This is an optimization exercise on Yosys and OpenROAD, whose aim is small area, a short achievable clock period and few clock cycles per item, not a production implementation. RTL that was checked went through simulation tests only; none was proved equivalent to the original. The series may have gaps, and a smaller design here may also do less where the tests do not look. For runs 2, 3, 7 and 8, only the layout was checked, not whether the RTL still works.

### design/flow/run.sh
#!/bin/bash
# synth_recipe.tcl (not shown) runs the flow's synth.tcl, then flattens the netlist and writes it again
# the make line also repeats each setting of config.mk as NAME=value (left out here)
make -C /OpenROAD-flow-scripts/flow DESIGN_CONFIG=/design/flow/config.mk WORK_HOME=/design/flow/orfs CLKGATE_MAP_FILE= SYNTH_SCRIPT=/design/flow/synth_recipe.tcl finish
### design/flow/config.mk
export PLATFORM = sky130hd
export DESIGN_NAME = CONV
export DESIGN_NICKNAME = CONV
export VERILOG_FILES = /design/flow/design.v
export SDC_FILE = /design/flow/constraint.sdc
export NUM_CORES = 4
export LEC_CHECK = 0
export CAP_MARGIN = 20
export CORE_MARGIN = 2
export CORE_UTILIZATION = 40
export PLACE_DENSITY = 0.6
export SLEW_MARGIN = 20
### design/flow/constraint.sdc
create_clock -name core_clock -period 10.0 [get_ports {clk}]
set_input_delay 2.0000 -clock core_clock [delete_from_list [all_inputs] [get_ports {clk}]]
set_output_delay 2.0000 -clock core_clock [all_outputs]
set_load 0.01 [all_outputs]
### design/flow/design.v
`timescale 1ns/10ps
module  CONV(
    input		clk,
    input		reset,
    output reg 	busy,
    input		ready,
    output [11:0]	iaddr,
    input [19:0]	idata,
    output	cwr,
    output reg [11:0]	caddr_wr,
    output reg [19:0]	cdata_wr,
    output	crd,
    output reg [11:0]	caddr_rd,
    input [19:0]	cdata_rd,
    output reg [2:0]	csel
  );
parameter IDLE=4'd0,
          READ_9=4'd1,
          READ_C=4'd2,
          CONV=4'd3,
          RELU=4'd4,
          LAYER0_WRITE=4'd5,
          LAYER0_DONE=4'd6,
          MAX_POOLING=4'd7,
          LAYER1_WRITE=4'd8,
          LAYER1_DONE=4'd9; 
reg [3:0] state,n_state;
reg [6:0] row,col;
reg [6:0] next_row,next_col;
reg [6:0] tmp_row,tmp_col;
reg [3:0] read_counter,next_read_counter;
reg [3:0] conv_count,next_conv_count;
reg [19:0] reg0,reg1,reg2,reg3,reg4,reg5,reg6,reg7,reg8;
wire read_en,conv_en;
wire read9,readc,relu;
wire max_en,layer1_wen;
wire zero_padding;
wire [19:0] tmp_data;
wire [6:0] img_row,img_col;
reg [19:0] weight,img_data;
reg signed [39:0] psum,next_psum,addBias_result;
wire signed [39:0] tmp_result;
reg [19:0] conv_data,next_conv_data;
reg [11:0] caddr_count,next_caddr_count;
reg [19:0] max,n_max;
wire [11:0] max_addr;
assign read9=(state==READ_9)?1'b1:1'b0;
assign readc=(state==READ_C)?1'b1:1'b0;
assign relu=(state==RELU)?1'b1:1'b0;
assign max_en=(state==MAX_POOLING)?1'b1:1'b0;
assign layer1_wen=(state==LAYER1_WRITE)?1'b1:1'b0;
assign read_en=(read9|readc|max_en);  
assign conv_en=(state==CONV)?1'b1:1'b0;  
assign zero_padding=(tmp_row==7'd0||tmp_row==7'd65||tmp_col==7'd0||tmp_col==7'd65)?1'b1:1'b0;
assign cwr=(state==LAYER0_WRITE||state==LAYER1_WRITE)?1'b1:1'b0;
assign crd=(state==MAX_POOLING)?1'b1:1'b0;
assign img_row=tmp_row-7'd1;
assign img_col=tmp_col-7'd1;
assign tmp_data=(zero_padding)?20'd0:idata;
assign iaddr=(zero_padding)?12'd0:(img_row<<6)+img_col;
assign tmp_result=$signed(img_data)*$signed(weight);
assign max_addr=(row<<6)+col;
always@(posedge clk or posedge reset)begin
  if(reset)begin
    state<=IDLE;
  end
  else begin
    state<=n_state;
  end
end
always@(*)begin
  case(state)
      IDLE:begin
        if(ready)begin
          n_state=READ_9;
        end
        else begin
          n_state=state;
        end
      end
      READ_9:begin
        if(read_counter==4'd8)begin
          n_state=CONV;
        end
        else begin
          n_state=state;
        end
      end
      READ_C:begin
        if(read_counter==4'd2)begin
          n_state=CONV;
        end
        else begin
          n_state=state;
        end
      end
      CONV:begin
        if(conv_count==4'd8)begin
          n_state=RELU;
        end
        else begin
          n_state=state;
        end
      end
      RELU:begin
        n_state=LAYER0_WRITE;
      end
      LAYER0_WRITE:begin
        if(caddr_wr==12'd4095)begin
          n_state=LAYER0_DONE;
        end
        else if(col==7'd63)begin
          n_state=READ_9;
        end
        else begin
          n_state=READ_C;
        end
      end
      LAYER0_DONE:begin
        n_state=MAX_POOLING;
      end
      MAX_POOLING:begin
        if(read_counter==4'd3)begin
          n_state=LAYER1_WRITE;
        end
        else begin
          n_state=state;
        end
      end
      LAYER1_WRITE:begin
        if(caddr_wr==12'd1023)begin
          n_state=LAYER1_DONE;
        end
        else begin
          n_state=MAX_POOLING;
        end
      end
      LAYER1_DONE:begin
        n_state=LAYER1_DONE;
      end
      default:begin
        n_state=IDLE;
      end
  endcase
end
always@(posedge clk or posedge reset)begin
  if(reset)begin
    read_counter<=4'd0;
  end
  else if(read_en)begin
    read_counter<=next_read_counter;
  end
  else begin
    read_counter<=4'd0;
  end
end
always@(*)begin
  if(read_en)begin
    next_read_counter=read_counter+4'd1;
  end
  else begin
    next_read_counter=read_counter;
  end
end
always@(posedge clk or posedge reset)begin
  if(reset)begin
    row<=7'd0;
    col<=7'd0;
  end
  else begin
    row<=next_row;
    col<=next_col;
  end
end
always@(*)begin
  if(state==LAYER0_WRITE)begin
    if(row==7'd63 && col==7'd63)begin
      next_row=7'd0;
      next_col=7'd0;
    end
    else if(col==7'd63)begin
      next_row=row+7'd1;
      next_col=7'd0;
    end
    else begin
      next_row=row;
      next_col=col+7'd1;
    end
  end
  else if(state==LAYER1_WRITE)begin
    if(col==7'd62 && row==7'd62)begin
      next_row=7'd0;
      next_col=7'd0;
    end
    else if(col==7'd62)begin
      next_col=7'd0;
      next_row=row+7'd2;
    end
    else begin
      next_col=col+7'd2;
      next_row=row;
    end
  end
  else begin
    next_row=row;
    next_col=col;
  end
end
always@(posedge clk or posedge reset)begin
  if(reset)begin
    reg0<=20'd0;
    reg1<=20'd0;
    reg2<=20'd0;
    reg3<=20'd0;
    reg4<=20'd0;
    reg5<=20'd0;
    reg6<=20'd0;
    reg7<=20'd0;
    reg8<=20'd0;
  end
  else if(read9)begin
    case(read_counter)
        4'd0:reg0<=tmp_data;
        4'd1:reg1<=tmp_data;
        4'd2:reg2<=tmp_data;
        4'd3:reg3<=tmp_data;
        4'd4:reg4<=tmp_data;
        4'd5:reg5<=tmp_data;
        4'd6:reg6<=tmp_data;
        4'd7:reg7<=tmp_data;
        4'd8:reg8<=tmp_data;
        default:begin
        end
    endcase
  end
  else if(readc)begin
    case(read_counter)
        4'd0:begin
            reg0<=reg1;
            reg1<=reg2;
            reg2<=tmp_data;
            reg3<=reg4;
            reg4<=reg5;
            reg5<=20'd0;
            reg6<=reg7;
            reg7<=reg8;
            reg8<=20'd0;
        end
        4'd1:reg5<=tmp_data;
        4'd2:reg8<=tmp_data;
        default:begin
        end
    endcase
  end
  else begin
  end
end
always@(*)begin
  if(read9)begin
    case(read_counter)
      4'd0:begin
        tmp_row=row;
        tmp_col=col;
      end
      4'd1:begin
        tmp_row=row;
        tmp_col=col+7'd1;
      end
      4'd2:begin
        tmp_row=row;
        tmp_col=col+7'd2;
      end
      4'd3:begin
        tmp_row=row+7'd1;
        tmp_col=col;
      end
      4'd4:begin
        tmp_row=row+7'd1;
        tmp_col=col+7'd1;
      end
      4'd5:begin
        tmp_row=row+7'd1;
        tmp_col=col+7'd2;
      end
      4'd6:begin
        tmp_row=row+7'd2;
        tmp_col=col;
      end
      4'd7:begin
        tmp_row=row+7'd2;
        tmp_col=col+7'd1;
      end
      4'd8:begin
        tmp_row=row+7'd2;
        tmp_col=col+7'd2;
      end
      default:begin
        tmp_row=row;
        tmp_col=col;
      end
    endcase
  end
  else if(readc)begin
    case(read_counter)
        4'd0:begin
          tmp_row=row;
          tmp_col=col+7'd2;
        end
        4'd1:begin
          tmp_row=row+7'd1;
          tmp_col=col+7'd2;
        end
        4'd2:begin
          tmp_row=row+7'd2;
          tmp_col=col+7'd2;
        end
        default:begin
          tmp_row=row;
          tmp_col=col;
        end
    endcase
  end
  else begin
    tmp_row=row;
    tmp_col=col;
  end
end
always@(posedge clk or posedge reset)begin
  if(reset)begin
    conv_count<=4'd0;
  end
  else if(conv_en)begin
    conv_count<=next_conv_count;
  end
  else begin
    conv_count<=4'd0;
  end
end
always@(*)begin
  if(conv_en)begin
    next_conv_count=conv_count+4'd1;
  end
  else begin
    next_conv_count=conv_count;
  end
end
always@(*)begin
  if(conv_en)begin
    case(conv_count)
        4'd0:begin
          img_data=reg0;
          weight=20'h0A89E;
        end
        4'd1:begin
          img_data=reg1;
          weight=20'h092D5;
        end
        4'd2:begin
          img_data=reg2;
          weight=20'h06D43;
        end
        4'd3:begin
          img_data=reg3;
          weight=20'h01004;
        end
        4'd4:begin
          img_data=reg4;
          weight=20'hF8F71;
        end
        4'd5:begin
          img_data=reg5;
          weight=20'hF6E54;
        end
        4'd6:begin
          img_data=reg6;
          weight=20'hFA6D7;
        end
        4'd7:begin
          img_data=reg7;
          weight=20'hFC834;
        end
        4'd8:begin
          img_data=reg8;
          weight=20'hFAC19;
        end
        default:begin
          img_data=20'd0;
          weight=20'd0;
        end
    endcase
  end
  else begin
    img_data=20'd0;
    weight=20'd0;
  end
end
always@(posedge clk or posedge reset)begin
  if(reset)begin
    psum<=40'd0;
  end
  else if(conv_en)begin
    psum<=next_psum;
  end
  else begin
    psum<=40'd0;
  end
end
always@(*)begin
  if(conv_en)begin
    next_psum=psum+tmp_result;
  end
  else begin
    next_psum=psum;
  end
end
always@(posedge clk or posedge reset)begin
  if(reset)begin
    conv_data<=20'd0;
  end
  else if(relu)begin
    conv_data<=next_conv_data;
  end
  else begin
    conv_data<=20'd0;
  end
end
always@(*)begin
  addBias_result=psum+{4'd0,20'h01310,16'd0};
  if(relu)begin
    if(addBias_result[39]==1'b1||addBias_result==40'd0)begin
      next_conv_data=20'd0;
    end
    else begin
      if(addBias_result[15]==1'b1)begin
        next_conv_data=addBias_result[35:16]+20'd1;
      end
      else begin
        next_conv_data=addBias_result[35:16];
      end
    end
  end
  else begin
    next_conv_data=conv_data;
  end
end
always@(posedge clk or posedge reset)begin
  if(reset)begin
    max<=20'd0;
  end
  else if(max_en)begin
    max<=n_max;
  end
  else begin
    max<=20'd0;
  end
end
always@(*)begin
  if(max_en)begin
    if(max<cdata_rd)begin
      n_max=cdata_rd;   
    end
    else begin
      n_max=max;
    end
    case(read_counter)
      4'd0:begin
        caddr_rd=max_addr;
      end
      4'd1:begin
        caddr_rd=max_addr+12'd1;
      end
      4'd2:begin
        caddr_rd=max_addr+12'd64;
      end
      4'd3:begin
        caddr_rd=max_addr+12'd65;
      end
      default:begin
        caddr_rd=max_addr;
      end
    endcase
  end
  else begin
    n_max=max;
    caddr_rd=max_addr;
  end
end
always@(posedge clk or posedge reset)begin
  if(reset)begin
    caddr_count<=12'd0;
  end
  else if(layer1_wen)begin
    caddr_count<=next_caddr_count;
  end
  else begin
  end
end
always@(*)begin
  if(layer1_wen)begin
    next_caddr_count=caddr_count+12'd1;
  end
  else begin
    next_caddr_count=caddr_count;
  end
end
always@(*)begin
  if(state==LAYER0_WRITE)begin
    caddr_wr=(row<<6)+col;
    cdata_wr=conv_data;
  end
  else if(state==LAYER1_WRITE)begin
    caddr_wr=caddr_count;
    cdata_wr=max;
  end
  else begin
    caddr_wr=12'd0;
    cdata_wr=20'd0;
  end
end
always@(*)begin
  case(state)
    LAYER0_WRITE:csel=3'b001;
    MAX_POOLING:csel=3'b001;
    LAYER1_WRITE:csel=3'b011;
    default:csel=3'b000;
  endcase
end
always@(posedge clk or posedge reset)begin
  if(reset)begin
    busy<=1'b0;
  end
  else if(ready)begin
    busy<=1'b1;
  end
  else if(state==LAYER1_DONE)begin
    busy<=1'b0;
  end
  else begin
  end
end
endmodule
==> run_1/met1.png <==
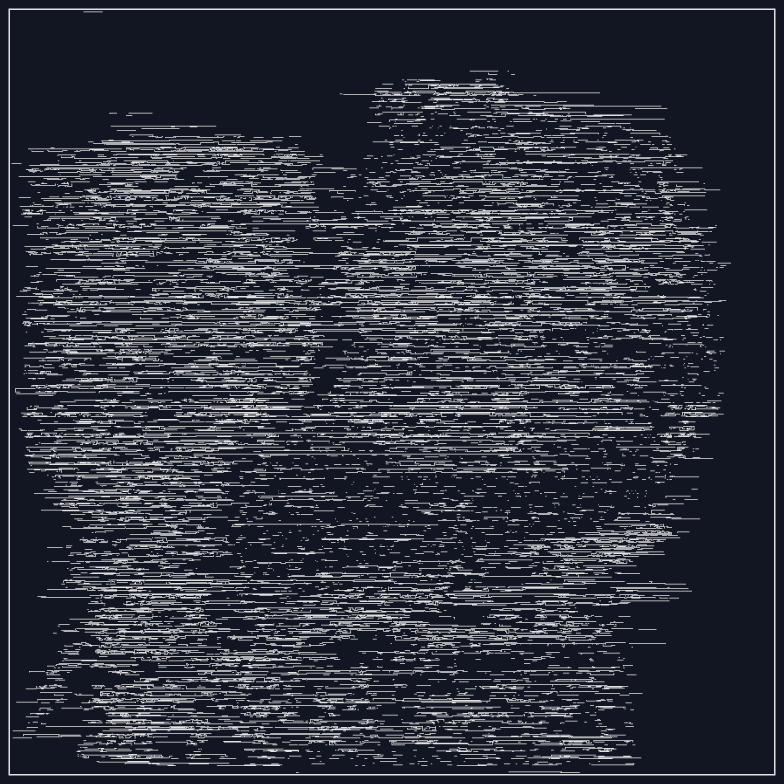
- longest straight run: 138 µm
- main direction: horizontal
- share of all routed wire: 42%

==> run_1/met2.png <==
Scale bar: 100 µm.
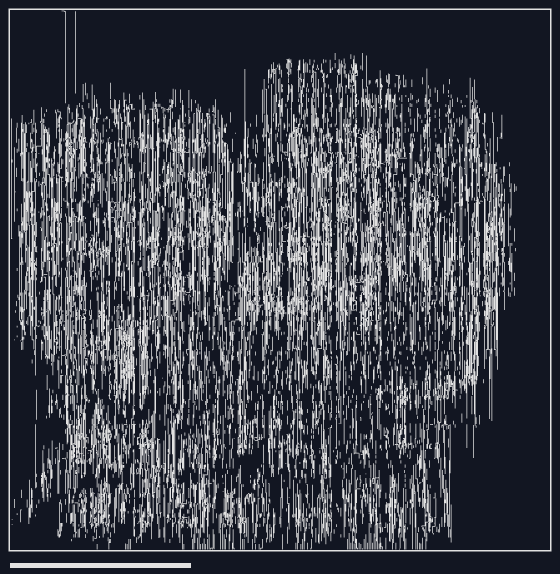
- main direction: vertical
- nets with wire on the layer: 3835
- longest straight run: 93.9 µm

==> impl_metrics.env, run 1 <==
export IMPL_place_gp_congestion=0.951
export IMPL_r2r_cells=33
export IMPL_layout_commonest_cell="inv_1"
export IMPL_clk_share_pct=3.50
export IMPL_first_iter_violations=2589
export IMPL_grt_pass1_vias=28821
export IMPL_routedWlPerCell_um=20.5
export IMPL_slowest_stage="and2_1"
export IMPL_rr_startpoint="conv_count[2]"
export IMPL_worst_setup_path_end_kind="register"
export IMPL_min_path_cells=1
export IMPL_yosysWarnings=1
export IMPL_synth_edf_count=0
export IMPL_finalWirelength_um=106000
export IMPL_dpl_cell_area_um2=36900
export IMPL_ys_types=81
export IMPL_min_to="caddr_count[11]"
export IMPL_core_area_um2=85300
export IMPL_mostFrequentLayoutCells="inv_1 (694), nand2_1 (490), fa_1 (467), dfrtp_1 (299), nor2_1 (283)"
export IMPL_r2r_slack_ns=0.49
export IMPL_worst_pin_slew_ns=1.13
export IMPL_finalCritPeriodShare_pct=95.1
export IMPL_cp_top_family="adder cells"
export IMPL_num_rows=107
export IMPL_multi_input_area_um2=23600
export IMPL_dp_hpwl_um=77300
export IMPL_cts_root_buf="clkbuf_16"
export IMPL_clkTransAtPathRegs_ns=0.06
export IMPL_cap_violations=0
export IMPL_start_util_pct=40.5
export IMPL_cts_buffers=40
export IMPL_synthCells=3959
export IMPL_firstDrtPassIters=8
export IMPL_multi_input_area_share_pct=61.5
export IMPL_endpoint="psum[36]"
export IMPL_rsz0062_at_grt="no"
export IMPL_finalNonFillerCells=5159
export IMPL_setup_viol_count_final=0
export IMPL_met3_usage_pct=4.86
export IMPL_vias_per_cell=5.52
export IMPL_syn_avg_cell_area_um2=8.71
export IMPL_syn_area_um2=34500
export IMPL_fin_skew_ns=0.0400
export IMPL_pre_cts_ws_ns=0.441
export IMPL_die_area_um2=88600
export IMPL_nonClkBufAreaFrac_pct=4.97
export IMPL_cts_tree="built"
export IMPL_hold_path_startpoint="caddr_count[11]"
export IMPL_finalSetupTns_ns=0
export IMPL_grt_max_degree=171
export IMPL_nClkBuffers=57
export IMPL_num_multi_input_gates=2737
export IMPL_synth_seq_cells=299
export IMPL_slew_headroom_pct=24.6
export IMPL_grt_util_met2_pct=38.1
export IMPL_seqCellArea_um2=7480
export IMPL_ys_seq_area_share_pct=21.7
export IMPL_nNonClkInverters=695
export IMPL_biggestCellCategory="multi-input gates"
export IMPL_sh_seq_area_pct=19.5
export IMPL_drc=0
export IMPL_utilization_pct=45.0
export IMPL_antenna_found_initial=1
export IMPL_max_stage_delay_ns=0.95
export IMPL_grtUsageTotal_pct=23.9
export IMPL_nets=4674
export IMPL_crit_buf_inv=9
export IMPL_start_kind="register"
export IMPL_n_sequential_cell=299
export IMPL_fmax_mhz=105
export IMPL_drive_gt1_share_pct=5.33
export IMPL_holdWs_ns=0.472
export IMPL_vias=28485
export IMPL_cpMostUsedCell="fa_1"
export IMPL_tap_cells=1144
export IMPL_critPathKind="register to register"
export IMPL_status="complete, no violations"
export IMPL_post_cts_buffers=0
export IMPL_hold_viol=0
export IMPL_ant_nets=0
export IMPL_globalRoute_busiestLayer="met2"
export IMPL_numPortBuffers=103
export IMPL_clk_latency_ns=0.60
export IMPL_signal_buffers=210
export IMPL_fin_ws_ns=0.492
export IMPL_final_area_um2=38300
export IMPL_grt_overflow_total=0
export IMPL_worstPathArrival_ns=9.94
export IMPL_cp_startpoint="conv_count[2]"
export IMPL_hp_class="register to register"
export IMPL_grt_pass1_wl_um=167000
export IMPL_placed_cells=5083
export IMPL_area_growth_pct=11.1
export IMPL_postSynthNetCount=4650
export IMPL_min_period_ns=9.51
export IMPL_clockBufferDepth=3
export IMPL_crit_required_ns=10.43
export IMPL_r2r_end="psum[36]"
export IMPL_nFillCells=8451
Testbench counts for the RTL of run 1, summed over its fixed seeds: cycles 502,808, images 8.
==> run_1/cts_layout.png <==
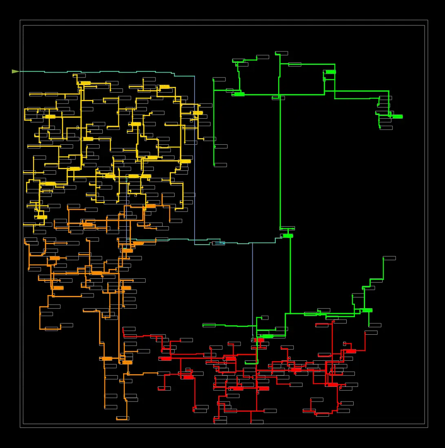
# clock sinks: 299
# H-tree levels: 2

-- run 1: registers in the layout, summed over array words and instances, names as in the netlist, 12 cells and up --
| signal | count |
|---|---|
| psum | 40 |
| conv_data | 20 |
| max | 20 |
| reg0 | 20 |
| reg1 | 20 |
| reg2 | 20 |
| reg3 | 20 |
| reg4 | 20 |
| reg5 | 20 |
| reg6 | 20 |
| reg7 | 20 |
| reg8 | 20 |
| caddr_count | 12 |
-- run 1: what timing repair did --
item                       CTS  global route
setup endpoints to repair    0             5
gates resized for setup      0             4
hold buffers                 0             0
-- run 1: logic make-up (layout without fill, tap and decap cells) --
| logic type | count (synthesis) | in the layout | share of synthesized area [%] |
|---|---|---|---|
| buffers and inverters | 923 | 979 | 10.3 |
| AOI/OAI and AO/OA | 744 | 744 | 14.5 |
| and+or+nand+nor | 1196 | 1196 | 16.0 |
| muxes | 33 | 33 | 0.979 |
| other | 1 | 1 | 0.0109 |
| xor gates and xnor gates | 115 | 115 | 2.92 |
| DFF | 299 | 299 | 21.7 |
| adders and majority gates | 648 | 648 | 33.7 |
-- run 1: synthesized netlist by cell type (11+ instances only) --
master	number	share of area, %
o22ai_1	15	0.27
nor3_1	32	0.46
inv_1	695	7.6
a21o_1	30	0.65
nor2_1	285	3.1
fa_1	467	27
buf_1	14	0.15
a221o_1	22	0.64
o21ai_0	124	1.8
nand2b_1	14	0.25
or3_1	11	0.20
a22o_1	51	1.3
and2_1	46	0.83
mux2i_1	30	0.87
a31oi_1	21	0.38
nand3_1	75	1.1
a221oi_1	32	0.81
a222oi_1	20	0.58
clkbuf_1	193	2.1
xor2_1	55	1.4
nor2b_1	19	0.34
dfrtp_1	299	22
o31ai_1	130	2.8
xnor2_1	60	1.5
a21oi_1	205	3.0
nand3b_1	11	0.24
nand2_1	491	5.3
ha_1	181	6.6
a22oi_1	12	0.26
nand4_1	16	0.29
and3_1	149	2.7
-- run 1: routing by layer --
layer	part of all wire (%)	vias up
met5	0.11	-
met4	3.2	4
met3	8.4	189
met2	46	1115
met1	42	14244
li1	-	12933
==> run_1/met3.png <==
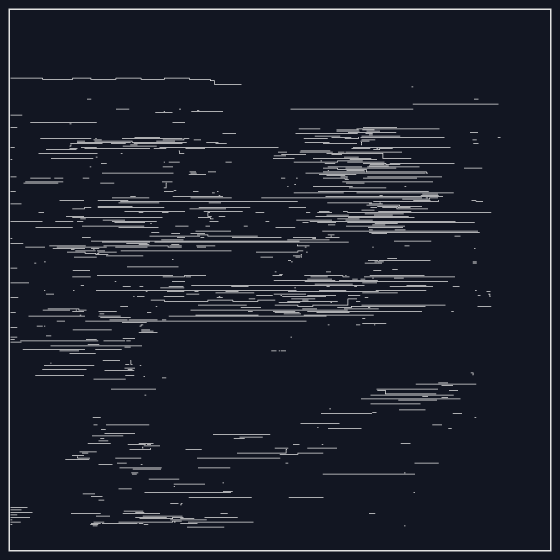

## Run 2: large edit since run 1, in outline
design/flow/design.v: 541 -> 2957 lines; modules unchanged: 0
  CONV: edited, 540 -> 136 lines
  conv_mac: new, 2812 lines
  mac_fa: new, 4 lines
  mac_ha: new, 4 lines
==> module mac_ha as of run 2 <==
module mac_ha(input a, input b, output s, output co);
assign s = a ^ b;
assign co = a & b;
endmodule
==> module CONV as of run 2 <==
module CONV(
    input             clk,
    input             reset,
    output reg        busy,
    input             ready,
    output reg [11:0] iaddr,
    input      [19:0] idata,
    output reg        cwr,
    output reg [11:0] caddr_wr,
    output reg [19:0] cdata_wr,
    output reg        crd,
    output reg [11:0] caddr_rd,
    input      [19:0] cdata_rd,
    output     [2:0]  csel
  );
reg        s_pre, w_pre;
reg  [3:0] s_b, w_b;
reg  [6:0] s_j, w_j;
reg  [3:0] s_ph, w_ph;
reg        s_run, w_run;
localparam MACLAT = 2;    
reg  [MACLAT+1:0] w_dly;
reg        done;
reg  [3:0] c_ph;       
wire s_last = (s_ph == 4'd9);
always @(posedge clk or posedge reset) begin
  if (reset) begin
    s_pre <= 1'b1; s_b <= 4'd0; s_j <= 7'd0; s_ph <= 4'd0;
  end else if (s_run) begin
    s_ph <= s_last ? 4'd0 : s_ph + 4'd1;
    if (s_last) begin
      if (s_pre) s_pre <= 1'b0;
      else if (s_j == 7'd64) begin s_j <= 7'd0; s_b <= s_b + 4'd1; end
      else s_j <= s_j + 7'd1;
    end
  end
end
wire w_last = (w_ph == 4'd9);
always @(posedge clk or posedge reset) begin
  if (reset) begin
    w_pre <= 1'b1; w_b <= 4'd0; w_j <= 7'd0; w_ph <= 4'd0;
  end else if (w_run) begin
    w_ph <= w_last ? 4'd0 : w_ph + 4'd1;
    if (w_last) begin
      if (w_pre) w_pre <= 1'b0;
      else if (w_j == 7'd64) begin w_j <= 7'd0; w_b <= w_b + 4'd1; end
      else w_j <= w_j + 7'd1;
    end
  end
end
wire w_end = (w_b == 4'd8) && (w_j == 7'd2) && (w_ph == 4'd2);
always @(posedge clk or posedge reset) begin
  if (reset) begin
    busy <= 1'b0; done <= 1'b0; s_run <= 1'b0; w_run <= 1'b0; w_dly <= 0;
  end else begin
    w_dly <= {w_dly[MACLAT:0], 1'b0};
    if (ready && !busy && !done) begin
      busy <= 1'b1; s_run <= 1'b1; w_dly[0] <= 1'b1;
    end
    if (w_dly[MACLAT+1]) w_run <= 1'b1;
    if (w_run && w_end) begin
      busy <= 1'b0; done <= 1'b1; s_run <= 1'b0; w_run <= 1'b0;
    end
  end
end
wire [5:0] s_row = {s_b[2:0], 3'b000} + {2'b00, s_ph} - 6'd1;
wire s_zero = s_pre || (s_j == 7'd64) || (s_b[3]) ||
              (s_b[2:0] == 3'd0 && s_ph == 4'd0) || (s_b[2:0] == 3'd7 && s_ph == 4'd9);
reg zero_q;
always @(posedge clk) begin
  iaddr  <= {s_row, s_j[5:0]};
  zero_q <= s_zero;
end
reg [19:0] sr [0:22];
integer k;
always @(posedge clk) begin
  sr[0] <= zero_q ? 20'd0 : idata;
  for (k = 1; k < 23; k = k + 1) sr[k] <= sr[k-1];
end
wire        m_neg;
wire [19:0] m_val;
conv_mac mac(
  .clk(clk),
  .p0(sr[22]), .p1(sr[12]), .p2(sr[2]),
  .p3(sr[21]), .p4(sr[11]), .p5(sr[1]),
  .p6(sr[20]), .p7(sr[10]), .p8(sr[0]),
  .neg(m_neg), .val(m_val)
);
wire [19:0] l0_word = m_neg ? 20'd0 : m_val;
wire [6:0] w_jm3 = w_j - 7'd3;
wire       p_valid = !w_pre && ((w_j >= 7'd3) ? !w_b[3] : (w_j != 7'd2 && w_b != 4'd0));
wire [2:0] p_b     = (w_j >= 7'd3) ? w_b[2:0] : w_b[2:0] - 3'd1;
wire [4:0] p_c     = (w_j >= 7'd3) ? w_jm3[5:1] : 5'd31;
wire       p_h     = (w_j >= 7'd3) ? w_jm3[0] : w_j[0];
wire [6:0] w_jm4 = w_j - 7'd4;
wire       q_valid = !w_pre && ((w_j >= 7'd4) ? !w_b[3] : (w_j != 7'd3 && w_b != 4'd0));
wire [2:0] q_b     = (w_j >= 7'd4) ? w_b[2:0] : w_b[2:0] - 3'd1;
wire [4:0] q_c     = (w_j >= 7'd4) ? w_jm4[5:1] : (w_j == 7'd0 ? 5'd30 : 5'd31);
wire       q_h     = (w_j >= 7'd4) ? w_jm4[0] : (w_j == 7'd0 ? 1'b1 : w_j[1]);
wire [3:0] w_s  = w_ph - 4'd2;
wire       v0   = !w_pre && !w_b[3] && (w_ph >= 4'd2) && (w_j != 7'd0);
wire       v1   = q_valid && (w_ph <= 4'd1);
wire       vrd  = p_valid && (w_ph >= 4'd2);
reg  [19:0] rdq, acc_a, acc_b;
wire [19:0] max_a = (rdq > acc_a) ? rdq : acc_a;
wire [19:0] max_b = (rdq > acc_b) ? rdq : acc_b;
always @(posedge clk) begin
  rdq  <= cdata_rd;
  c_ph <= w_ph;
  if (c_ph == 4'd3) acc_a <= rdq;
  else if (c_ph >= 4'd4 && c_ph <= 4'd6) acc_a <= max_a;
  if (c_ph == 4'd7) acc_b <= rdq;
  else if (c_ph >= 4'd8) acc_b <= max_b;
end
reg cwr_l1;
assign csel = {1'b0, cwr_l1, 1'b1};
always @(posedge clk or posedge reset) begin
  if (reset) begin
    cwr <= 1'b0; crd <= 1'b0; cwr_l1 <= 1'b0;
  end else begin
    cwr    <= w_run && (v0 || v1);
    crd    <= w_run && vrd;
    cwr_l1 <= w_run && v1;
  end
end
always @(posedge clk) begin
  caddr_rd <= {p_b, p_h, w_s[2], w_s[1], p_c, w_s[0]};
  if (v0) begin
    caddr_wr <= {w_b[2:0], w_s[2:0], w_j[5:0] - 6'd1};
    cdata_wr <= l0_word;
  end else begin
    caddr_wr <= {2'b00, q_b, q_h, w_ph[0], q_c};
    cdata_wr <= w_ph[0] ? max_b : acc_a;
  end
end
endmodule
==> module mac_fa as of run 2 <==
module mac_fa(input a, input b, input c, output s, output co);
assign s = a ^ b ^ c;
assign co = (a & b) | (a & c) | (b & c);
endmodule
--- a/design/flow/config.mk
+++ b/design/flow/config.mk
@@ -6,7 +6,11 @@
 export NUM_CORES = 4
 export LEC_CHECK = 0
+export ABC_CLOCK_PERIOD_IN_PS = 3000
 export CAP_MARGIN = 20
 export CORE_MARGIN = 2
 export CORE_UTILIZATION = 40
 export PLACE_DENSITY = 0.6
+export SETUP_SLACK_MARGIN = 5
 export SLEW_MARGIN = 20
+export SYNTH_HIERARCHICAL = 1
+export SYNTH_MINIMUM_KEEP_SIZE = 0
==> run_2/met3.png <==
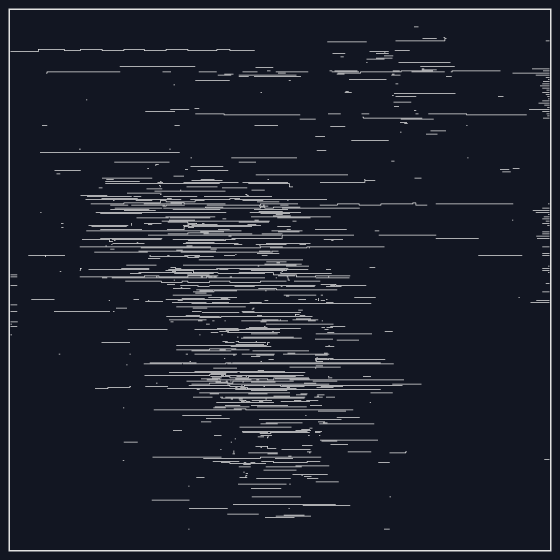
- longest straight run: 114 µm
- main direction: horizontal
- wire length on this layer: 11500 µm
- share of all routed wire: 9.2%

==> run_2/cts_layout.png <==
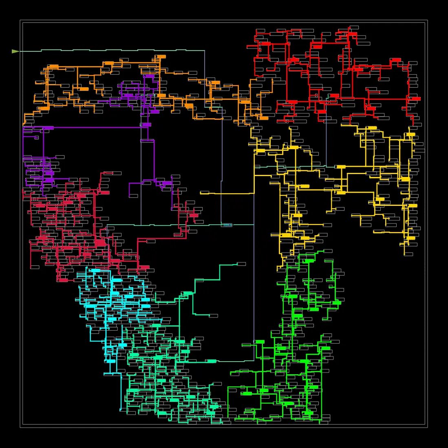
Num CTS Buffers: 96
# H-tree levels: 3
Root Buffer: clkbuf_16
sequential cell count: 930

==> run_2/met4.png <==
Scale bar: 100 µm.
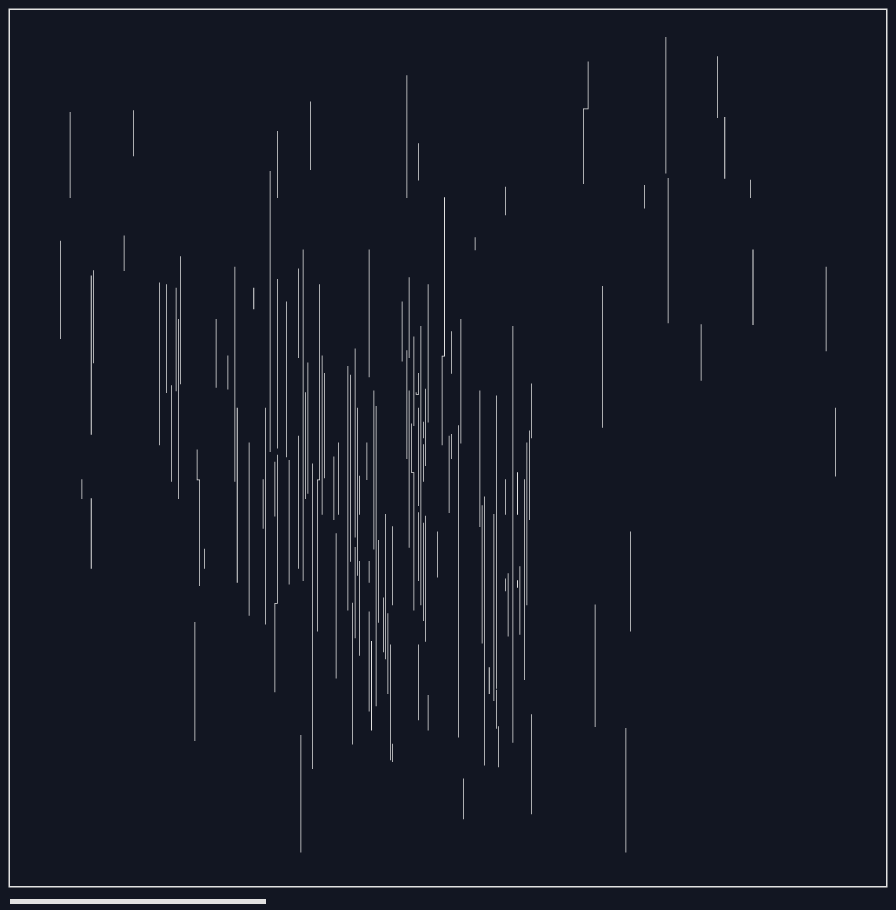
- nets with wire on the layer: 84
- main direction: vertical
- wire length on this layer: 5850 µm
- share of all routed wire: 4.7%
- longest straight run: 163 µm

==> impl_metrics.env, run 2 <==
export IMPL_synthTopCellsByArea="fa_1 (42%), dfxtp_1 (37%), ha_1 (5.0%), edfxtp_1 (2.6%), inv_1 (2.6%)"
export IMPL_synthCells=2969
export IMPL_post_cts_buffers=0
export IMPL_layout_commonest_cell="fa_1"
export IMPL_firstDrtPassIters=5
export IMPL_status="complete, no violations"
export IMPL_die_w_um=342
export IMPL_yosysWarnings=10
export IMPL_ant_nets=0
export IMPL_synth_area_leader_cell="fa_1"
export IMPL_critPathKind="register to output pin"
export IMPL_ys_types=75
export IMPL_hold_viol=0
export IMPL_place_gp_congestion=0.989
export IMPL_cts_tree="built"
export IMPL_postSynthNetCount=4166
export IMPL_rsz0062_at_grt="no"
export IMPL_slew_viol_final=0
export IMPL_first_iter_violations=1844
export IMPL_placed_cells=4556
export IMPL_finalSetupTns_ns=0
export IMPL_diodes=0
export IMPL_cts_sinks=930
export IMPL_synth_seq_cells=930
export IMPL_largest_reg_flops=460
export IMPL_fmax_mhz=259
export IMPL_worstPathArrival_ns=1.86
export IMPL_core_area_um2=114000
export IMPL_grt_max_degree=48
export IMPL_max_stage_delay_ns=0.61
export IMPL_worst_pin_slew_ns=1.15
export IMPL_largest_register="sr"
export IMPL_cts_resized=0
export IMPL_holdWs_ns=0.290
export IMPL_grt_pass1_vias=26398
export IMPL_synth_common_cells="fa_1 (970), dfxtp_1 (848), inv_1 (314)"
export IMPL_synth_edf_count=40
export IMPL_vias=23602
export IMPL_fin_skew_ns=0.0434
export IMPL_numPortBuffers=102
export IMPL_min_period_ns=3.86
export IMPL_clk_latency_ns=0.70
export IMPL_slowest_stage="clkdlybuf4s50_1"
export IMPL_dp_hpwl_um=95200
export IMPL_grt_overflow_total=0
export IMPL_start_util_pct=40.2
export IMPL_synth_top_area_share_pct=42.4
export IMPL_vias_per_cell=4.99
export IMPL_slew_headroom_pct=23.1
export IMPL_routedWlPerCell_um=26.3
export IMPL_cap_violations=0
export IMPL_num_rows=124
export IMPL_synth_most_common_cell="fa_1"
export IMPL_mostFrequentLayoutCells="fa_1 (970), dfxtp_1 (848), inv_1 (313), ha_1 (184), clkdlybuf4s50_1 (102)"
export IMPL_ys_seq_area_share_pct=42.0
export IMPL_start_kind="register"
export IMPL_drc=0
export IMPL_grt_pass1_wl_um=183000
export IMPL_clkTransAtPathRegs_ns=0.06
export IMPL_antenna_found_initial=7
export IMPL_area_growth_pct=13.5
export IMPL_die_area_um2=117000
export IMPL_nets=4340
export IMPL_grtUsageTotal_pct=22.2
export IMPL_drive_gt1_share_pct=6.53
export IMPL_postCtsHoldBufs=0
export IMPL_worst_setup_path_end_kind="output pin"
export IMPL_clockBufferDepth=3
export IMPL_crit_required_ns=8.00
export IMPL_finalNonFillerCells=4730
export IMPL_cp_top_family="buffers and inverters"
export IMPL_hp_class="register to register"
export IMPL_finalWirelength_um=124000
export IMPL_finalCritPeriodShare_pct=38.6
export IMPL_setup_viol_count_final=0
export IMPL_syn_avg_cell_area_um2=15.4
export IMPL_crit_buf_inv=1
export IMPL_syn_area_um2=45800
export IMPL_die_h_um=342
-- run 2: per-module statistics from Yosys, one instance, submodules excluded --
module	cells	copies in the design	area [µm²]
mac_ha	1	25	12.5
conv_mac	764	1	9080
mac_fa	1	969	20.0
CONV	1211	1	17000
-- run 2: worst paths after layout --
kind | end | cells after the start | start | slack (ns)
worst max-delay path | busy | 1 | s_run | 6.14
worst min-delay path | sr[8][12] | 0 | sr[7][12] | 0.29
worst max register to register | cdata_wr[8] | 12 | mac.q2397 | 6.45
worst min register to register | sr[8][12] | 0 | sr[7][12] | 0.29
max in group asynchronous | w_pre | 3 | reset | 7.85
min in group asynchronous | s_j[2] | 3 | reset | 1.76
-- run 2: worst reg2reg max path, cell delays in order (launching register included) --
cell and delay (ns):
dfxtp_1 0.30, ha_1 0.29, nand4_1 0.08, or3_1 0.36, a211o_1 0.41, a21oi_2 0.48, o21a_2 0.24, a211o_1 0.16
a211oi_2 0.08, xnor2_1 0.14, inv_1 0.60, a31oi_1 0.18, o2111ai_1 0.14
-- run 2: cell type report --
cell class	instances	area, µm²
Tap cell	1512	1890
Timing Repair Buffer	114	1110
Sequential cell	930	19200
Clock buffer	123	2710
Inverter	315	1180
Multi-Input combinational cell	1686	25100
Fill cell	10035	61900
Clock inverter	50	672
-- run 2: routing by layer --
layer / GRT usage [%] / wire length, µm
met2: 34.3 / 55600
met1: 29.8 / 51500
met4: 9.11 / 5850
met3: 5.89 / 11500
met5: 0 / 12
-- run 2: kinds of logic (layout without fill, tap and decap cells) --
group	after synthesis	count (layout)	share of synthesized area [%]
AO/OA/AOI/OAI	196	196	2.99
XOR/XNOR	46	46	0.881
adder cells (fa/ha/maj)	1154	1154	47.5
buffers and inverters	353	602	3.06
flip-flops	930	930	42.0
multiplexers	22	22	0.487
other	2	2	0.0164
AND/OR/NAND/NOR	266	266	3.07
-- run 2: metrics by stage --
stage / instance area (µm²) / setup slack (ns) / util (%)
floorplan: 45800 / 6.90 / -
CTS: 51900 / 6.06 / 45.6
global route: 51900 / 6.05 / 45.6
global placement: 48500 / 6.18 / 42.6
detailed placement: 48500 / 6.14 / 42.6
finish: 51900 / 6.14 / 45.6
==> run_2/met1.png <==
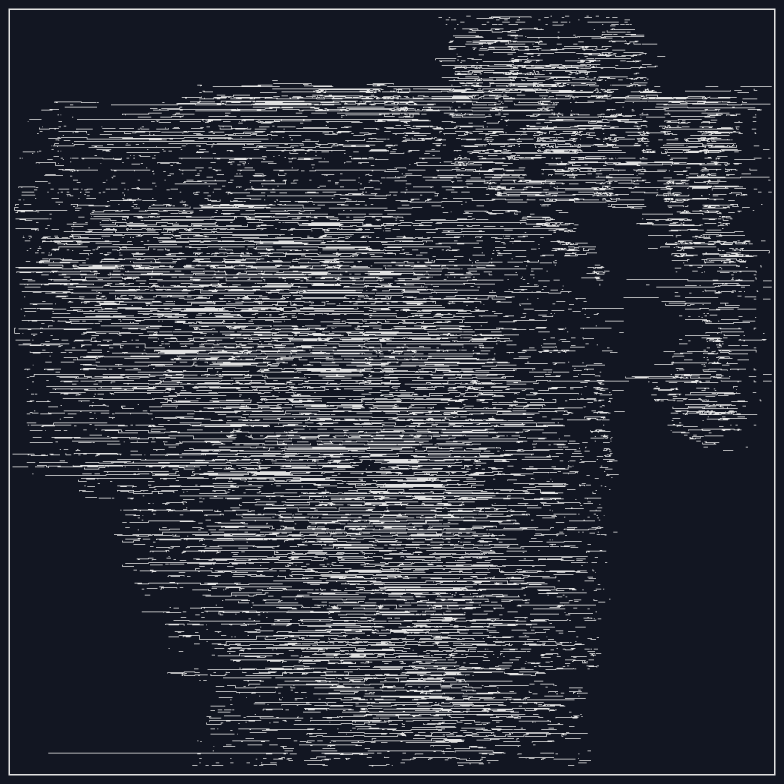

==> run 3: changes to the inputs <==
--- a/design/flow/config.mk
+++ b/design/flow/config.mk
@@ -10,4 +10,5 @@
 export CORE_MARGIN = 2
-export CORE_UTILIZATION = 40
-export PLACE_DENSITY = 0.6
+export CORE_UTILIZATION = 60
+export CTS_BUF_LIST = sky130_fd_sc_hd__clkbuf_4 sky130_fd_sc_hd__clkbuf_8
+export PLACE_DENSITY = 0.7
 export SETUP_SLACK_MARGIN = 5
==> run_3/met1.png <==
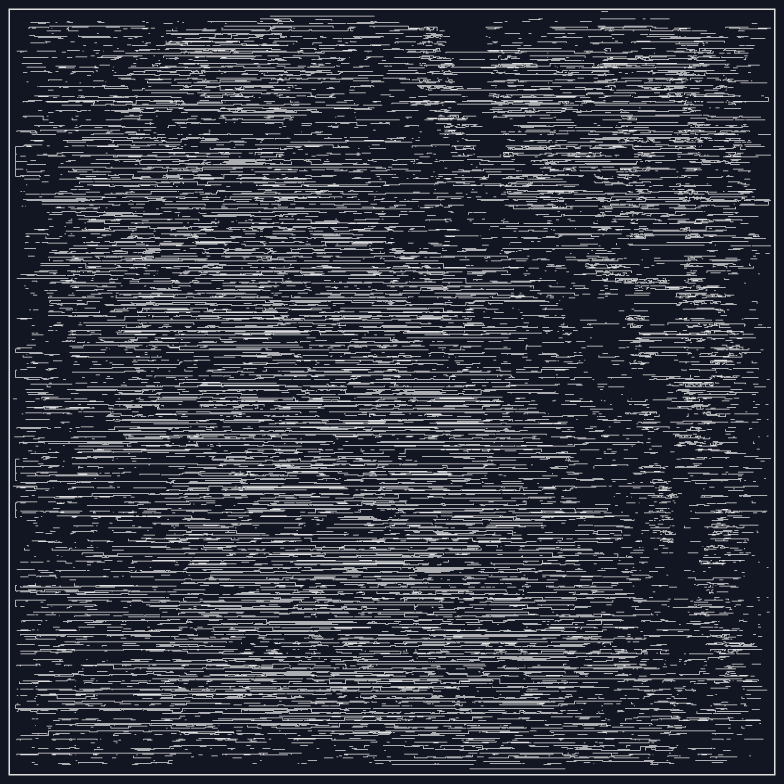
- nets with wire on the layer: 4028
- share of all routed wire: 39%

==> run_3/met2.png <==
Scale bar: 100 µm.
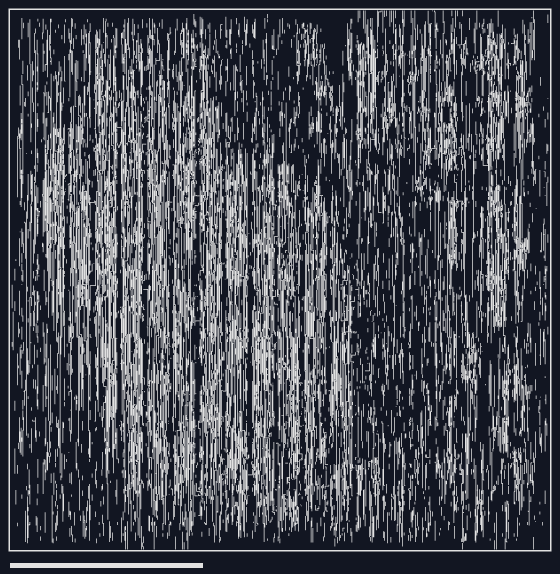
- wire length on this layer: 55.4 mm
- main direction: vertical
- longest straight run: 116 µm
- share of all routed wire: 43%

==> impl_metrics.env, run 3 <==
export IMPL_numPortBuffers=102
export IMPL_grt_max_degree=52
export IMPL_layout_commonest_cell="fa_1"
export IMPL_start_kind="register"
export IMPL_synthTopCellsByArea="fa_1 (42%), dfxtp_1 (37%), ha_1 (5.0%), edfxtp_1 (2.6%), inv_1 (2.6%)"
export IMPL_syn_area_um2=45800
export IMPL_clk_latency_ns=0.83
export IMPL_post_cts_buffers=0
export IMPL_met1Wirelength_um=50100
export IMPL_cp_top_family="buffers and inverters"
export IMPL_nFillCells=5210
export IMPL_hold_viol=0
export IMPL_largest_reg_flops=460
export IMPL_synth_area_leader_cell="fa_1"
export IMPL_fin_skew_ns=0.0732
export IMPL_slowest_stage="clkdlybuf4s50_1"
export IMPL_grtUsageTotal_pct=34.6
export IMPL_place_gp_congestion=1.03
export IMPL_drc=0
export IMPL_cts_sinks=930
export IMPL_area_growth_pct=12.1
export IMPL_largest_register="sr"
export IMPL_synth_common_cells="fa_1 (970), dfxtp_1 (848), inv_1 (314)"
export IMPL_cts_buffers=149
export IMPL_dp_hpwl_um=97700
export IMPL_start_util_pct=60.4
export IMPL_die_area_um2=78500
export IMPL_die_h_um=280
export IMPL_highest_layer="met5"
export IMPL_worst_setup_path_end_kind="output pin"
export IMPL_fin_ws_ns=6.07
export IMPL_clockBufferDepth=3
export IMPL_die_w_um=280
export IMPL_slew_headroom_pct=17.6
export IMPL_core_area_um2=75700
export IMPL_finalSetupTns_ns=0
export IMPL_synthCells=2969
export IMPL_ys_types=75
export IMPL_routedWlPerCell_um=29.9
export IMPL_synth_top_area_share_pct=42.4
export IMPL_synth_edf_count=40
export IMPL_wl_met2_um=55400
export IMPL_finalWirelength_um=128000
export IMPL_status="complete, no violations"
export IMPL_crit_required_ns=8.00
export IMPL_ant_nets=0
export IMPL_synth_seq_cells=930
export IMPL_cts_root_buf="clkbuf_8"
export IMPL_postCtsHoldBufs=0
export IMPL_multi_input_area_um2=25100
export IMPL_seqCellArea_um2=19200
export IMPL_mostFrequentLayoutCells="fa_1 (970), dfxtp_1 (845), inv_1 (313), ha_1 (184), clkbuf_8 (180)"
export IMPL_grt_pass1_vias=27929
==> run_3/met4.png <==
Scale bar: 100 µm.
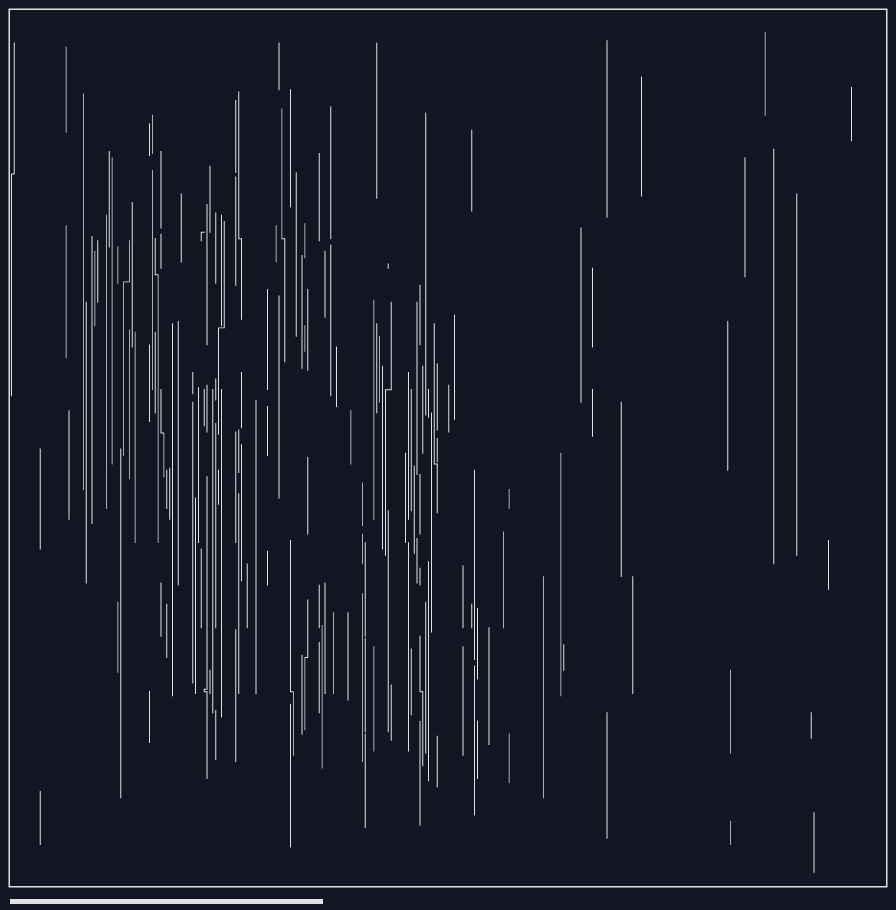
- main direction: vertical
- share of all routed wire: 5.4%
- wire length on this layer: 6870 µm
- nets with wire on the layer: 111

-- run 3: changes by cell type in the layout (fill, tap and decap cells not counted), moves of 6 or more --
cell	previous run	this run
clkbuf_8	14	180
clkbuf_1	10	0
clkbuf_16	99	0
bufinv_16	12	6
clkinvlp_4	8	0
clkbuf_4	0	52
-- run 3: layout make-up --
| cell class | instances | share of cell area (%) |
|---|---|---|
| clock inverters | 37 | 1.06 |
| well taps | 978 | 2.39 |
| clock buffers | 232 | 5.59 |
| diodes | 1 | 0.00488 |
| repair buffers | 110 | 2.12 |
| flip-flops and latches | 930 | 37.5 |
| multi-input cells | 1686 | 49.0 |
| inverters | 315 | 2.31 |
-- run 3: path summary, 6_finish.rpt --
kind	from	end	slack, ns	cells past startpoint
max in group asynchronous	reset	w_ph[0]	7.88	3
min in group asynchronous	reset	s_j[4]	1.65	3
hold / removal	sr[7][12]	sr[8][12]	0.31	0
setup reg to reg	mac.q2359	cdata_wr[11]	6.43	12
hold reg to reg	sr[7][12]	sr[8][12]	0.31	0
setup / recovery	s_run	busy	6.07	1
-- run 3: cell families (layout without fill, tap and decap cells) --
| family | count (synthesis) | in the layout | synth area share (%) |
|---|---|---|---|
| fa+ha+maj | 1154 | 1154 | 47.5 |
| mux | 22 | 22 | 0.487 |
| compound gates | 196 | 196 | 2.99 |
| buf+inv | 353 | 694 | 3.06 |
| flops | 930 | 930 | 42.0 |
| xor+xnor | 46 | 46 | 0.881 |
| simple gates | 266 | 266 | 3.07 |
| other cells | 2 | 3 | 0.0164 |
-- run 3: per-module statistics from Yosys, one instance, submodules excluded --
module    cells  times used
conv_mac    764           1
mac_fa        1         969
CONV       1211           1
mac_ha        1          25
-- run 3: layer usage --
metal  vias to the layer above  GRT usage (%)
met5                         -              0
met4                         2           16.3
met3                       400           14.5
met2                      1348           50.4
met1                     12775           45.4
li1                       9878              -
-- run 3: metrics by stage --
| step | hold WS (ns) | instances | instance area (µm²) |
|---|---|---|---|
| 3_5_place_dp | 0.312 | 4019 | 47900 |
| 3_3_place_gp | 0.309 | 4018 | 47800 |
| 4_1_cts | 0.311 | 4288 | 51300 |
| 2_1_floorplan | 0.310 | 2969 | 45800 |
| 6_report | 0.312 | 4289 | 51300 |
| 5_1_grt | 0.322 | 4289 | 51300 |
==> run_3/met3.png <==
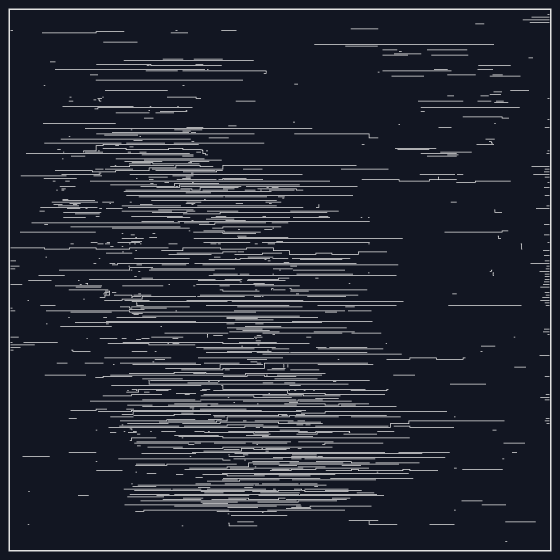

==> run 4: changes to the inputs <==
--- a/design/flow/design.v
+++ b/design/flow/design.v
@@ -22,5 +22,3 @@
 localparam MACLAT = 2;    
-reg  [MACLAT+1:0] w_dly;
-reg        done;
-reg  [3:0] c_ph;       
+reg  [MACLAT+2:0] w_dly;
 wire s_last = (s_ph == 4'd9);
@@ -52,13 +50,16 @@
 wire w_end = (w_b == 4'd8) && (w_j == 7'd2) && (w_ph == 4'd2);
+wire s_end = s_b[3];
+reg idle;
 always @(posedge clk or posedge reset) begin
   if (reset) begin
-    busy <= 1'b0; done <= 1'b0; s_run <= 1'b0; w_run <= 1'b0; w_dly <= 0;
+    busy <= 1'b0; idle <= 1'b1; s_run <= 1'b0; w_run <= 1'b0; w_dly <= 0;
   end else begin
-    w_dly <= {w_dly[MACLAT:0], 1'b0};
-    if (ready && !busy && !done) begin
-      busy <= 1'b1; s_run <= 1'b1; w_dly[0] <= 1'b1;
+    w_dly <= {w_dly[MACLAT+1:0], 1'b0};
+    if (ready && idle) begin
+      busy <= 1'b1; idle <= 1'b0; s_run <= 1'b1; w_dly[0] <= 1'b1;
     end
-    if (w_dly[MACLAT+1]) w_run <= 1'b1;
+    if (w_dly[MACLAT+2]) w_run <= 1'b1;
+    if (s_end) s_run <= 1'b0;
     if (w_run && w_end) begin
-      busy <= 1'b0; done <= 1'b1; s_run <= 1'b0; w_run <= 1'b0;
+      busy <= 1'b0; w_run <= 1'b0;
     end
@@ -89,3 +90,9 @@
 );
-wire [19:0] l0_word = m_neg ? 20'd0 : m_val;
+reg         l0_neg;
+reg  [19:0] l0_val;
+always @(posedge clk) begin
+  l0_neg <= m_neg;
+  l0_val <= m_val;
+end
+wire [19:0] l0_word = l0_neg ? 20'd0 : l0_val;
 wire [6:0] w_jm3 = w_j - 7'd3;
@@ -105,2 +112,3 @@
 reg  [19:0] rdq, acc_a, acc_b;
+reg         a_ld, a_mx, b_ld, b_mx;
 wire [19:0] max_a = (rdq > acc_a) ? rdq : acc_a;
@@ -109,7 +117,10 @@
   rdq  <= cdata_rd;
-  c_ph <= w_ph;
-  if (c_ph == 4'd3) acc_a <= rdq;
-  else if (c_ph >= 4'd4 && c_ph <= 4'd6) acc_a <= max_a;
-  if (c_ph == 4'd7) acc_b <= rdq;
-  else if (c_ph >= 4'd8) acc_b <= max_b;
+  a_ld <= (w_ph == 4'd3);
+  a_mx <= (w_ph >= 4'd4 && w_ph <= 4'd6);
+  b_ld <= (w_ph == 4'd7);
+  b_mx <= (w_ph >= 4'd8);
+  if (a_ld) acc_a <= rdq;
+  else if (a_mx) acc_a <= max_a;
+  if (b_ld) acc_b <= rdq;
+  else if (b_mx) acc_b <= max_b;
 end
==> design/flow/flow/run.sh (new file) <==
#!/bin/bash
set -euo pipefail
export BUFFER_PORTS_ARGS="-buffer_cell sky130_fd_sc_hd__buf_2"
export SETUP_SLACK_MARGIN=6.7
bash standard.sh > standard.log 2>&1
==> design/flow/standard.sh (new file) <==
#!/bin/bash
# synth_recipe.tcl (not shown) runs the flow's synth.tcl, then flattens the netlist and writes it again
# the make line also repeats each setting of config.mk as NAME=value (left out here)
make -C /OpenROAD-flow-scripts/flow DESIGN_CONFIG=/design/flow/config.mk WORK_HOME=/design/flow/orfs CLKGATE_MAP_FILE= SYNTH_SCRIPT=/design/flow/synth_recipe.tcl "${@:-finish}"
--- a/design/flow/config.mk
+++ b/design/flow/config.mk
@@ -10,6 +10,4 @@
 export CORE_MARGIN = 2
-export CORE_UTILIZATION = 60
-export CTS_BUF_LIST = sky130_fd_sc_hd__clkbuf_4 sky130_fd_sc_hd__clkbuf_8
-export PLACE_DENSITY = 0.7
-export SETUP_SLACK_MARGIN = 5
+export CORE_UTILIZATION = 40
+export PLACE_DENSITY = 0.6
 export SLEW_MARGIN = 20
removed: design/flow/run.sh
==> run_4/met3.png <==
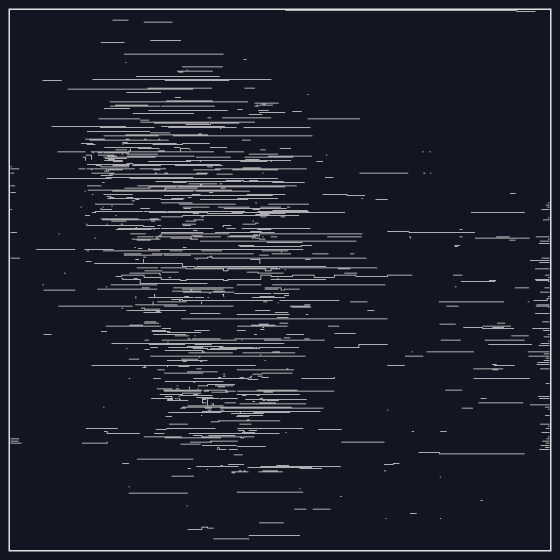
- main direction: horizontal
- wire length on this layer: 12000 µm
- nets with wire on the layer: 391
- longest straight run: 148 µm

==> run_4/met2.png <==
Scale bar: 100 µm.
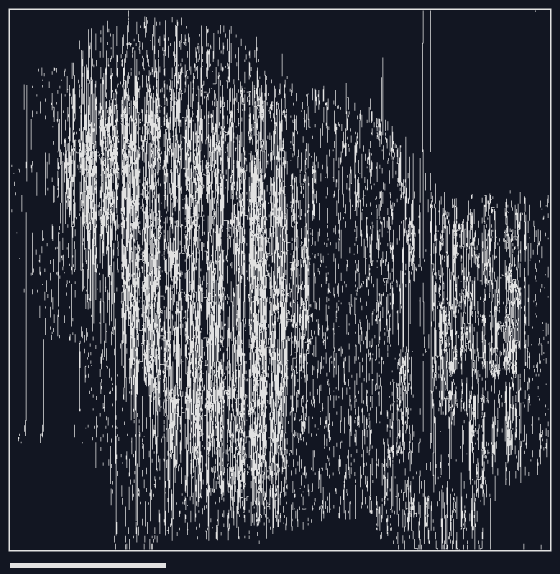
- nets with wire on the layer: 3697
- share of all routed wire: 43%
- wire length on this layer: 56.0 mm

==> impl_metrics.env, run 4 <==
export IMPL_first_iter_violations=2025
export IMPL_layout_commonest_cell="fa_1"
export IMPL_synth_most_common_cell="fa_1"
export IMPL_finalCritPeriodShare_pct=33.0
export IMPL_max_stage_delay_ns=0.95
export IMPL_largest_reg_flops=460
export IMPL_dp_hpwl_um=99800
export IMPL_dpl_cell_area_um2=48900
export IMPL_rr_startpoint="sr[20][14]"
export IMPL_clkTransAtPathRegs_ns=0.06
export IMPL_endpoint="mac.r1797"
export IMPL_ant_nets=0
export IMPL_htree_levels=3
export IMPL_synth_edf_count=40
export IMPL_cp_depth=4
export IMPL_grt_pass1_vias=26889
export IMPL_core_area_um2=116000
export IMPL_r2r_slack_ns=6.70
export IMPL_synthSimpleGateAreaFrac_pct=3.54
export IMPL_fmax_mhz=303
export IMPL_drive_gt1_share_pct=10.4
export IMPL_fin_ws_ns=6.70
export IMPL_slew_headroom_pct=27.1
export IMPL_utilization_pct=45.2
export IMPL_synthTopCellsByArea="fa_1 (42%), dfxtp_1 (37%), ha_1 (4.9%), edfxtp_1 (2.6%), inv_1 (2.3%)"
export IMPL_grt_max_degree=45
export IMPL_start_kind="register"
export IMPL_cap_violations=0
export IMPL_slowest_stage="dfxtp_1"
export IMPL_min_path_cells=0
export IMPL_finalSetupTns_ns=0
export IMPL_grtUsageTotal_pct=22.3
export IMPL_synth_fa_ha_area_share_pct=46.6
export IMPL_synth_top_area_share_pct=41.6
export IMPL_die_w_um=345
export IMPL_synth_mux_area_share_pct=0.0778
export IMPL_mostFrequentLayoutCells="fa_1 (970), dfxtp_1 (852), inv_1 (290), ha_1 (184)"
export IMPL_syn_area_um2=46600
export IMPL_die_area_um2=119000
export IMPL_holdWs_ns=0.280
export IMPL_cts_root_buf="clkbuf_16"
export IMPL_synth_seq_cells=954
export IMPL_fin_skew_ns=0.0687
export IMPL_place_gp_congestion=0.986
export IMPL_status="complete, no violations"
export IMPL_clk_latency_ns=0.71
export IMPL_synth_compound_area_share_pct=3.63
export IMPL_r2r_end="mac.r1797"
export IMPL_vias_per_cell=5.05
export IMPL_setup_viol_count_final=0
export IMPL_syn_avg_cell_area_um2=15.3
export IMPL_clockBufferDepth=3
export IMPL_synth_common_cells="fa_1 (970), dfxtp_1 (870), inv_1 (291)"
export IMPL_routedWlPerCell_um=26.8
export IMPL_grt_pass1_wl_um=190000
export IMPL_ys_types=75
export IMPL_cp_top_family="adder cells"
export IMPL_critPathKind="register to register"
export IMPL_crit_required_ns=10.52
export IMPL_worst_pin_slew_ns=1.09
export IMPL_hp_class="register to register"
export IMPL_num_rows=125
Testbench counts for the RTL of run 4, summed over its fixed seeds: cycles 41,912, images 8.
==> run_4/cts_layout.png <==
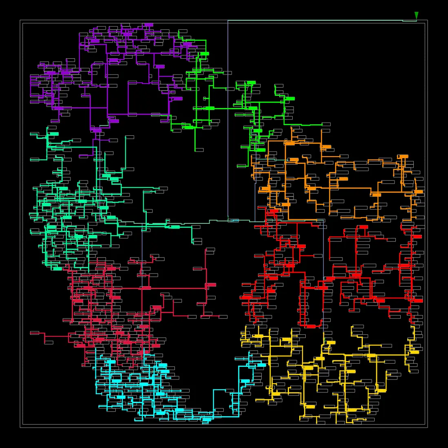
sequential cell count: 954
Num CTS Buffers: 99

## run 4: worst min path at each step
stage / from / endpoint / slack, ns
2_1_floorplan: mac.r1719 / mac.q2352 / 0.31
3_3_place_gp: sr[9][13] / sr[10][13] / 0.31
3_5_place_dp: sr[13][12] / sr[14][12] / 0.31
4_1_cts: sr[19][0] / sr[20][0] / 0.29
5_1_grt: sr[19][0] / sr[20][0] / 0.30
6_report: sr[19][0] / sr[20][0] / 0.28
## run 4: cell families (layout without fill, tap and decap cells)
family | count (synthesis) | count (layout)
flip-flops | 954 | 954
other | 2 | 3
AND/OR/NAND/NOR | 309 | 309
XOR/XNOR | 48 | 48
buffers and inverters | 347 | 594
AO/OA/AOI/OAI | 233 | 234
adder cells (fa/ha/maj) | 1154 | 1154
multiplexers | 3 | 3
## run 4: final cells by class
class,instances,area [µm²],area share (%)
antenna,1,2.50,0.00478
clock buffer,136,2880,5.50
clock inverter,48,532,1.02
inverter,292,1100,2.09
multi-input combinational,1750,25600,48.8
sequential,954,19700,37.7
tap,1524,1910,3.64
timing repair buffer,118,643,1.23
## run 4: metal layers
layer	wire [µm]	vias to the layer above
met5	25	-
met4	6480	4
met3	12000	333
met2	56000	1148
met1	54800	12773
li1	-	10093
## run 4: per-module statistics from Yosys (local to each module, per instance)
module / flops+latches / cell area (µm²)
CONV: 646 / 17800
conv_mac: 308 / 9080
mac_fa: 0 / 20.0
mac_ha: 0 / 12.5
## run 4: repair_timing
action	4_1_cts	5_1_grt
pin swaps	1	2
setup buffers	0	5
setup endpoints to repair	29	44
resized for setup	10	12
cloned	1	0
## run 4: worst reg2reg max path: cells and delay by family, from the launching register on
| family | cells | cell delay, ns |
|---|---|---|
| adder cells (fa/ha/maj) | 4 | 2.19 |
| flip-flops | 1 | 0.95 |
==> run_4/met1.png <==
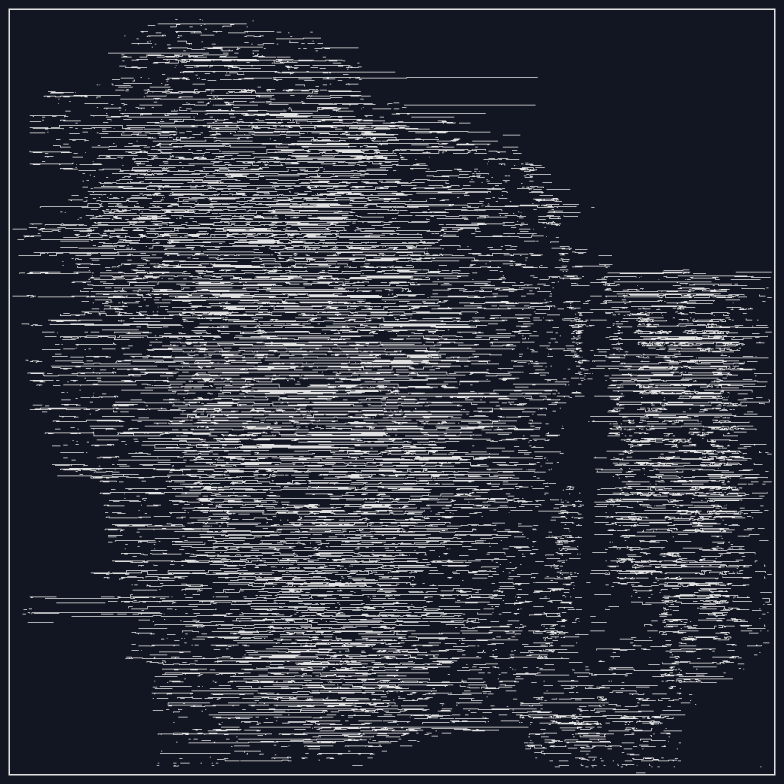

==> run 5: changes to the inputs <==
--- a/design/flow/config.mk
+++ b/design/flow/config.mk
@@ -10,4 +10,6 @@
 export CORE_MARGIN = 2
-export CORE_UTILIZATION = 40
-export PLACE_DENSITY = 0.6
+export CORE_UTILIZATION = 65
+export CTS_CLUSTER_DIAMETER = 100
+export CTS_CLUSTER_SIZE = 30
+export PLACE_DENSITY = 0.75
 export SLEW_MARGIN = 20
==> run_5/met1.png <==
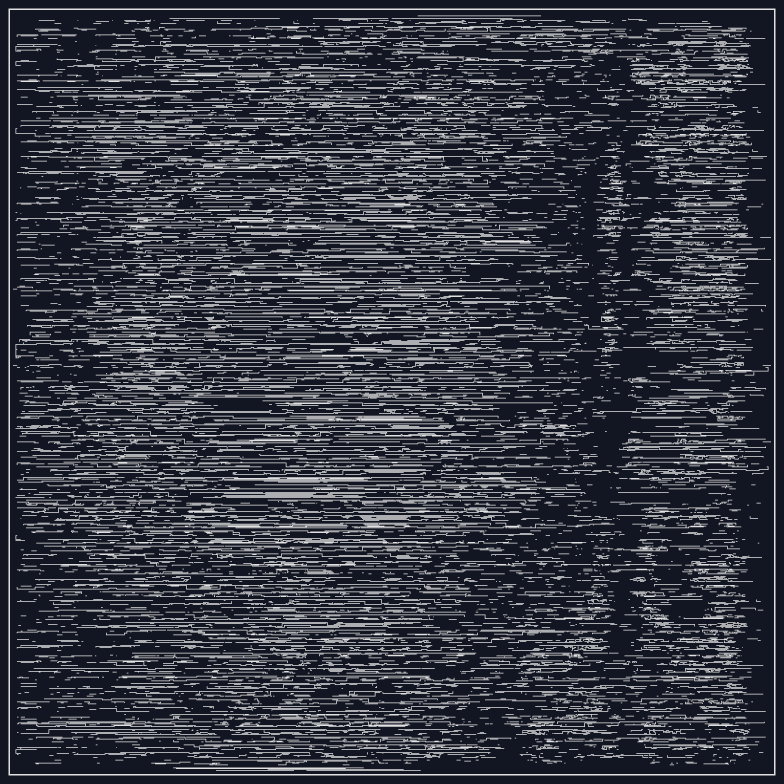
- share of all routed wire: 38%
- wire length on this layer: 49.7 mm
- main direction: horizontal

==> run_5/met3.png <==
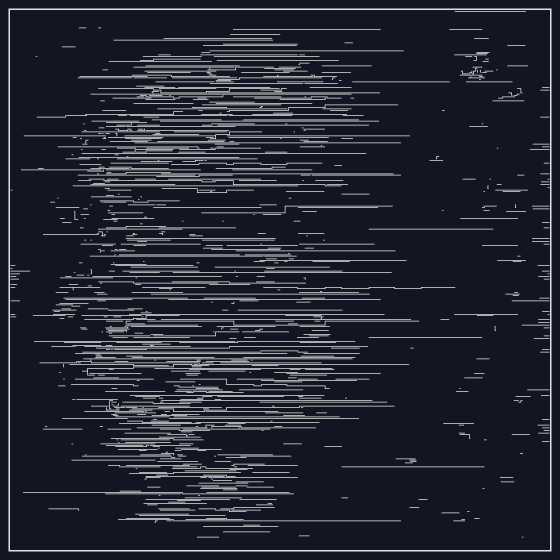
- wire length on this layer: 16000 µm
- longest straight run: 143 µm
- nets with wire on the layer: 458
- main direction: horizontal

==> impl_metrics.env, run 5 <==
export IMPL_finalWirelength_um=132000
export IMPL_dp_hpwl_um=101000
export IMPL_htree_levels=2
export IMPL_slowest_stage="dfxtp_1"
export IMPL_slew_headroom_pct=23.1
export IMPL_drive_gt1_share_pct=7.91
export IMPL_setup_viol_count_final=0
export IMPL_synthCells=3050
export IMPL_die_h_um=272
export IMPL_multi_input_area_um2=25600
export IMPL_path_cells="fa_1 -> fa_1 -> fa_1 -> fa_1"
export IMPL_nets=4372
export IMPL_syn_avg_cell_area_um2=15.3
export IMPL_die_w_um=272
export IMPL_status="complete, no violations"
export IMPL_place_gp_congestion=1.04
export IMPL_ant_nets=0
export IMPL_routedWlPerCell_um=31.9
export IMPL_cap_violations=0
export IMPL_start_kind="register"
export IMPL_dpl_cell_area_um2=48200
export IMPL_synth_area_leader_cell="fa_1"
export IMPL_clk_latency_ns=0.65
export IMPL_largest_reg_flops=460
export IMPL_firstDrtPassIters=6
export IMPL_final_area_um2=49800
export IMPL_worst_pin_slew_ns=1.15
export IMPL_cts_tree="built"
export IMPL_vias_per_cell=6.01
export IMPL_area_growth_pct=6.79
export IMPL_synth_ff_type="dfxtp_1"
export IMPL_grt_max_degree=45
export IMPL_crit_buf_inv=0
export IMPL_yosysWarnings=10
export IMPL_grt_pass1_vias=28084
export IMPL_pin_count=105
export IMPL_rsz0062_at_grt="no"
export IMPL_slew_viol_final=0
export IMPL_vias=24926
export IMPL_async_flop_share_pct=4.61
export IMPL_crit_fanout=8
export IMPL_mostFrequentLayoutCells="fa_1 (970), dfxtp_1 (852), inv_1 (290), ha_1 (184), buf_2 (102)"
export IMPL_grt_pass1_wl_um=192000
export IMPL_die_area_um2=73900
export IMPL_finalSetupTns_ns=0
export IMPL_start_util_pct=65.5
export IMPL_cp_top_family="adder cells"
export IMPL_num_rows=98
export IMPL_synthTopCellsByArea="fa_1 (42%), dfxtp_1 (37%), ha_1 (4.9%), edfxtp_1 (2.6%), inv_1 (2.3%)"
export IMPL_fin_ws_ns=6.66
export IMPL_antenna_found_initial=4
export IMPL_holdWs_ns=0.316
export IMPL_critPathKind="register to register"
export IMPL_cpMostUsedCell="fa_1"
export IMPL_synth_edf_count=40
export IMPL_synth_common_cells="fa_1 (970), dfxtp_1 (870), inv_1 (291)"
export IMPL_postSynthNetCount=4247
export IMPL_synth_most_common_cell="fa_1"
export IMPL_synth_top_area_share_pct=41.6
export IMPL_ys_types=75
export IMPL_hold_viol=0
export IMPL_grt_overflow_total=0
export IMPL_worst_setup_path_end_kind="register"
export IMPL_finalCritPeriodShare_pct=33.4
export IMPL_worstPathArrival_ns=3.85
export IMPL_synth_seq_cells=954
export IMPL_syn_area_um2=46600
export IMPL_hp_class="register to register"
export IMPL_fin_skew_ns=0.0550
export IMPL_min_period_ns=3.34
export IMPL_largest_register="sr"
export IMPL_drc=0
export IMPL_cts_root_buf="clkbuf_16"
export IMPL_max_stage_delay_ns=1.04
export IMPL_clkTransAtPathRegs_ns=0.12
export IMPL_crit_required_ns=10.50
export IMPL_nFillCells=4642
export IMPL_grtUsageTotal_pct=37.5
export IMPL_pre_cts_ws_ns=6.39
export IMPL_clockBufferDepth=3
export IMPL_first_iter_violations=2624
export IMPL_core_area_um2=71200
export IMPL_fmax_mhz=299
export IMPL_ys_seq_area_share_pct=42.3
export IMPL_numPortBuffers=102
export IMPL_seqCellArea_um2=19700
export IMPL_layout_commonest_cell="fa_1"
export IMPL_cts_sinks=954
export IMPL_cts_buffers=43
==> run_5/met4.png <==
Scale bar: 100 µm.
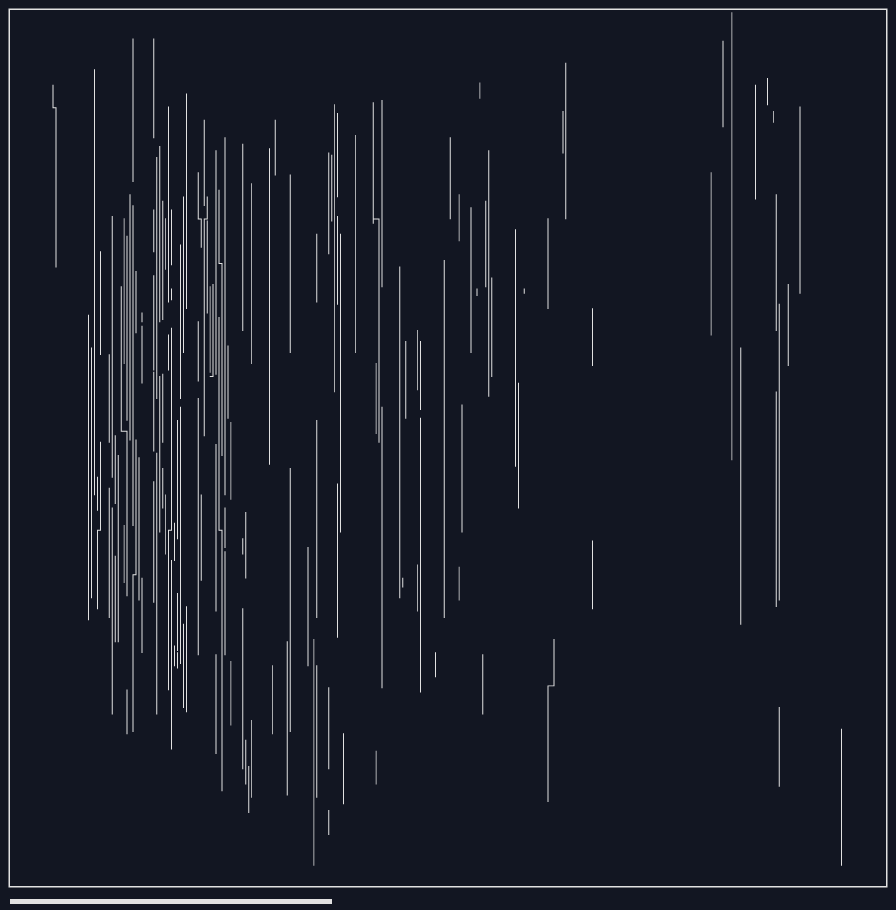
- share of all routed wire: 5.1%
- nets with wire on the layer: 104
- wire length on this layer: 6700 µm

==> run 5: routing by layer <==
layer  up-vias  share of wire [%]  global-route usage (%)
met2      1471                 45                    57.4
met5         -              0.025                       0
met4         4                5.1                    14.9
li1       9918                  -                       -
met3       350                 12                    13.6
met1     13183                 38                    49.4
==> run 5: final timing paths <==
path / start / endpoint / slack [ns] / depth (start not counted)
max reg2reg: sr[2][2] / mac.r1726 / 6.66 / 4
min reg2reg: sr[16][18] / sr[17][18] / 0.32 / 0
min: sr[16][18] / sr[17][18] / 0.32 / 0
min in group asynchronous: reset / s_j[1] / 1.58 / 2
max: sr[2][2] / mac.r1726 / 6.66 / 4
max in group asynchronous: reset / w_ph[1] / 7.85 / 2
==> run 5: repair_timing <==
action,CTS,global route
setup endpoints to repair,25,35
setup buffers,8,4
gates resized for setup,8,14
cloned,2,0
pin swaps,4,1
hold buffers,0,0
==> run 5: layout make-up <==
| cell class | instances | area share (%) |
|---|---|---|
| inverter | 292 | 2.21 |
| antenna | 1 | 0.00503 |
| timing repair buffer | 133 | 1.49 |
| sequential | 954 | 39.6 |
| multi-input combinational | 1751 | 51.4 |
| tap | 950 | 2.39 |
| clock buffer | 52 | 2.31 |
| clock inverter | 16 | 0.548 |
==> run 5: worst reg2reg max path: stages (launching register included) <==
cell and delay [ns]:
dfxtp_1 1.04, fa_1 0.59, fa_1 0.52, fa_1 0.61
fa_1 0.43
==> run 5: through the flow <==
stage               cells  util, %
floorplan            3050        -
global placement     4066     67.7
detailed placement   4066     67.7
CTS                  4144     69.8
global route         4148     69.9
finish               4149     69.9
==> run 5: cell families after synthesis <==
group | share of synthesized area, %
muxes | 0.0778
DFF | 42.3
and+or+nand+nor | 3.54
adders and majority gates | 46.6
AOI/OAI and AO/OA | 3.63
other | 0.0161
xor gates and xnor gates | 0.902
buffers and inverters | 2.97
==> run 5: per-module statistics from Yosys, one instance, submodules excluded <==
module	area [µm²]	copies in the design	cells	flops+latches
CONV	17800	1	1292	646
conv_mac	9080	1	764	308
mac_fa	20.0	969	1	0
mac_ha	12.5	25	1	0
==> run_5/cts_layout.png <==
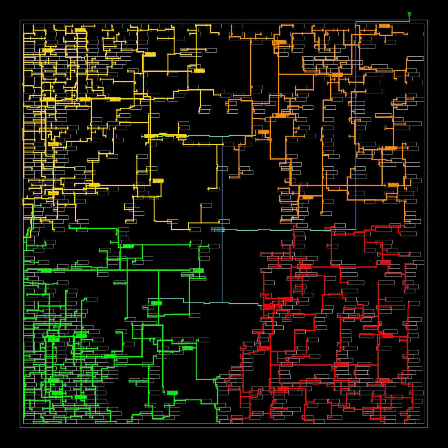

==> run 6: changes to the inputs <==
--- a/design/flow/config.mk
+++ b/design/flow/config.mk
@@ -10,6 +10,6 @@
 export CORE_MARGIN = 2
-export CORE_UTILIZATION = 65
-export CTS_CLUSTER_DIAMETER = 100
-export CTS_CLUSTER_SIZE = 30
-export PLACE_DENSITY = 0.75
+export CORE_UTILIZATION = 55
+export CTS_CLUSTER_DIAMETER = 80
+export CTS_CLUSTER_SIZE = 20
+export PLACE_DENSITY = 0.7
 export SLEW_MARGIN = 20
==> run_6/cts_layout.png <==
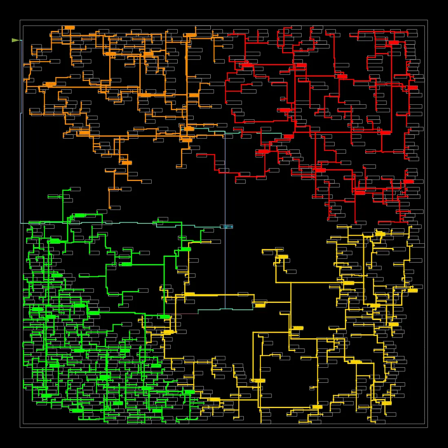
Num CTS Buffers: 60
# H-tree levels: 2

==> run_6/met1.png <==
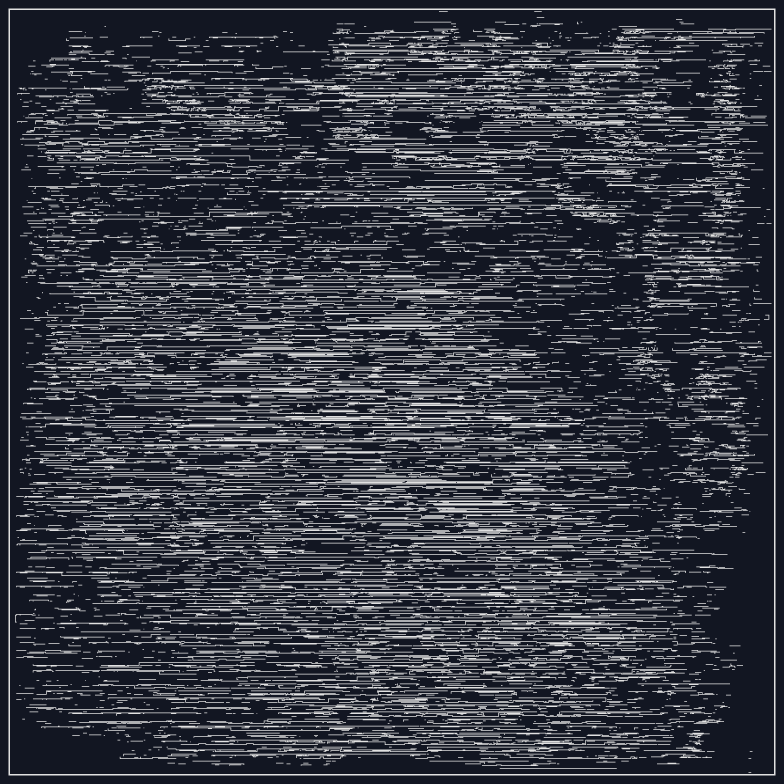
- wire length on this layer: 53.7 mm
- share of all routed wire: 40%
- main direction: horizontal
- nets with wire on the layer: 4052

==> impl_metrics.env, run 6 <==
export IMPL_endpoint="mac.r1906"
export IMPL_yosysWarnings=10
export IMPL_max_stage_delay_ns=0.90
export IMPL_crit_required_ns=10.51
export IMPL_mostFrequentLayoutCells="fa_1 (970), dfxtp_1 (835), inv_1 (290), ha_1 (184), buf_2 (102)"
export IMPL_r2r_end="mac.r1906"
export IMPL_clockBufferDepth=3
export IMPL_synth_most_common_cell="fa_1"
export IMPL_finalSetupTns_ns=0
export IMPL_critPathKind="register to register"
export IMPL_vias_per_cell=5.66
export IMPL_ant_nets=0
export IMPL_grt_pass1_vias=27755
export IMPL_postSynthNetCount=4247
export IMPL_crit_buf_inv=1
export IMPL_synth_area_leader_cell="fa_1"
export IMPL_postCtsHoldBufs=0
export IMPL_firstDrtPassIters=5
export IMPL_fin_ws_ns=6.68
export IMPL_first_iter_violations=2091
export IMPL_grt_max_degree=52
export IMPL_start_kind="register"
export IMPL_vias=24628
export IMPL_finalWirelength_um=135000
export IMPL_synth_common_cells="fa_1 (970), dfxtp_1 (870), inv_1 (291)"
export IMPL_nFillCells=6478
export IMPL_final_area_um2=50400
export IMPL_grtUsageTotal_pct=32.6
export IMPL_hold_viol=0
export IMPL_cpMostUsedCell="fa_1"
export IMPL_synthTopCellsByArea="fa_1 (42%), dfxtp_1 (37%), ha_1 (4.9%), edfxtp_1 (2.6%), inv_1 (2.3%)"
export IMPL_place_gp_congestion=0.977
export IMPL_largest_reg_flops=460
export IMPL_ys_seq_area_share_pct=42.3
export IMPL_core_area_um2=83800
export IMPL_async_flop_share_pct=4.61
export IMPL_layout_commonest_cell="fa_1"
export IMPL_worstPathArrival_ns=3.82
export IMPL_slew_viol_final=0
export IMPL_syn_area_um2=46600
export IMPL_status="complete, no violations"
export IMPL_pin_count=105
export IMPL_worst_pin_slew_ns=1.07
export IMPL_r2r_cells=5
export IMPL_synth_top_area_share_pct=41.6
export IMPL_min_period_ns=3.32
export IMPL_cp_startpoint="sr[0][13]"
export IMPL_num_rows=106
export IMPL_routedWlPerCell_um=31.0
export IMPL_synth_ff_type="dfxtp_1"
export IMPL_nets=4382
export IMPL_antenna_found_initial=13
export IMPL_slowest_stage="dfxtp_1"
export IMPL_grt_pass1_wl_um=196000
export IMPL_slew_headroom_pct=28.8
export IMPL_path_cells="inv_1 -> ha_1 -> fa_1 -> fa_1 -> fa_1"
export IMPL_dpl_cell_area_um2=48400
export IMPL_die_area_um2=87100
export IMPL_die_h_um=295
export IMPL_synthCells=3050
export IMPL_hp_class="register to register"
export IMPL_grt_overflow_total=0
export IMPL_fmax_mhz=301
export IMPL_pre_cts_ws_ns=6.35
export IMPL_drive_gt1_share_pct=8.75
==> run_6/met4.png <==
Scale bar: 100 µm.
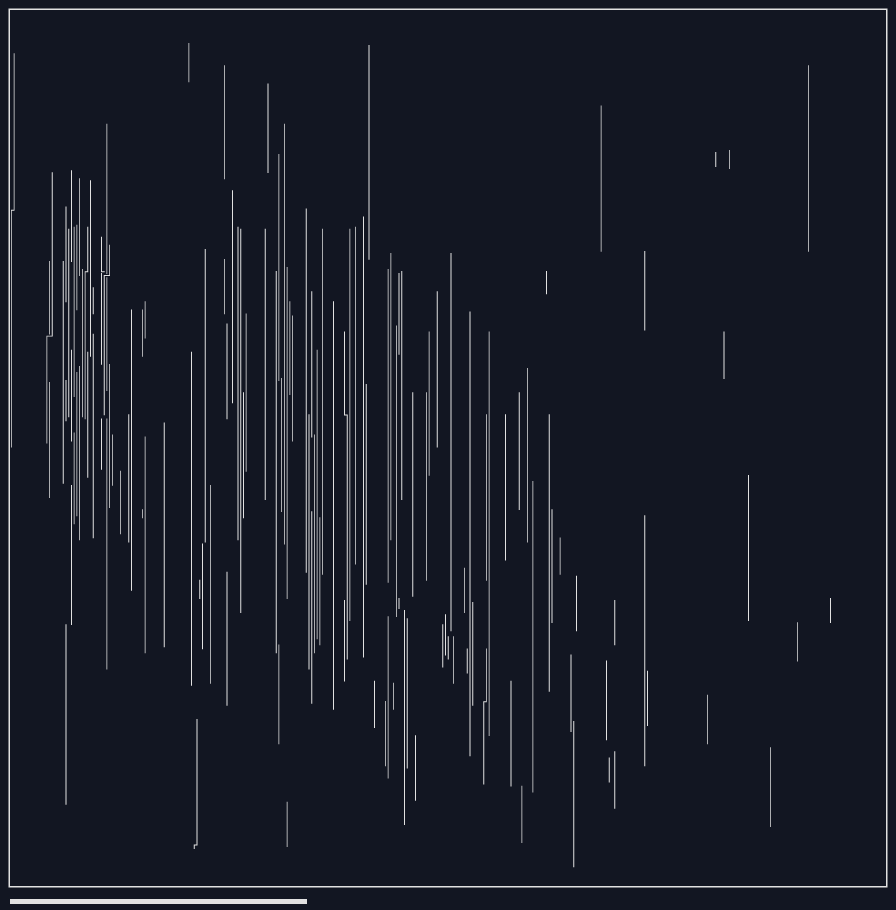
- share of all routed wire: 5.6%
- wire length on this layer: 7510 µm
- nets with wire on the layer: 92
- longest straight run: 150 µm

==> run 6: layout make-up <==
| type | instances | area, µm² | share of cell area, % |
|---|---|---|---|
| antenna | 1 | 2.50 | 0.00496 |
| timing repair buffer | 126 | 703 | 1.39 |
| inverter | 292 | 1100 | 2.17 |
| multi-input combinational | 1751 | 25600 | 50.8 |
| clock inverter | 20 | 282 | 0.558 |
| tap | 1134 | 1420 | 2.81 |
| sequential | 954 | 19800 | 39.2 |
| clock buffer | 70 | 1550 | 3.07 |
==> run 6: metal layers <==
metal / wire length (µm) / up-vias / global-route usage [%]
met2: 61500 / 1195 / 51.0
li1: - / 9957 / -
met5: 0 / - / 0
met1: 53700 / 13151 / 44.2
met4: 7510 / 0 / 14.5
met3: 11800 / 325 / 7.25
==> run 6: cell families after synthesis <==
kind of cell / synth area share [%]
mux: 0.0778
simple gates: 3.54
buf+inv: 2.97
xor+xnor: 0.902
flops: 42.3
fa+ha+maj: 46.6
compound gates: 3.63
other cells: 0.0161
==> run 6: modules after synthesis (local to each module, per instance) <==
module,area [µm²],copies in the design,cells inside,flops+latches
CONV,17800,1,1292,646
conv_mac,9080,1,764,308
mac_fa,20.0,969,1,0
mac_ha,12.5,25,1,0
==> run 6: timing repair <==
action / 4_1_cts / 5_1_grt
pin swaps: 4 / 0
gates cloned: 2 / 0
gates resized for setup: 25 / 13
setup endpoints to repair: 62 / 25
setup buffers: 8 / 0
==> run 6: through the flow <==
step           std cells  hold WS, ns  utilization [%]
6_report            4348        0.320             60.1
2_1_floorplan       3050        0.310                -
3_3_place_gp        4247        0.309             57.8
4_1_cts             4347        0.322             60.1
3_5_place_dp        4247        0.312             57.8
5_1_grt             4348        0.330             60.1
==> run 6: worst min-delay path by stage <==
stage,from,end,slack [ns],cells past startpoint
floorplan,mac.r1719,mac.q2352,0.31,0
global placement,sr[7][0],sr[8][0],0.31,0
detailed placement,sr[14][3],sr[15][3],0.31,0
CTS,sr[17][18],sr[18][18],0.32,0
global route,sr[17][18],sr[18][18],0.33,0
finish,sr[7][13],sr[8][13],0.32,0
==> run_6/met2.png <==
Scale bar: 100 µm.
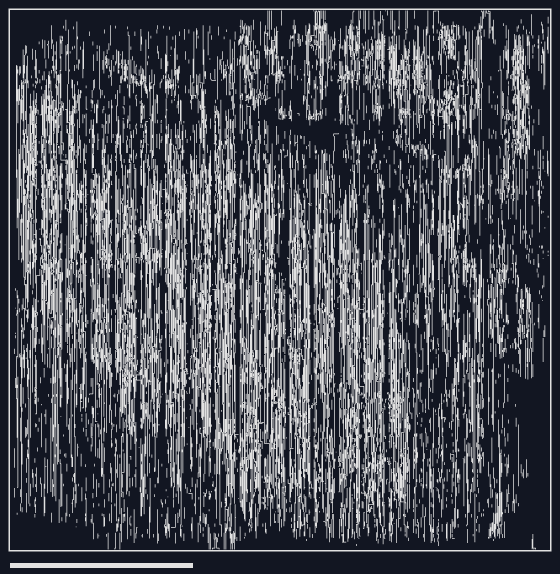

==> run 7: too many edits to list; what changed since run 6 <==
design/flow/design.v: 2968 -> 2837 lines; modules unchanged: 3
  conv_mac: edited, 2812 -> 2681 lines
--- a/design/flow/config.mk
+++ b/design/flow/config.mk
@@ -9,8 +9,8 @@
 export CAP_MARGIN = 20
 export CORE_MARGIN = 2
-export CORE_UTILIZATION = 55
+export CORE_UTILIZATION = 65
 export CTS_CLUSTER_DIAMETER = 80
-export CTS_CLUSTER_SIZE = 20
-export PLACE_DENSITY = 0.7
+export CTS_CLUSTER_SIZE = 24
+export PLACE_DENSITY = 0.75
 export SLEW_MARGIN = 20
 export SYNTH_HIERARCHICAL = 1
==> run_7/met2.png <==
Scale bar: 100 µm.
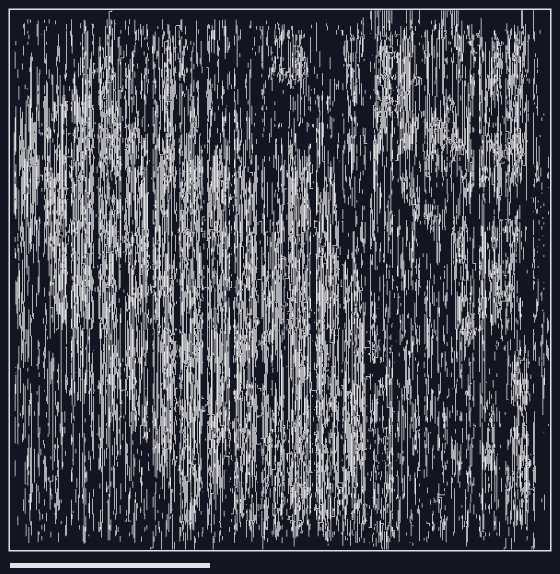
- nets with wire on the layer: 3704
- longest straight run: 101 µm
- main direction: vertical
- share of all routed wire: 44%
- wire length on this layer: 55.5 mm

==> run_7/met4.png <==
Scale bar: 100 µm.
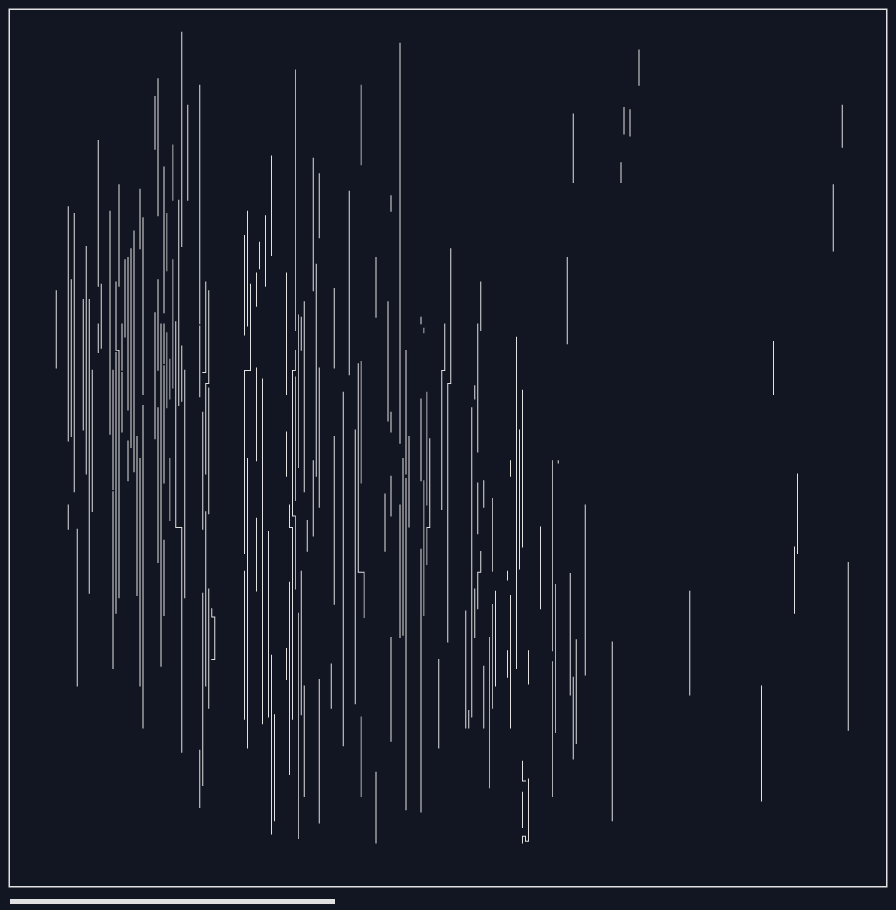
- nets with wire on the layer: 113
- main direction: vertical

==> run_7/cts_layout.png <==
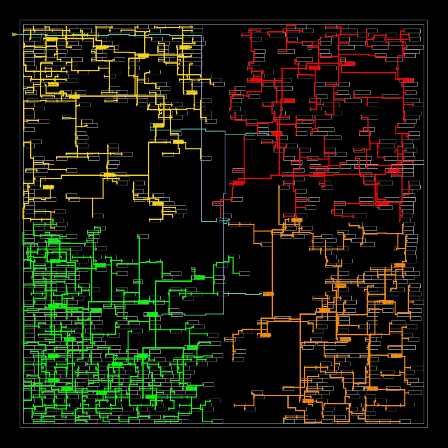
Num CTS Buffers: 52
sequential cell count: 958

==> impl_metrics.env, run 7 <==
export IMPL_postCtsHoldBufs=0
export IMPL_ant_nets=0
export IMPL_mostFrequentLayoutCells="fa_1 (969), dfxtp_1 (866), inv_1 (220), ha_1 (135), buf_2 (102)"
export IMPL_finalWirelength_um=126000
export IMPL_worst_setup_path_end_kind="register"
export IMPL_fin_skew_ns=0.0741
export IMPL_layout_commonest_cell="fa_1"
export IMPL_status="complete, no violations"
export IMPL_routedWlPerCell_um=31.2
export IMPL_syn_area_um2=45900
export IMPL_die_area_um2=72700
export IMPL_grtUsageTotal_pct=36.3
export IMPL_finalNonFillerCells=4030
export IMPL_r2r_slack_ns=6.69
export IMPL_synth_common_cells="fa_1 (969), dfxtp_1 (874), inv_1 (221)"
export IMPL_endpoint="mac.r1662"
export IMPL_postSynthNetCount=4093
export IMPL_grt_pass1_wl_um=186000
export IMPL_die_w_um=270
export IMPL_numPortBuffers=102
export IMPL_synth_most_common_cell="fa_1"
export IMPL_area_growth_pct=7.10
export IMPL_cts_sinks=958
export IMPL_yosysWarnings=10
export IMPL_min_period_ns=3.31
export IMPL_cp_startpoint="sr[20][5]"
export IMPL_synthTopCellsByArea="fa_1 (42%), dfxtp_1 (38%), ha_1 (3.7%), edfxtp_1 (2.6%), dfrtp_1 (2.2%)"
export IMPL_cp_top_family="adder cells"
export IMPL_drc=0
export IMPL_clk_latency_ns=0.68
export IMPL_pin_count=105
export IMPL_ys_seq_area_share_pct=43.2
export IMPL_dp_hpwl_um=95000
export IMPL_setup_viol_count_final=0
export IMPL_async_flop_share_pct=4.59
export IMPL_cts_root_buf="clkbuf_16"
export IMPL_nets=4208
export IMPL_rr_startpoint="sr[20][5]"
export IMPL_clkTransAtPathRegs_ns=0.09
export IMPL_largest_register="sr"
export IMPL_synthCells=2946
## run 7: worst min-delay path by stage
stage                     startpoint          to  slack [ns]  cells after the start
after floorplan            mac.r1638   mac.q2256        0.31                      0
after global placement     sr[16][0]   sr[17][0]        0.31                      0
after detailed placement   sr[13][2]   sr[14][2]        0.31                      0
after CTS                 sr[19][17]  sr[20][17]        0.33                      0
after global routing        sr[6][8]    sr[7][8]        0.33                      0
final                       sr[9][8]   sr[10][8]        0.32                      0
## run 7: layout make-up
cell class	instances	area, µm²	area share, %
Clock inverter	18	314	0.639
Multi-Input combinational cell	1712	25000	50.9
Tap cell	940	1180	2.39
Sequential cell	958	19800	40.3
Inverter	222	833	1.70
Clock buffer	63	1370	2.80
Timing Repair Buffer	115	621	1.26
Antenna cell	2	5.00	0.0102
## run 7: kinds of logic after synthesis
kind of cell	Yosys count	synth area share, %
compound gates	238	3.73
xor+xnor	46	0.878
fa+ha+maj	1104	46.0
buf+inv	277	2.45
flops	958	43.2
mux	3	0.0791
other cells	2	0.0164
simple gates	318	3.74
## run 7: worst register-to-register path, stage by stage, from the launching register on
cell and delay [ns]:
dfxtp_1 1.02, fa_1 0.60, fa_1 0.54, inv_1 0.07
fa_1 0.51, fa_1 0.42
## run 7: Yosys stat by module (local to each module, per instance)
| module | copies in the design | cells inside | flops+latches | cell area [µm²] |
|---|---|---|---|---|
| conv_mac | 1 | 671 | 312 | 8470 |
| mac_fa | 968 | 1 | 0 | 20.0 |
| CONV | 1 | 1292 | 646 | 17800 |
| mac_ha | 15 | 1 | 0 | 12.5 |
## run 7: metrics by stage
step | area (µm²) | setup WS (ns) | hold WS [ns]
after floorplan | 45900 | 6.97 | 0.310
after global placement | 47400 | 6.71 | 0.310
after detailed placement | 47400 | 6.67 | 0.312
after CTS | 49100 | 6.66 | 0.326
after global routing | 49100 | 6.70 | 0.331
final | 49100 | 6.69 | 0.321
## run 7: metal layers
layer / global-route usage (%) / share of wire, % / wire length, µm / up-vias
li1: - / - / - / 9631
met1: 49.6 / 39 / 48500 / 12760
met2: 54.2 / 44 / 55500 / 1488
met3: 11.5 / 12 / 14500 / 418
met4: 16.4 / 5.8 / 7250 / 12
met5: 0 / 0.062 / 78 / -
==> run_7/met3.png <==
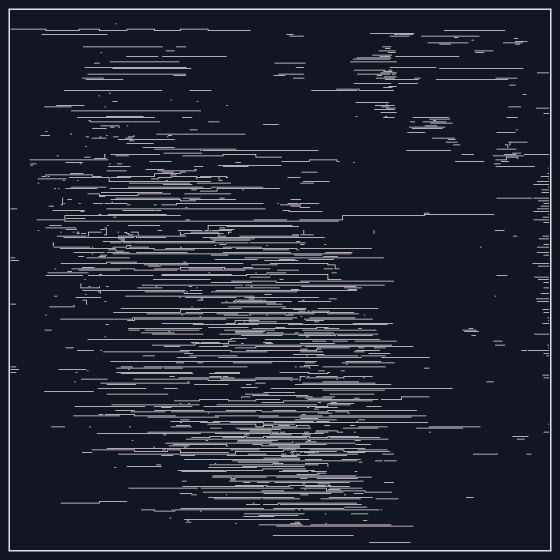

==> run 8: changes to the inputs <==
--- a/design/flow/design.v
+++ b/design/flow/design.v
@@ -111,16 +111,11 @@
 wire       vrd  = p_valid && (w_ph >= 4'd2);
-reg  [19:0] rdq, acc_a, acc_b;
-reg         a_ld, a_mx, b_ld, b_mx;
-wire [19:0] max_a = (rdq > acc_a) ? rdq : acc_a;
-wire [19:0] max_b = (rdq > acc_b) ? rdq : acc_b;
+reg  [19:0] rdq, acc, hold;
+reg         ld, hold_en;
+wire [19:0] mx = (rdq > acc) ? rdq : acc;
 always @(posedge clk) begin
-  rdq  <= cdata_rd;
-  a_ld <= (w_ph == 4'd3);
-  a_mx <= (w_ph >= 4'd4 && w_ph <= 4'd6);
-  b_ld <= (w_ph == 4'd7);
-  b_mx <= (w_ph >= 4'd8);
-  if (a_ld) acc_a <= rdq;
-  else if (a_mx) acc_a <= max_a;
-  if (b_ld) acc_b <= rdq;
-  else if (b_mx) acc_b <= max_b;
+  rdq     <= cdata_rd;
+  ld      <= (w_ph == 4'd3) || (w_ph == 4'd7);
+  hold_en <= (w_ph == 4'd7);
+  acc     <= ld ? rdq : mx;
+  if (hold_en) hold <= acc;
 end
@@ -144,3 +139,3 @@
     caddr_wr <= {2'b00, q_b, q_h, w_ph[0], q_c};
-    cdata_wr <= w_ph[0] ? max_b : acc_a;
+    cdata_wr <= w_ph[0] ? mx : hold;
   end
==> run_8/met3.png <==
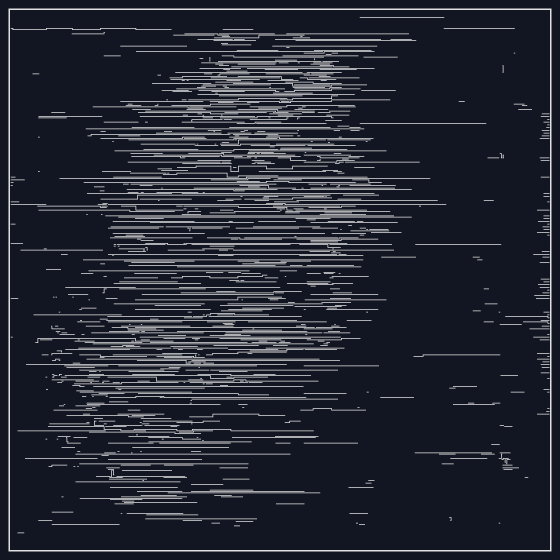
- nets with wire on the layer: 472
- share of all routed wire: 13%
- wire length on this layer: 16800 µm
- main direction: horizontal

==> run_8/met2.png <==
Scale bar: 100 µm.
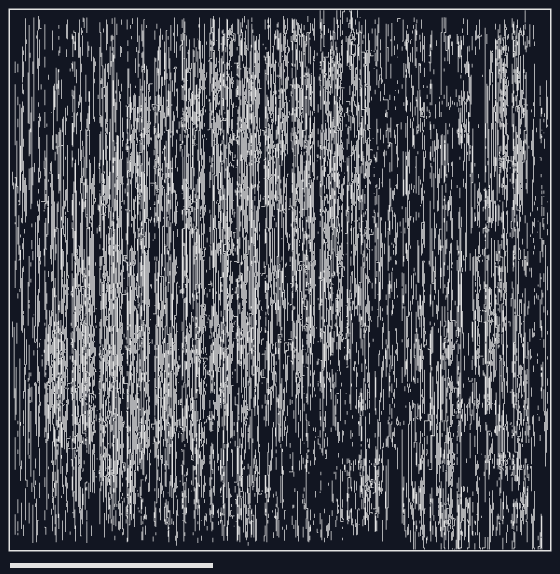
- share of all routed wire: 44%
- main direction: vertical
- wire length on this layer: 55.1 mm
- nets with wire on the layer: 3581
- longest straight run: 133 µm

==> run_8/met4.png <==
Scale bar: 100 µm.
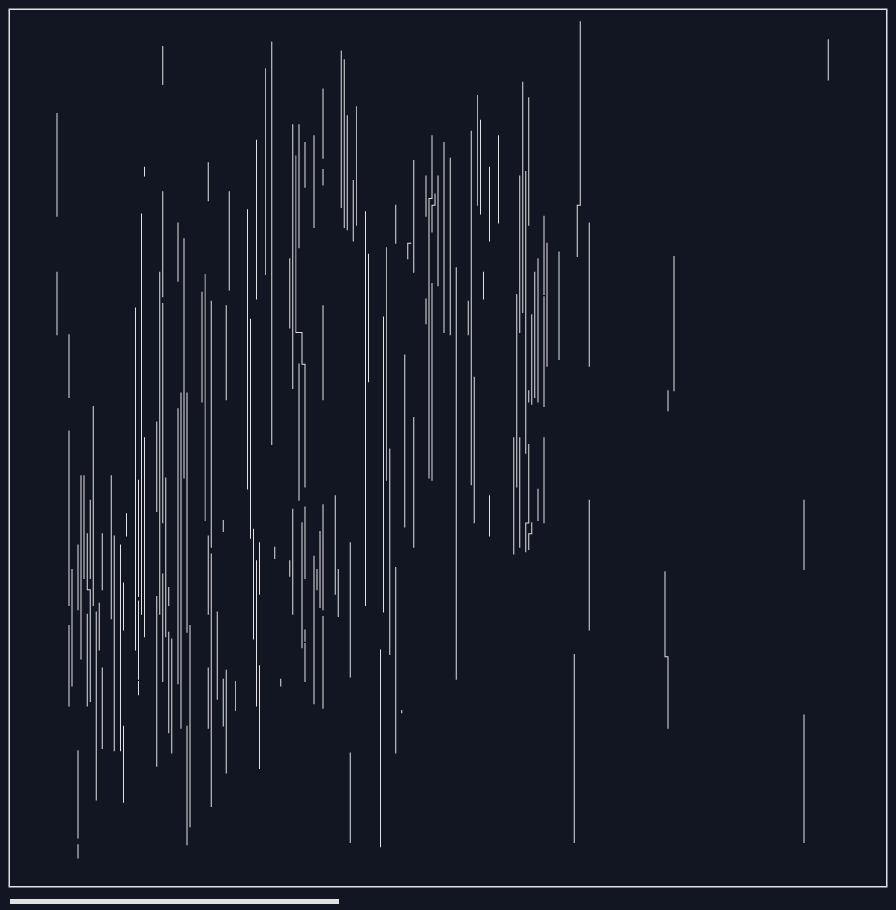
- share of all routed wire: 5.1%
- longest straight run: 125 µm
- nets with wire on the layer: 107
- wire length on this layer: 6420 µm
- main direction: vertical

==> impl_metrics.env, run 8 <==
export IMPL_status="complete, no violations"
export IMPL_layout_commonest_cell="fa_1"
export IMPL_seqCellArea_um2=19600
export IMPL_signal_buffers=116
export IMPL_hold_viol=0
export IMPL_largest_reg_flops=460
export IMPL_die_w_um=266
export IMPL_biggestCellCategory="multi-input gates"
export IMPL_grt_overflow_total=0
export IMPL_synth_seq_cells=956
export IMPL_nNonClkInverters=204
export IMPL_sh_seq_area_pct=40.8
export IMPL_synthTopCellsByArea="fa_1 (43%), dfxtp_1 (40%), ha_1 (3.2%), dfrtp_1 (2.3%), inv_1 (1.7%)"
export IMPL_postCtsHoldBufs=0
export IMPL_rsz0062_at_grt="no"
export IMPL_vias=23336
export IMPL_crit_required_ns=10.53
export IMPL_nFillCells=4481
export IMPL_first_iter_violations=2267
export IMPL_fin_skew_ns=0.0339
export IMPL_nets=4066
export IMPL_area_growth_pct=7.20
export IMPL_synth_top_area_share_pct=43.3
export IMPL_utilization_pct=70.2
export IMPL_cpMostUsedCell="fa_1"
export IMPL_finalSetupTns_ns=0
export IMPL_cts_buffers=51
export IMPL_n_sequential_cell=956
export IMPL_cts_tree="built"
export IMPL_start_kind="register"
export IMPL_htree_levels=2
export IMPL_num_rows=96
export IMPL_numPortBuffers=102
export IMPL_cts_sinks=956
export IMPL_drive_gt1_share_pct=8.06
export IMPL_clk_latency_ns=0.67
export IMPL_grt_max_degree=57
export IMPL_cap_violations=0
export IMPL_synthCells=2809
export IMPL_worst_pin_slew_ns=1.10
export IMPL_multi_input_area_um2=24300
export IMPL_dpl_cell_area_um2=46300
export IMPL_firstDrtPassIters=5
export IMPL_max_stage_delay_ns=1.06
export IMPL_synth_most_common_cell="fa_1"
export IMPL_largest_register="sr"
export IMPL_cp_top_family="adder cells"
export IMPL_placed_cells=3764
export IMPL_tap_cells=882
export IMPL_multi_input_area_share_pct=50.6
export IMPL_cts_root_buf="clkbuf_16"
export IMPL_synth_ff_type="dfxtp_1"
export IMPL_clkTransAtPathRegs_ns=0.10
export IMPL_start_util_pct=65.5
export IMPL_core_area_um2=68300
export IMPL_mostFrequentLayoutCells="fa_1 (969), dfxtp_1 (870), inv_1 (201), ha_1 (114), buf_2 (102)"
export IMPL_ys_types=73
export IMPL_diodes=3
export IMPL_num_multi_input_gates=1611
export IMPL_fin_ws_ns=6.69
export IMPL_place_gp_congestion=1.05
export IMPL_syn_avg_cell_area_um2=15.9
export IMPL_finalCritPeriodShare_pct=33.1
export IMPL_path_cells="fa_1 -> fa_1 -> fa_1 -> fa_1"
export IMPL_fmax_mhz=302
export IMPL_synth_common_cells="fa_1 (969), dfxtp_1 (892), inv_1 (202)"
export IMPL_crit_fanout=8
export IMPL_nonClkBufAreaFrac_pct=1.30
export IMPL_grt_pass1_wl_um=181000
export IMPL_pin_count=105
export IMPL_slew_headroom_pct=26.7
export IMPL_synth_area_leader_cell="fa_1"
export IMPL_slew_viol_final=0
export IMPL_antenna_found_initial=9
export IMPL_finalNonFillerCells=3850
export IMPL_finalWirelength_um=126000
export IMPL_yosysWarnings=10
export IMPL_setup_viol_count_final=0
export IMPL_vias_per_cell=6.06
export IMPL_pre_cts_ws_ns=6.37
export IMPL_grt_pass1_vias=25924
==> run 8: cell types whose count changed in the layout (fill, tap and decap cells not counted), moves of 20 or more <==
| cell | change |
|---|---|
| nand3_1 | -42 |
| nor2_1 | -27 |
| mux2_1 | +22 |
| nand3b_1 | -22 |
| a21boi_1 | +21 |
| ha_1 | -21 |
| nor3b_1 | +21 |
| o31ai_1 | -21 |
| a221o_1 | -20 |
| a22o_1 | -20 |
| edfxtp_1 | -20 |
| o211ai_1 | +20 |
==> run 8: metal layers <==
layer	global-route usage (%)	routed length (µm)	vias up
met2	54.8	55100	1509
met5	0	39	-
li1	-	-	9116
met3	15.6	16800	371
met1	49.9	47600	12334
met4	15.3	6420	6
==> run 8: per-module statistics from Yosys, one instance, submodules excluded <==
| module | copies in the design | cell area [µm²] | flip-flops and latches | cells |
|---|---|---|---|---|
| conv_mac | 1 | 8470 | 312 | 671 |
| mac_fa | 968 | 20.0 | 0 | 1 |
| CONV | 1 | 16700 | 644 | 1155 |
| mac_ha | 15 | 12.5 | 0 | 1 |
==> run 8: cell families (layout without fill, tap and decap cells) <==
kind of cell	Yosys count	count (layout)	share of synthesized area, %
adder cells (fa/ha/maj)	1083	1083	46.5
flip-flops	956	956	43.7
AND/OR/NAND/NOR	258	258	3.12
buffers and inverters	242	398	2.09
AO/OA/AOI/OAI	201	201	3.10
XOR/XNOR	44	44	0.861
multiplexers	23	23	0.579
other	2	5	0.0168
==> run 8: final timing paths <==
check / startpoint / end / slack (ns) / cells past startpoint
min in group asynchronous: reset / cwr_l1 / 1.46 / 2
setup / recovery: sr[2][3] / mac.r1652 / 6.69 / 4
max in group asynchronous: reset / s_b[0] / 8.00 / 2
setup reg to reg: sr[2][3] / mac.r1652 / 6.69 / 4
hold / removal: sr[5][15] / sr[6][15] / 0.31 / 0
hold reg to reg: sr[5][15] / sr[6][15] / 0.31 / 0
==> run 8: repair_timing <==
action	in CTS	in global routing
endpoints found under the setup margin	23	21
resized for setup	10	17
buffers inserted	0	5
==> run_8/met1.png <==
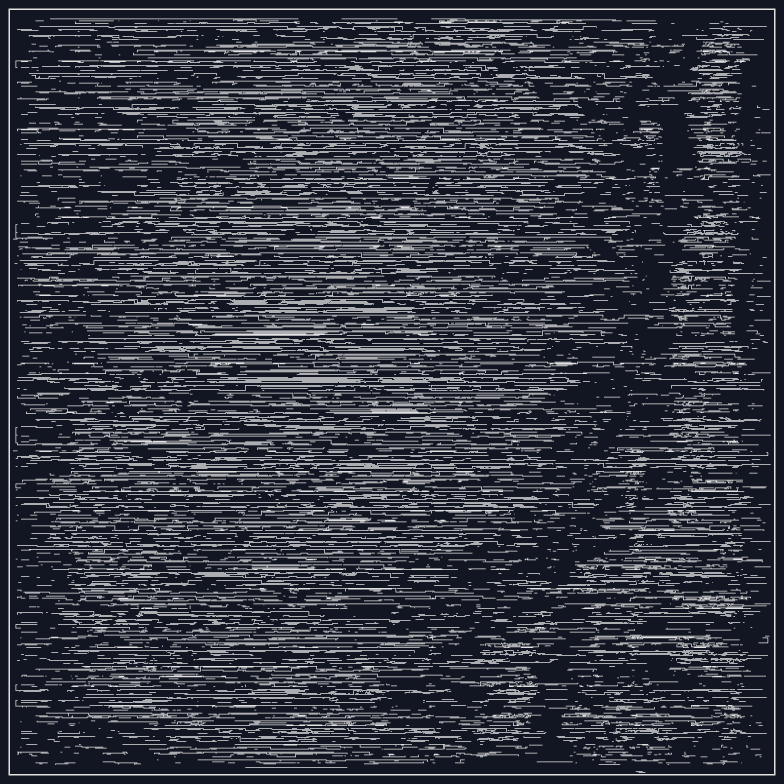

==> run 9: changes to the inputs <==
--- a/design/flow/design.v
+++ b/design/flow/design.v
@@ -36,3 +36,8 @@
 end
-wire w_last = (w_ph == 4'd9);
+wire       w_last = (w_ph == 4'd9);
+wire       w_step = w_run && w_last;
+wire [3:0] wn_ph  = !w_run ? w_ph : (w_last ? 4'd0 : w_ph + 4'd1);
+wire       wn_pre = w_step ? 1'b0 : w_pre;
+wire [6:0] wn_j   = (w_step && !w_pre) ? ((w_j == 7'd64) ? 7'd0 : w_j + 7'd1) : w_j;
+wire [3:0] wn_b   = (w_step && !w_pre && w_j == 7'd64) ? w_b + 4'd1 : w_b;
 always @(posedge clk or posedge reset) begin
@@ -40,9 +45,4 @@
     w_pre <= 1'b1; w_b <= 4'd0; w_j <= 7'd0; w_ph <= 4'd0;
-  end else if (w_run) begin
-    w_ph <= w_last ? 4'd0 : w_ph + 4'd1;
-    if (w_last) begin
-      if (w_pre) w_pre <= 1'b0;
-      else if (w_j == 7'd64) begin w_j <= 7'd0; w_b <= w_b + 4'd1; end
-      else w_j <= w_j + 7'd1;
-    end
+  end else begin
+    w_pre <= wn_pre; w_b <= wn_b; w_j <= wn_j; w_ph <= wn_ph;
   end
@@ -108,3 +108,4 @@
 wire [3:0] w_s  = w_ph - 4'd2;
-wire       v0   = !w_pre && !w_b[3] && (w_ph >= 4'd2) && (w_j != 7'd0);
+reg        v0;      
+always @(posedge clk) v0 <= !wn_pre && !wn_b[3] && (wn_ph >= 4'd2) && (wn_j != 7'd0);
 wire       v1   = q_valid && (w_ph <= 4'd1);
==> design/flow/flow/run.sh (replaced) <==
#!/bin/bash
# Layout: the standard flow (standard.sh), with these changes to how it is made:
#  - ports are buffered with buf_2 instead of the default weakest buffer;
#  - after placement, the shift register's tap flip-flops are upsized (upsize.tcl).
# Constraints (constraint.sdc, 10 ns clock) are unchanged.
set -euo pipefail
export BUFFER_PORTS_ARGS="-buffer_cell sky130_fd_sc_hd__buf_2"
export SETUP_SLACK_MARGIN=6.7
bash standard.sh synth floorplan place > standard_place.log 2>&1
RESULTS=orfs/results/sky130hd/CONV/base \
LIBERTY=$FLOW_HOME/platforms/sky130hd/lib/sky130_fd_sc_hd__tt_025C_1v80.lib \
  openroad -no_init -exit flow/upsize.tcl > upsize.log 2>&1
bash standard.sh > standard.log 2>&1
==> design/flow/flow/upsize.tcl (new file) <==
# Upsize the pixel shift register's tap flip-flops (the ones that feed the adder
# tree, fanout 6-9) from dfxtp_1 to dfxtp_2, then legalize. Runs on the placed
# design, before clock tree synthesis.
set results $::env(RESULTS)
read_db $results/3_place.odb
read_liberty $::env(LIBERTY)
set n 0
set m [[ord::get_db] findMaster sky130_fd_sc_hd__dfxtp_2]
foreach inst [[ord::get_db_block] getInsts] {
  set name [$inst getName]
  if {[regexp {^sr\\\[(0|1|2|10|11|12|20|21|22)\\\]} $name] &&
      [[$inst getMaster] getName] eq "sky130_fd_sc_hd__dfxtp_1"} {
    $inst swapMaster $m
    incr n
  }
}
puts "upsized $n tap flip-flops"
detailed_placement
check_placement
write_db $results/3_place.odb
==> run_9/met1.png <==
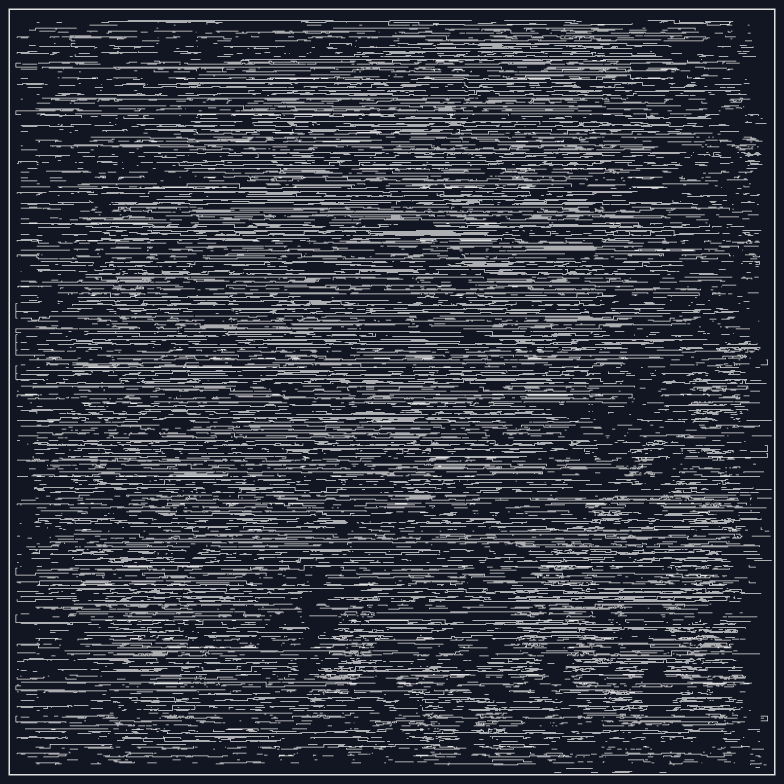
- main direction: horizontal
- share of all routed wire: 40%
- nets with wire on the layer: 3785

==> run_9/met2.png <==
Scale bar: 100 µm.
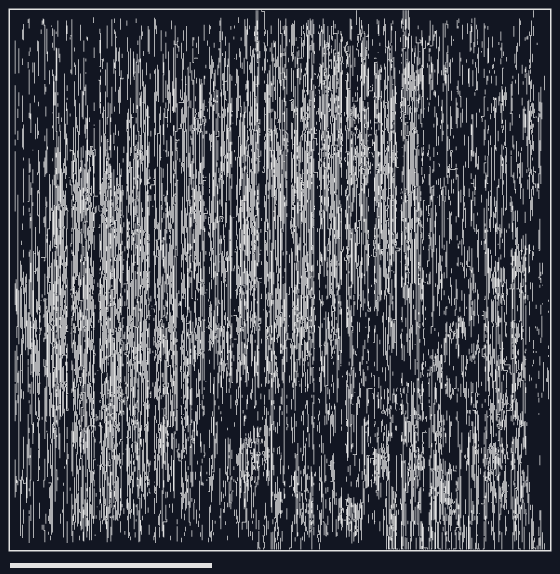
- nets with wire on the layer: 3582
- longest straight run: 96.6 µm

==> run_9/cts_layout.png <==
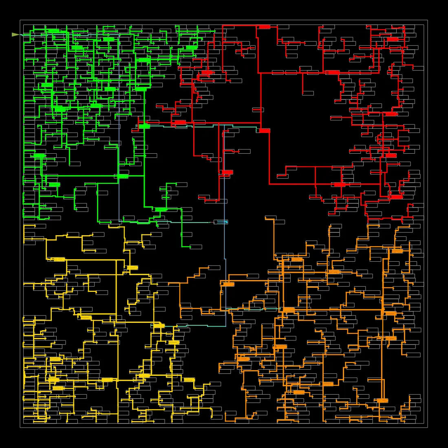
sequential cell count: 957
Num CTS Buffers: 50
# clock sinks: 957

==> impl_metrics.env, run 9 <==
export IMPL_synth_common_cells="fa_1 (969), dfxtp_1 (893), inv_1 (206)"
export IMPL_status="complete, no violations"
export IMPL_core_area_um2=68500
export IMPL_largest_register="sr"
export IMPL_numPortBuffers=102
export IMPL_worst_setup_path_end_kind="register"
export IMPL_nets=4074
export IMPL_setup_viol_count_final=0
export IMPL_ys_types=77
export IMPL_grt_max_degree=45
export IMPL_num_rows=96
export IMPL_grt_pass1_wl_um=178000
export IMPL_grtUsageTotal_pct=36.3
export IMPL_synth_area_leader_cell="fa_1"
export IMPL_crit_required_ns=10.51
export IMPL_synthTopCellsByArea="fa_1 (43%), dfxtp_1 (40%), ha_1 (3.2%), dfrtp_1 (2.3%), inv_1 (1.7%)"
export IMPL_syn_avg_cell_area_um2=15.9
export IMPL_vias=23058
export IMPL_postCtsHoldBufs=0
export IMPL_finalNonFillerCells=3858
export IMPL_synth_most_common_cell="fa_1"
export IMPL_grt_pass1_vias=25912
export IMPL_slowest_stage="fa_1"
export IMPL_place_gp_congestion=1.01
export IMPL_synth_ff_type="dfxtp_1"
export IMPL_synth_top_area_share_pct=43.2
export IMPL_path_cells="fa_1 -> fa_1 -> fa_1 -> fa_1 -> fa_1"
export IMPL_post_cts_buffers=0
export IMPL_firstDrtPassIters=5
export IMPL_antenna_found_initial=11
export IMPL_grt_overflow_total=0
export IMPL_start_kind="register"
export IMPL_pin_count=105
export IMPL_rsz0062_at_grt="no"
export IMPL_finalSetupTns_ns=0
export IMPL_fmax_mhz=308
export IMPL_min_period_ns=3.25
export IMPL_layout_commonest_cell="fa_1"
export IMPL_nFillCells=4456
export IMPL_multi_input_area_um2=24400
export IMPL_fin_ws_ns=6.75
export IMPL_utilization_pct=70.4
export IMPL_slew_viol_final=0
export IMPL_synth_seq_cells=957
export IMPL_die_area_um2=71300
export IMPL_vias_per_cell=5.98
export IMPL_cpMostUsedCell="fa_1"
export IMPL_crit_fanout=1
export IMPL_first_iter_violations=2242
export IMPL_clockBufferDepth=3
export IMPL_cap_violations=0
export IMPL_die_h_um=267
export IMPL_max_stage_delay_ns=0.70
export IMPL_routedWlPerCell_um=31.6
export IMPL_pre_cts_ws_ns=6.65
export IMPL_hold_viol=0
export IMPL_htree_levels=2
export IMPL_finalWirelength_um=122000
export IMPL_largest_reg_flops=460
export IMPL_hp_class="register to register"
export IMPL_dp_hpwl_um=94100
export IMPL_ant_nets=0
export IMPL_worst_pin_slew_ns=1.13
export IMPL_mostFrequentLayoutCells="fa_1 (969), dfxtp_1 (712), inv_1 (206), dfxtp_2 (181), ha_1 (114)"
export IMPL_cts_root_buf="clkbuf_16"
export IMPL_async_flop_share_pct=4.60
export IMPL_seqCellArea_um2=19800
export IMPL_yosysWarnings=10
Testbench counts for the RTL of run 9, summed over its fixed seeds: cycles 41,912, images 8.
==> run 9: changes by cell type in the layout (fill, tap and decap cells not counted), sizes merged, moves of 5 or more <==
cell | before | now
or2 | 4 | 22
a31oi | 23 | 5
inv | 211 | 217
mux2i | 0 | 23
nand4 | 13 | 8
o211ai | 26 | 2
nor3b | 25 | 4
a22oi | 1 | 21
a21boi | 22 | 1
o21ai | 36 | 53
==> run 9: final cells by class <==
type	instances	share of cell area, %
Clock inverter	19	0.486
Sequential cell	957	41.1
Tap cell	882	2.29
Antenna cell	3	0.0156
Inverter	206	1.60
Timing Repair Buffer	111	1.20
Multi-Input combinational cell	1622	50.6
Clock buffer	58	2.66
==> run 9: cell families after synthesis <==
logic type	count (synthesis)	synth area share, %
adder cells (fa/ha/maj)	1083	46.3
flip-flops	957	43.6
AND/OR/NAND/NOR	268	3.14
buffers and inverters	243	2.17
AO/OA/AOI/OAI	179	2.66
XOR/XNOR	46	0.896
multiplexers	44	1.21
other	2	0.0167
==> run 9: modules after synthesis (local to each module, per instance) <==
module,cells,flip-flops and latches,copies in the design
CONV,1168,645,1
conv_mac,671,312,1
mac_fa,1,0,968
mac_ha,1,0,15
==> run 9: per-stage QoR <==
stage	hold WS [ns]	instance area [µm²]
final	0.316	48200
after global routing	0.328	48200
after CTS	0.316	48200
after detailed placement	0.312	46400
after global placement	0.310	46400
after floorplan	0.310	44900
==> run 9: worst paths after layout <==
check,from,endpoint,slack (ns),cells past startpoint
worst max-delay path,mac.r1795,mac.q2316,6.75,5
worst min-delay path,sr[9][1],sr[10][1],0.32,0
worst max register to register,mac.r1795,mac.q2316,6.75,5
worst min register to register,sr[9][1],sr[10][1],0.32,0
max in group asynchronous,reset,w_j[0],8.08,3
min in group asynchronous,reset,w_ph[0],1.51,3
==> run 9: routing by layer <==
layer | global-route usage (%) | routed length (µm) | vias up
li1 | - | - | 9111
met1 | 50.6 | 48500 | 12257
met2 | 54.3 | 54500 | 1279
met3 | 9.63 | 12000 | 407
met4 | 16.8 | 6910 | 4
met5 | 0 | 27 | -
==> run 9: critical path, delay by kind of cell (launching register included) <==
family,cells,cell delay (ns)
adder cells (fa/ha/maj),5,2.79
flip-flops,1,0.33
==> run_9/met3.png <==
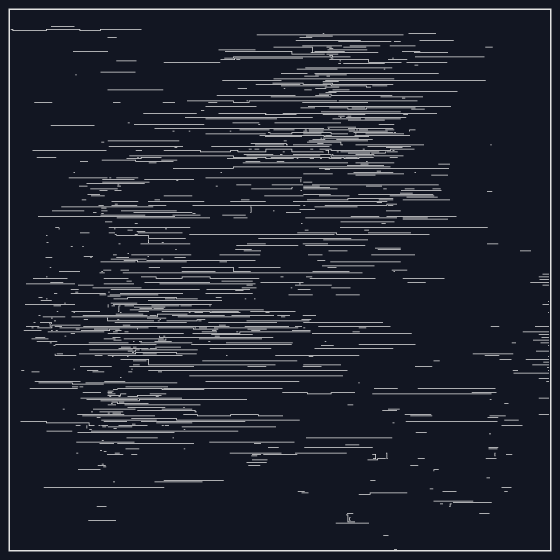

## Run 10: large edit since run 9, in outline
design/flow/design.v: 2833 -> 2879 lines; modules unchanged: 3
  conv_mac: edited, 2681 -> 2727 lines
--- a/design/flow/config.mk
+++ b/design/flow/config.mk
@@ -9,8 +9,8 @@
 export CAP_MARGIN = 20
 export CORE_MARGIN = 2
-export CORE_UTILIZATION = 65
+export CORE_UTILIZATION = 72
 export CTS_CLUSTER_DIAMETER = 80
 export CTS_CLUSTER_SIZE = 24
-export PLACE_DENSITY = 0.75
+export PLACE_DENSITY = 0.8
 export SLEW_MARGIN = 20
 export SYNTH_HIERARCHICAL = 1
==> run_10/met3.png <==
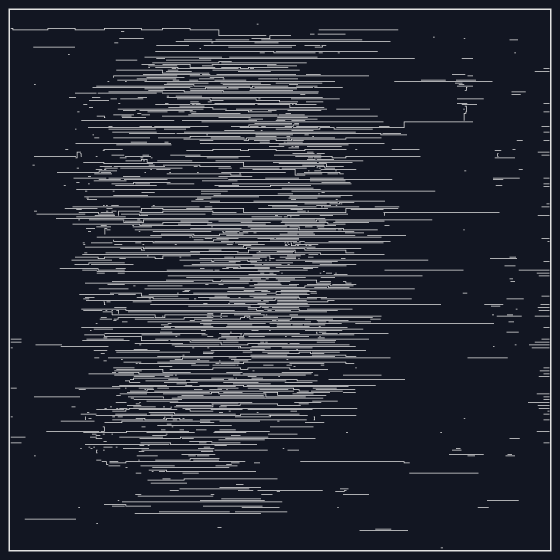
- nets with wire on the layer: 548
- main direction: horizontal

==> run_10/met1.png <==
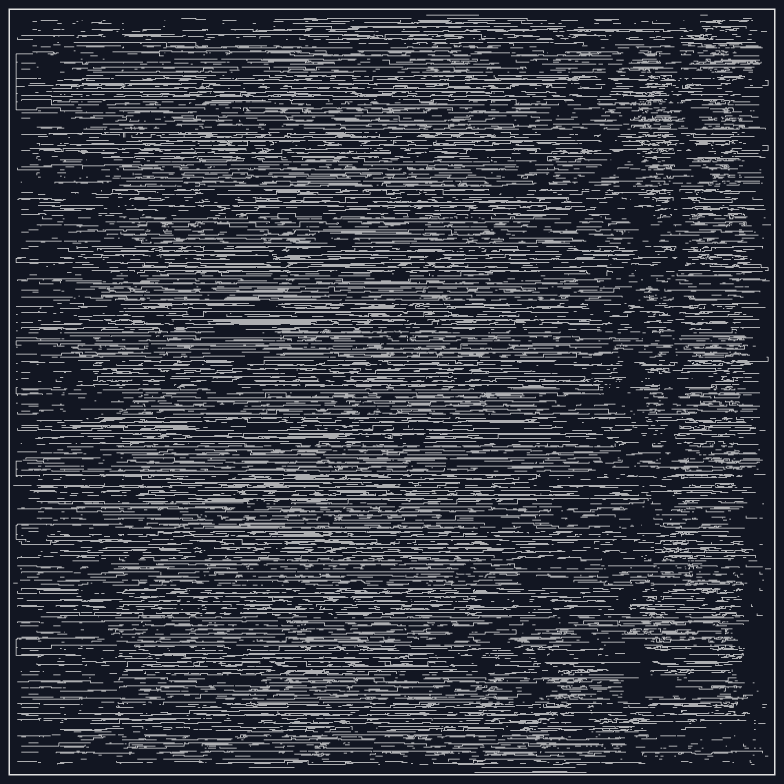
- share of all routed wire: 35%
- longest straight run: 66.7 µm
- main direction: horizontal
- nets with wire on the layer: 3821

==> impl_metrics.env, run 10 <==
export IMPL_finalSetupTns_ns=0
export IMPL_mostFrequentLayoutCells="fa_1 (969), dfxtp_1 (738), inv_1 (204), dfxtp_2 (180), ha_1 (114)"
export IMPL_highest_layer="met5"
export IMPL_fin_skew_ns=0.0297
export IMPL_synth_most_common_cell="fa_1"
export IMPL_status="complete, no violations"
export IMPL_synth_edf_count=20
export IMPL_die_w_um=255
export IMPL_grt_pass1_vias=27094
export IMPL_postCtsHoldBufs=0
export IMPL_crit_required_ns=8.00
export IMPL_finalCritPeriodShare_pct=31.7
export IMPL_worst_setup_path_end_kind="output pin"
export IMPL_dpl_cell_area_um2=46900
export IMPL_synthTopCellsByArea="fa_1 (43%), dfxtp_1 (40%), ha_1 (3.1%), dfrtp_1 (2.3%), inv_1 (1.7%)"
export IMPL_path_cells="buf_2"
export IMPL_start_kind="register"
export IMPL_slew_headroom_pct=28.1
export IMPL_ant_nets=0
export IMPL_pin_count=105
export IMPL_nets=4104
export IMPL_first_iter_violations=2942
export IMPL_grt_max_degree=45
export IMPL_wl_met2_um=55900
export IMPL_rsz0062_at_grt="no"
export IMPL_cts_root_buf="clkbuf_16"
export IMPL_place_gp_congestion=1.13
export IMPL_ys_types=77
export IMPL_drive_gt1_share_pct=13.5
export IMPL_clk_latency_ns=0.64
export IMPL_crit_buf_inv=1
export IMPL_layout_commonest_cell="fa_1"
export IMPL_fin_ws_ns=6.83
export IMPL_synth_common_cells="fa_1 (969), dfxtp_1 (918), inv_1 (205)"
export IMPL_worstPathArrival_ns=1.17
export IMPL_hp_class="register to register"
export IMPL_grt_pass1_wl_um=186000
Testbench counts for the RTL of run 10, summed over its fixed seeds: cycles 41,912, images 8.
==> run_10/cts_layout.png <==
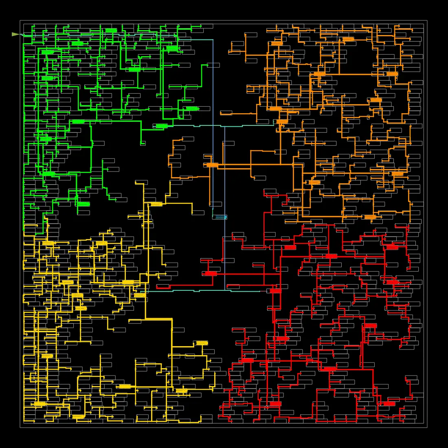
sequential cell count: 982
# clock sinks: 982

-- run 10: cell count changes in the layout (fill, tap and decap cells not counted), sizes merged --
cell	previous run	this run
clkinv	6	2
clkbuf	58	65
o21ba	1	2
bufinv	1	0
dfxtp	893	918
inv	217	212
buf	111	116
diode	3	4
-- run 10: cell type report --
| cell class | count | area (µm²) |
|---|---|---|
| clock inverter | 10 | 131 |
| antenna | 4 | 10.0 |
| inverter | 205 | 769 |
| sequential | 982 | 20300 |
| fill | 3384 | 14100 |
| tap | 846 | 1060 |
| clock buffer | 65 | 1360 |
| multi-input combinational | 1623 | 24400 |
| timing repair buffer | 116 | 616 |
-- run 10: routing by layer --
layer / GRT usage [%] / vias to the layer above
met5: 0 / -
met4: 22.0 / 4
met3: 20.6 / 575
met2: 60.9 / 1817
met1: 53.3 / 12629
li1: - / 9191
-- run 10: cells by family (layout without fill, tap and decap cells) --
kind of cell	after synthesis	count (layout)	share of synthesized area, %
adders and majority gates	1083	1083	45.8
DFF	982	982	44.2
and+or+nand+nor	268	268	3.11
buffers and inverters	242	396	2.13
AOI/OAI and AO/OA	179	180	2.64
xor gates and xnor gates	46	46	0.887
muxes	44	44	1.19
other	2	6	0.0165
-- run 10: final timing paths --
check / start / endpoint / slack [ns] / depth (start not counted)
worst max-delay path: busy / busy / 6.83 / 1
worst min-delay path: sr[7][0] / sr[8][0] / 0.32 / 0
worst max register to register: acc[18] / acc[1] / 6.84 / 9
worst min register to register: sr[7][0] / sr[8][0] / 0.32 / 0
max in group asynchronous: reset / w_pre / 8.11 / 3
min in group asynchronous: reset / s_j[0] / 1.50 / 3
-- run 10: what timing repair did --
action / CTS / global route
buffers inserted: 0 / 0
endpoints found under the setup margin: 0 / 20
gates resized for setup: 0 / 1

static timing again, ports no longer ideal:
How much do the figures lean on ideal ports? The routed layouts below were timed once more, with nothing changed but the port constraints.
Step 1 sets driving cells, clkbuf_16 on the clock port and buf_2 on the other inputs (assumed; they add their load-dependent delay and slew).
Step 2 adds t to the input delays and takes it off the output delays; t is the mean of the earliest and latest rising clock arrival at the registers after step 1. Input paths then give back, and output paths get back, about the clock's delay inside the block.
Slacks: ideal ports / drivers / drivers and shift; pairs: ideal ports / drivers.
run	shift t [ns]	slack for setup (ns)	clock arrival spread, ns
run 1	0.643	0.492 / 0.492 / 0.492	0.040 / 0.040
run 2	0.748	6.142 / 6.071 / 6.449	0.044 / 0.044
run 3	0.857	6.075 / 6.016 / 6.427	0.073 / 0.073
run 4	0.740	6.698 / 6.698 / 6.698	0.070 / 0.070
run 5	0.693	6.657 / 6.657 / 6.657	0.056 / 0.056
run 6	0.734	6.683 / 6.683 / 6.683	0.097 / 0.096
run 7	0.712	6.693 / 6.693 / 6.693	0.075 / 0.075
run 8	0.721	6.685 / 6.685 / 6.685	0.036 / 0.036
run 9	0.713	6.753 / 6.753 / 6.753	0.040 / 0.040
run 10	0.693	6.828 / 6.764 / 6.844	0.030 / 0.030
After both steps every run listed still meets setup and hold.
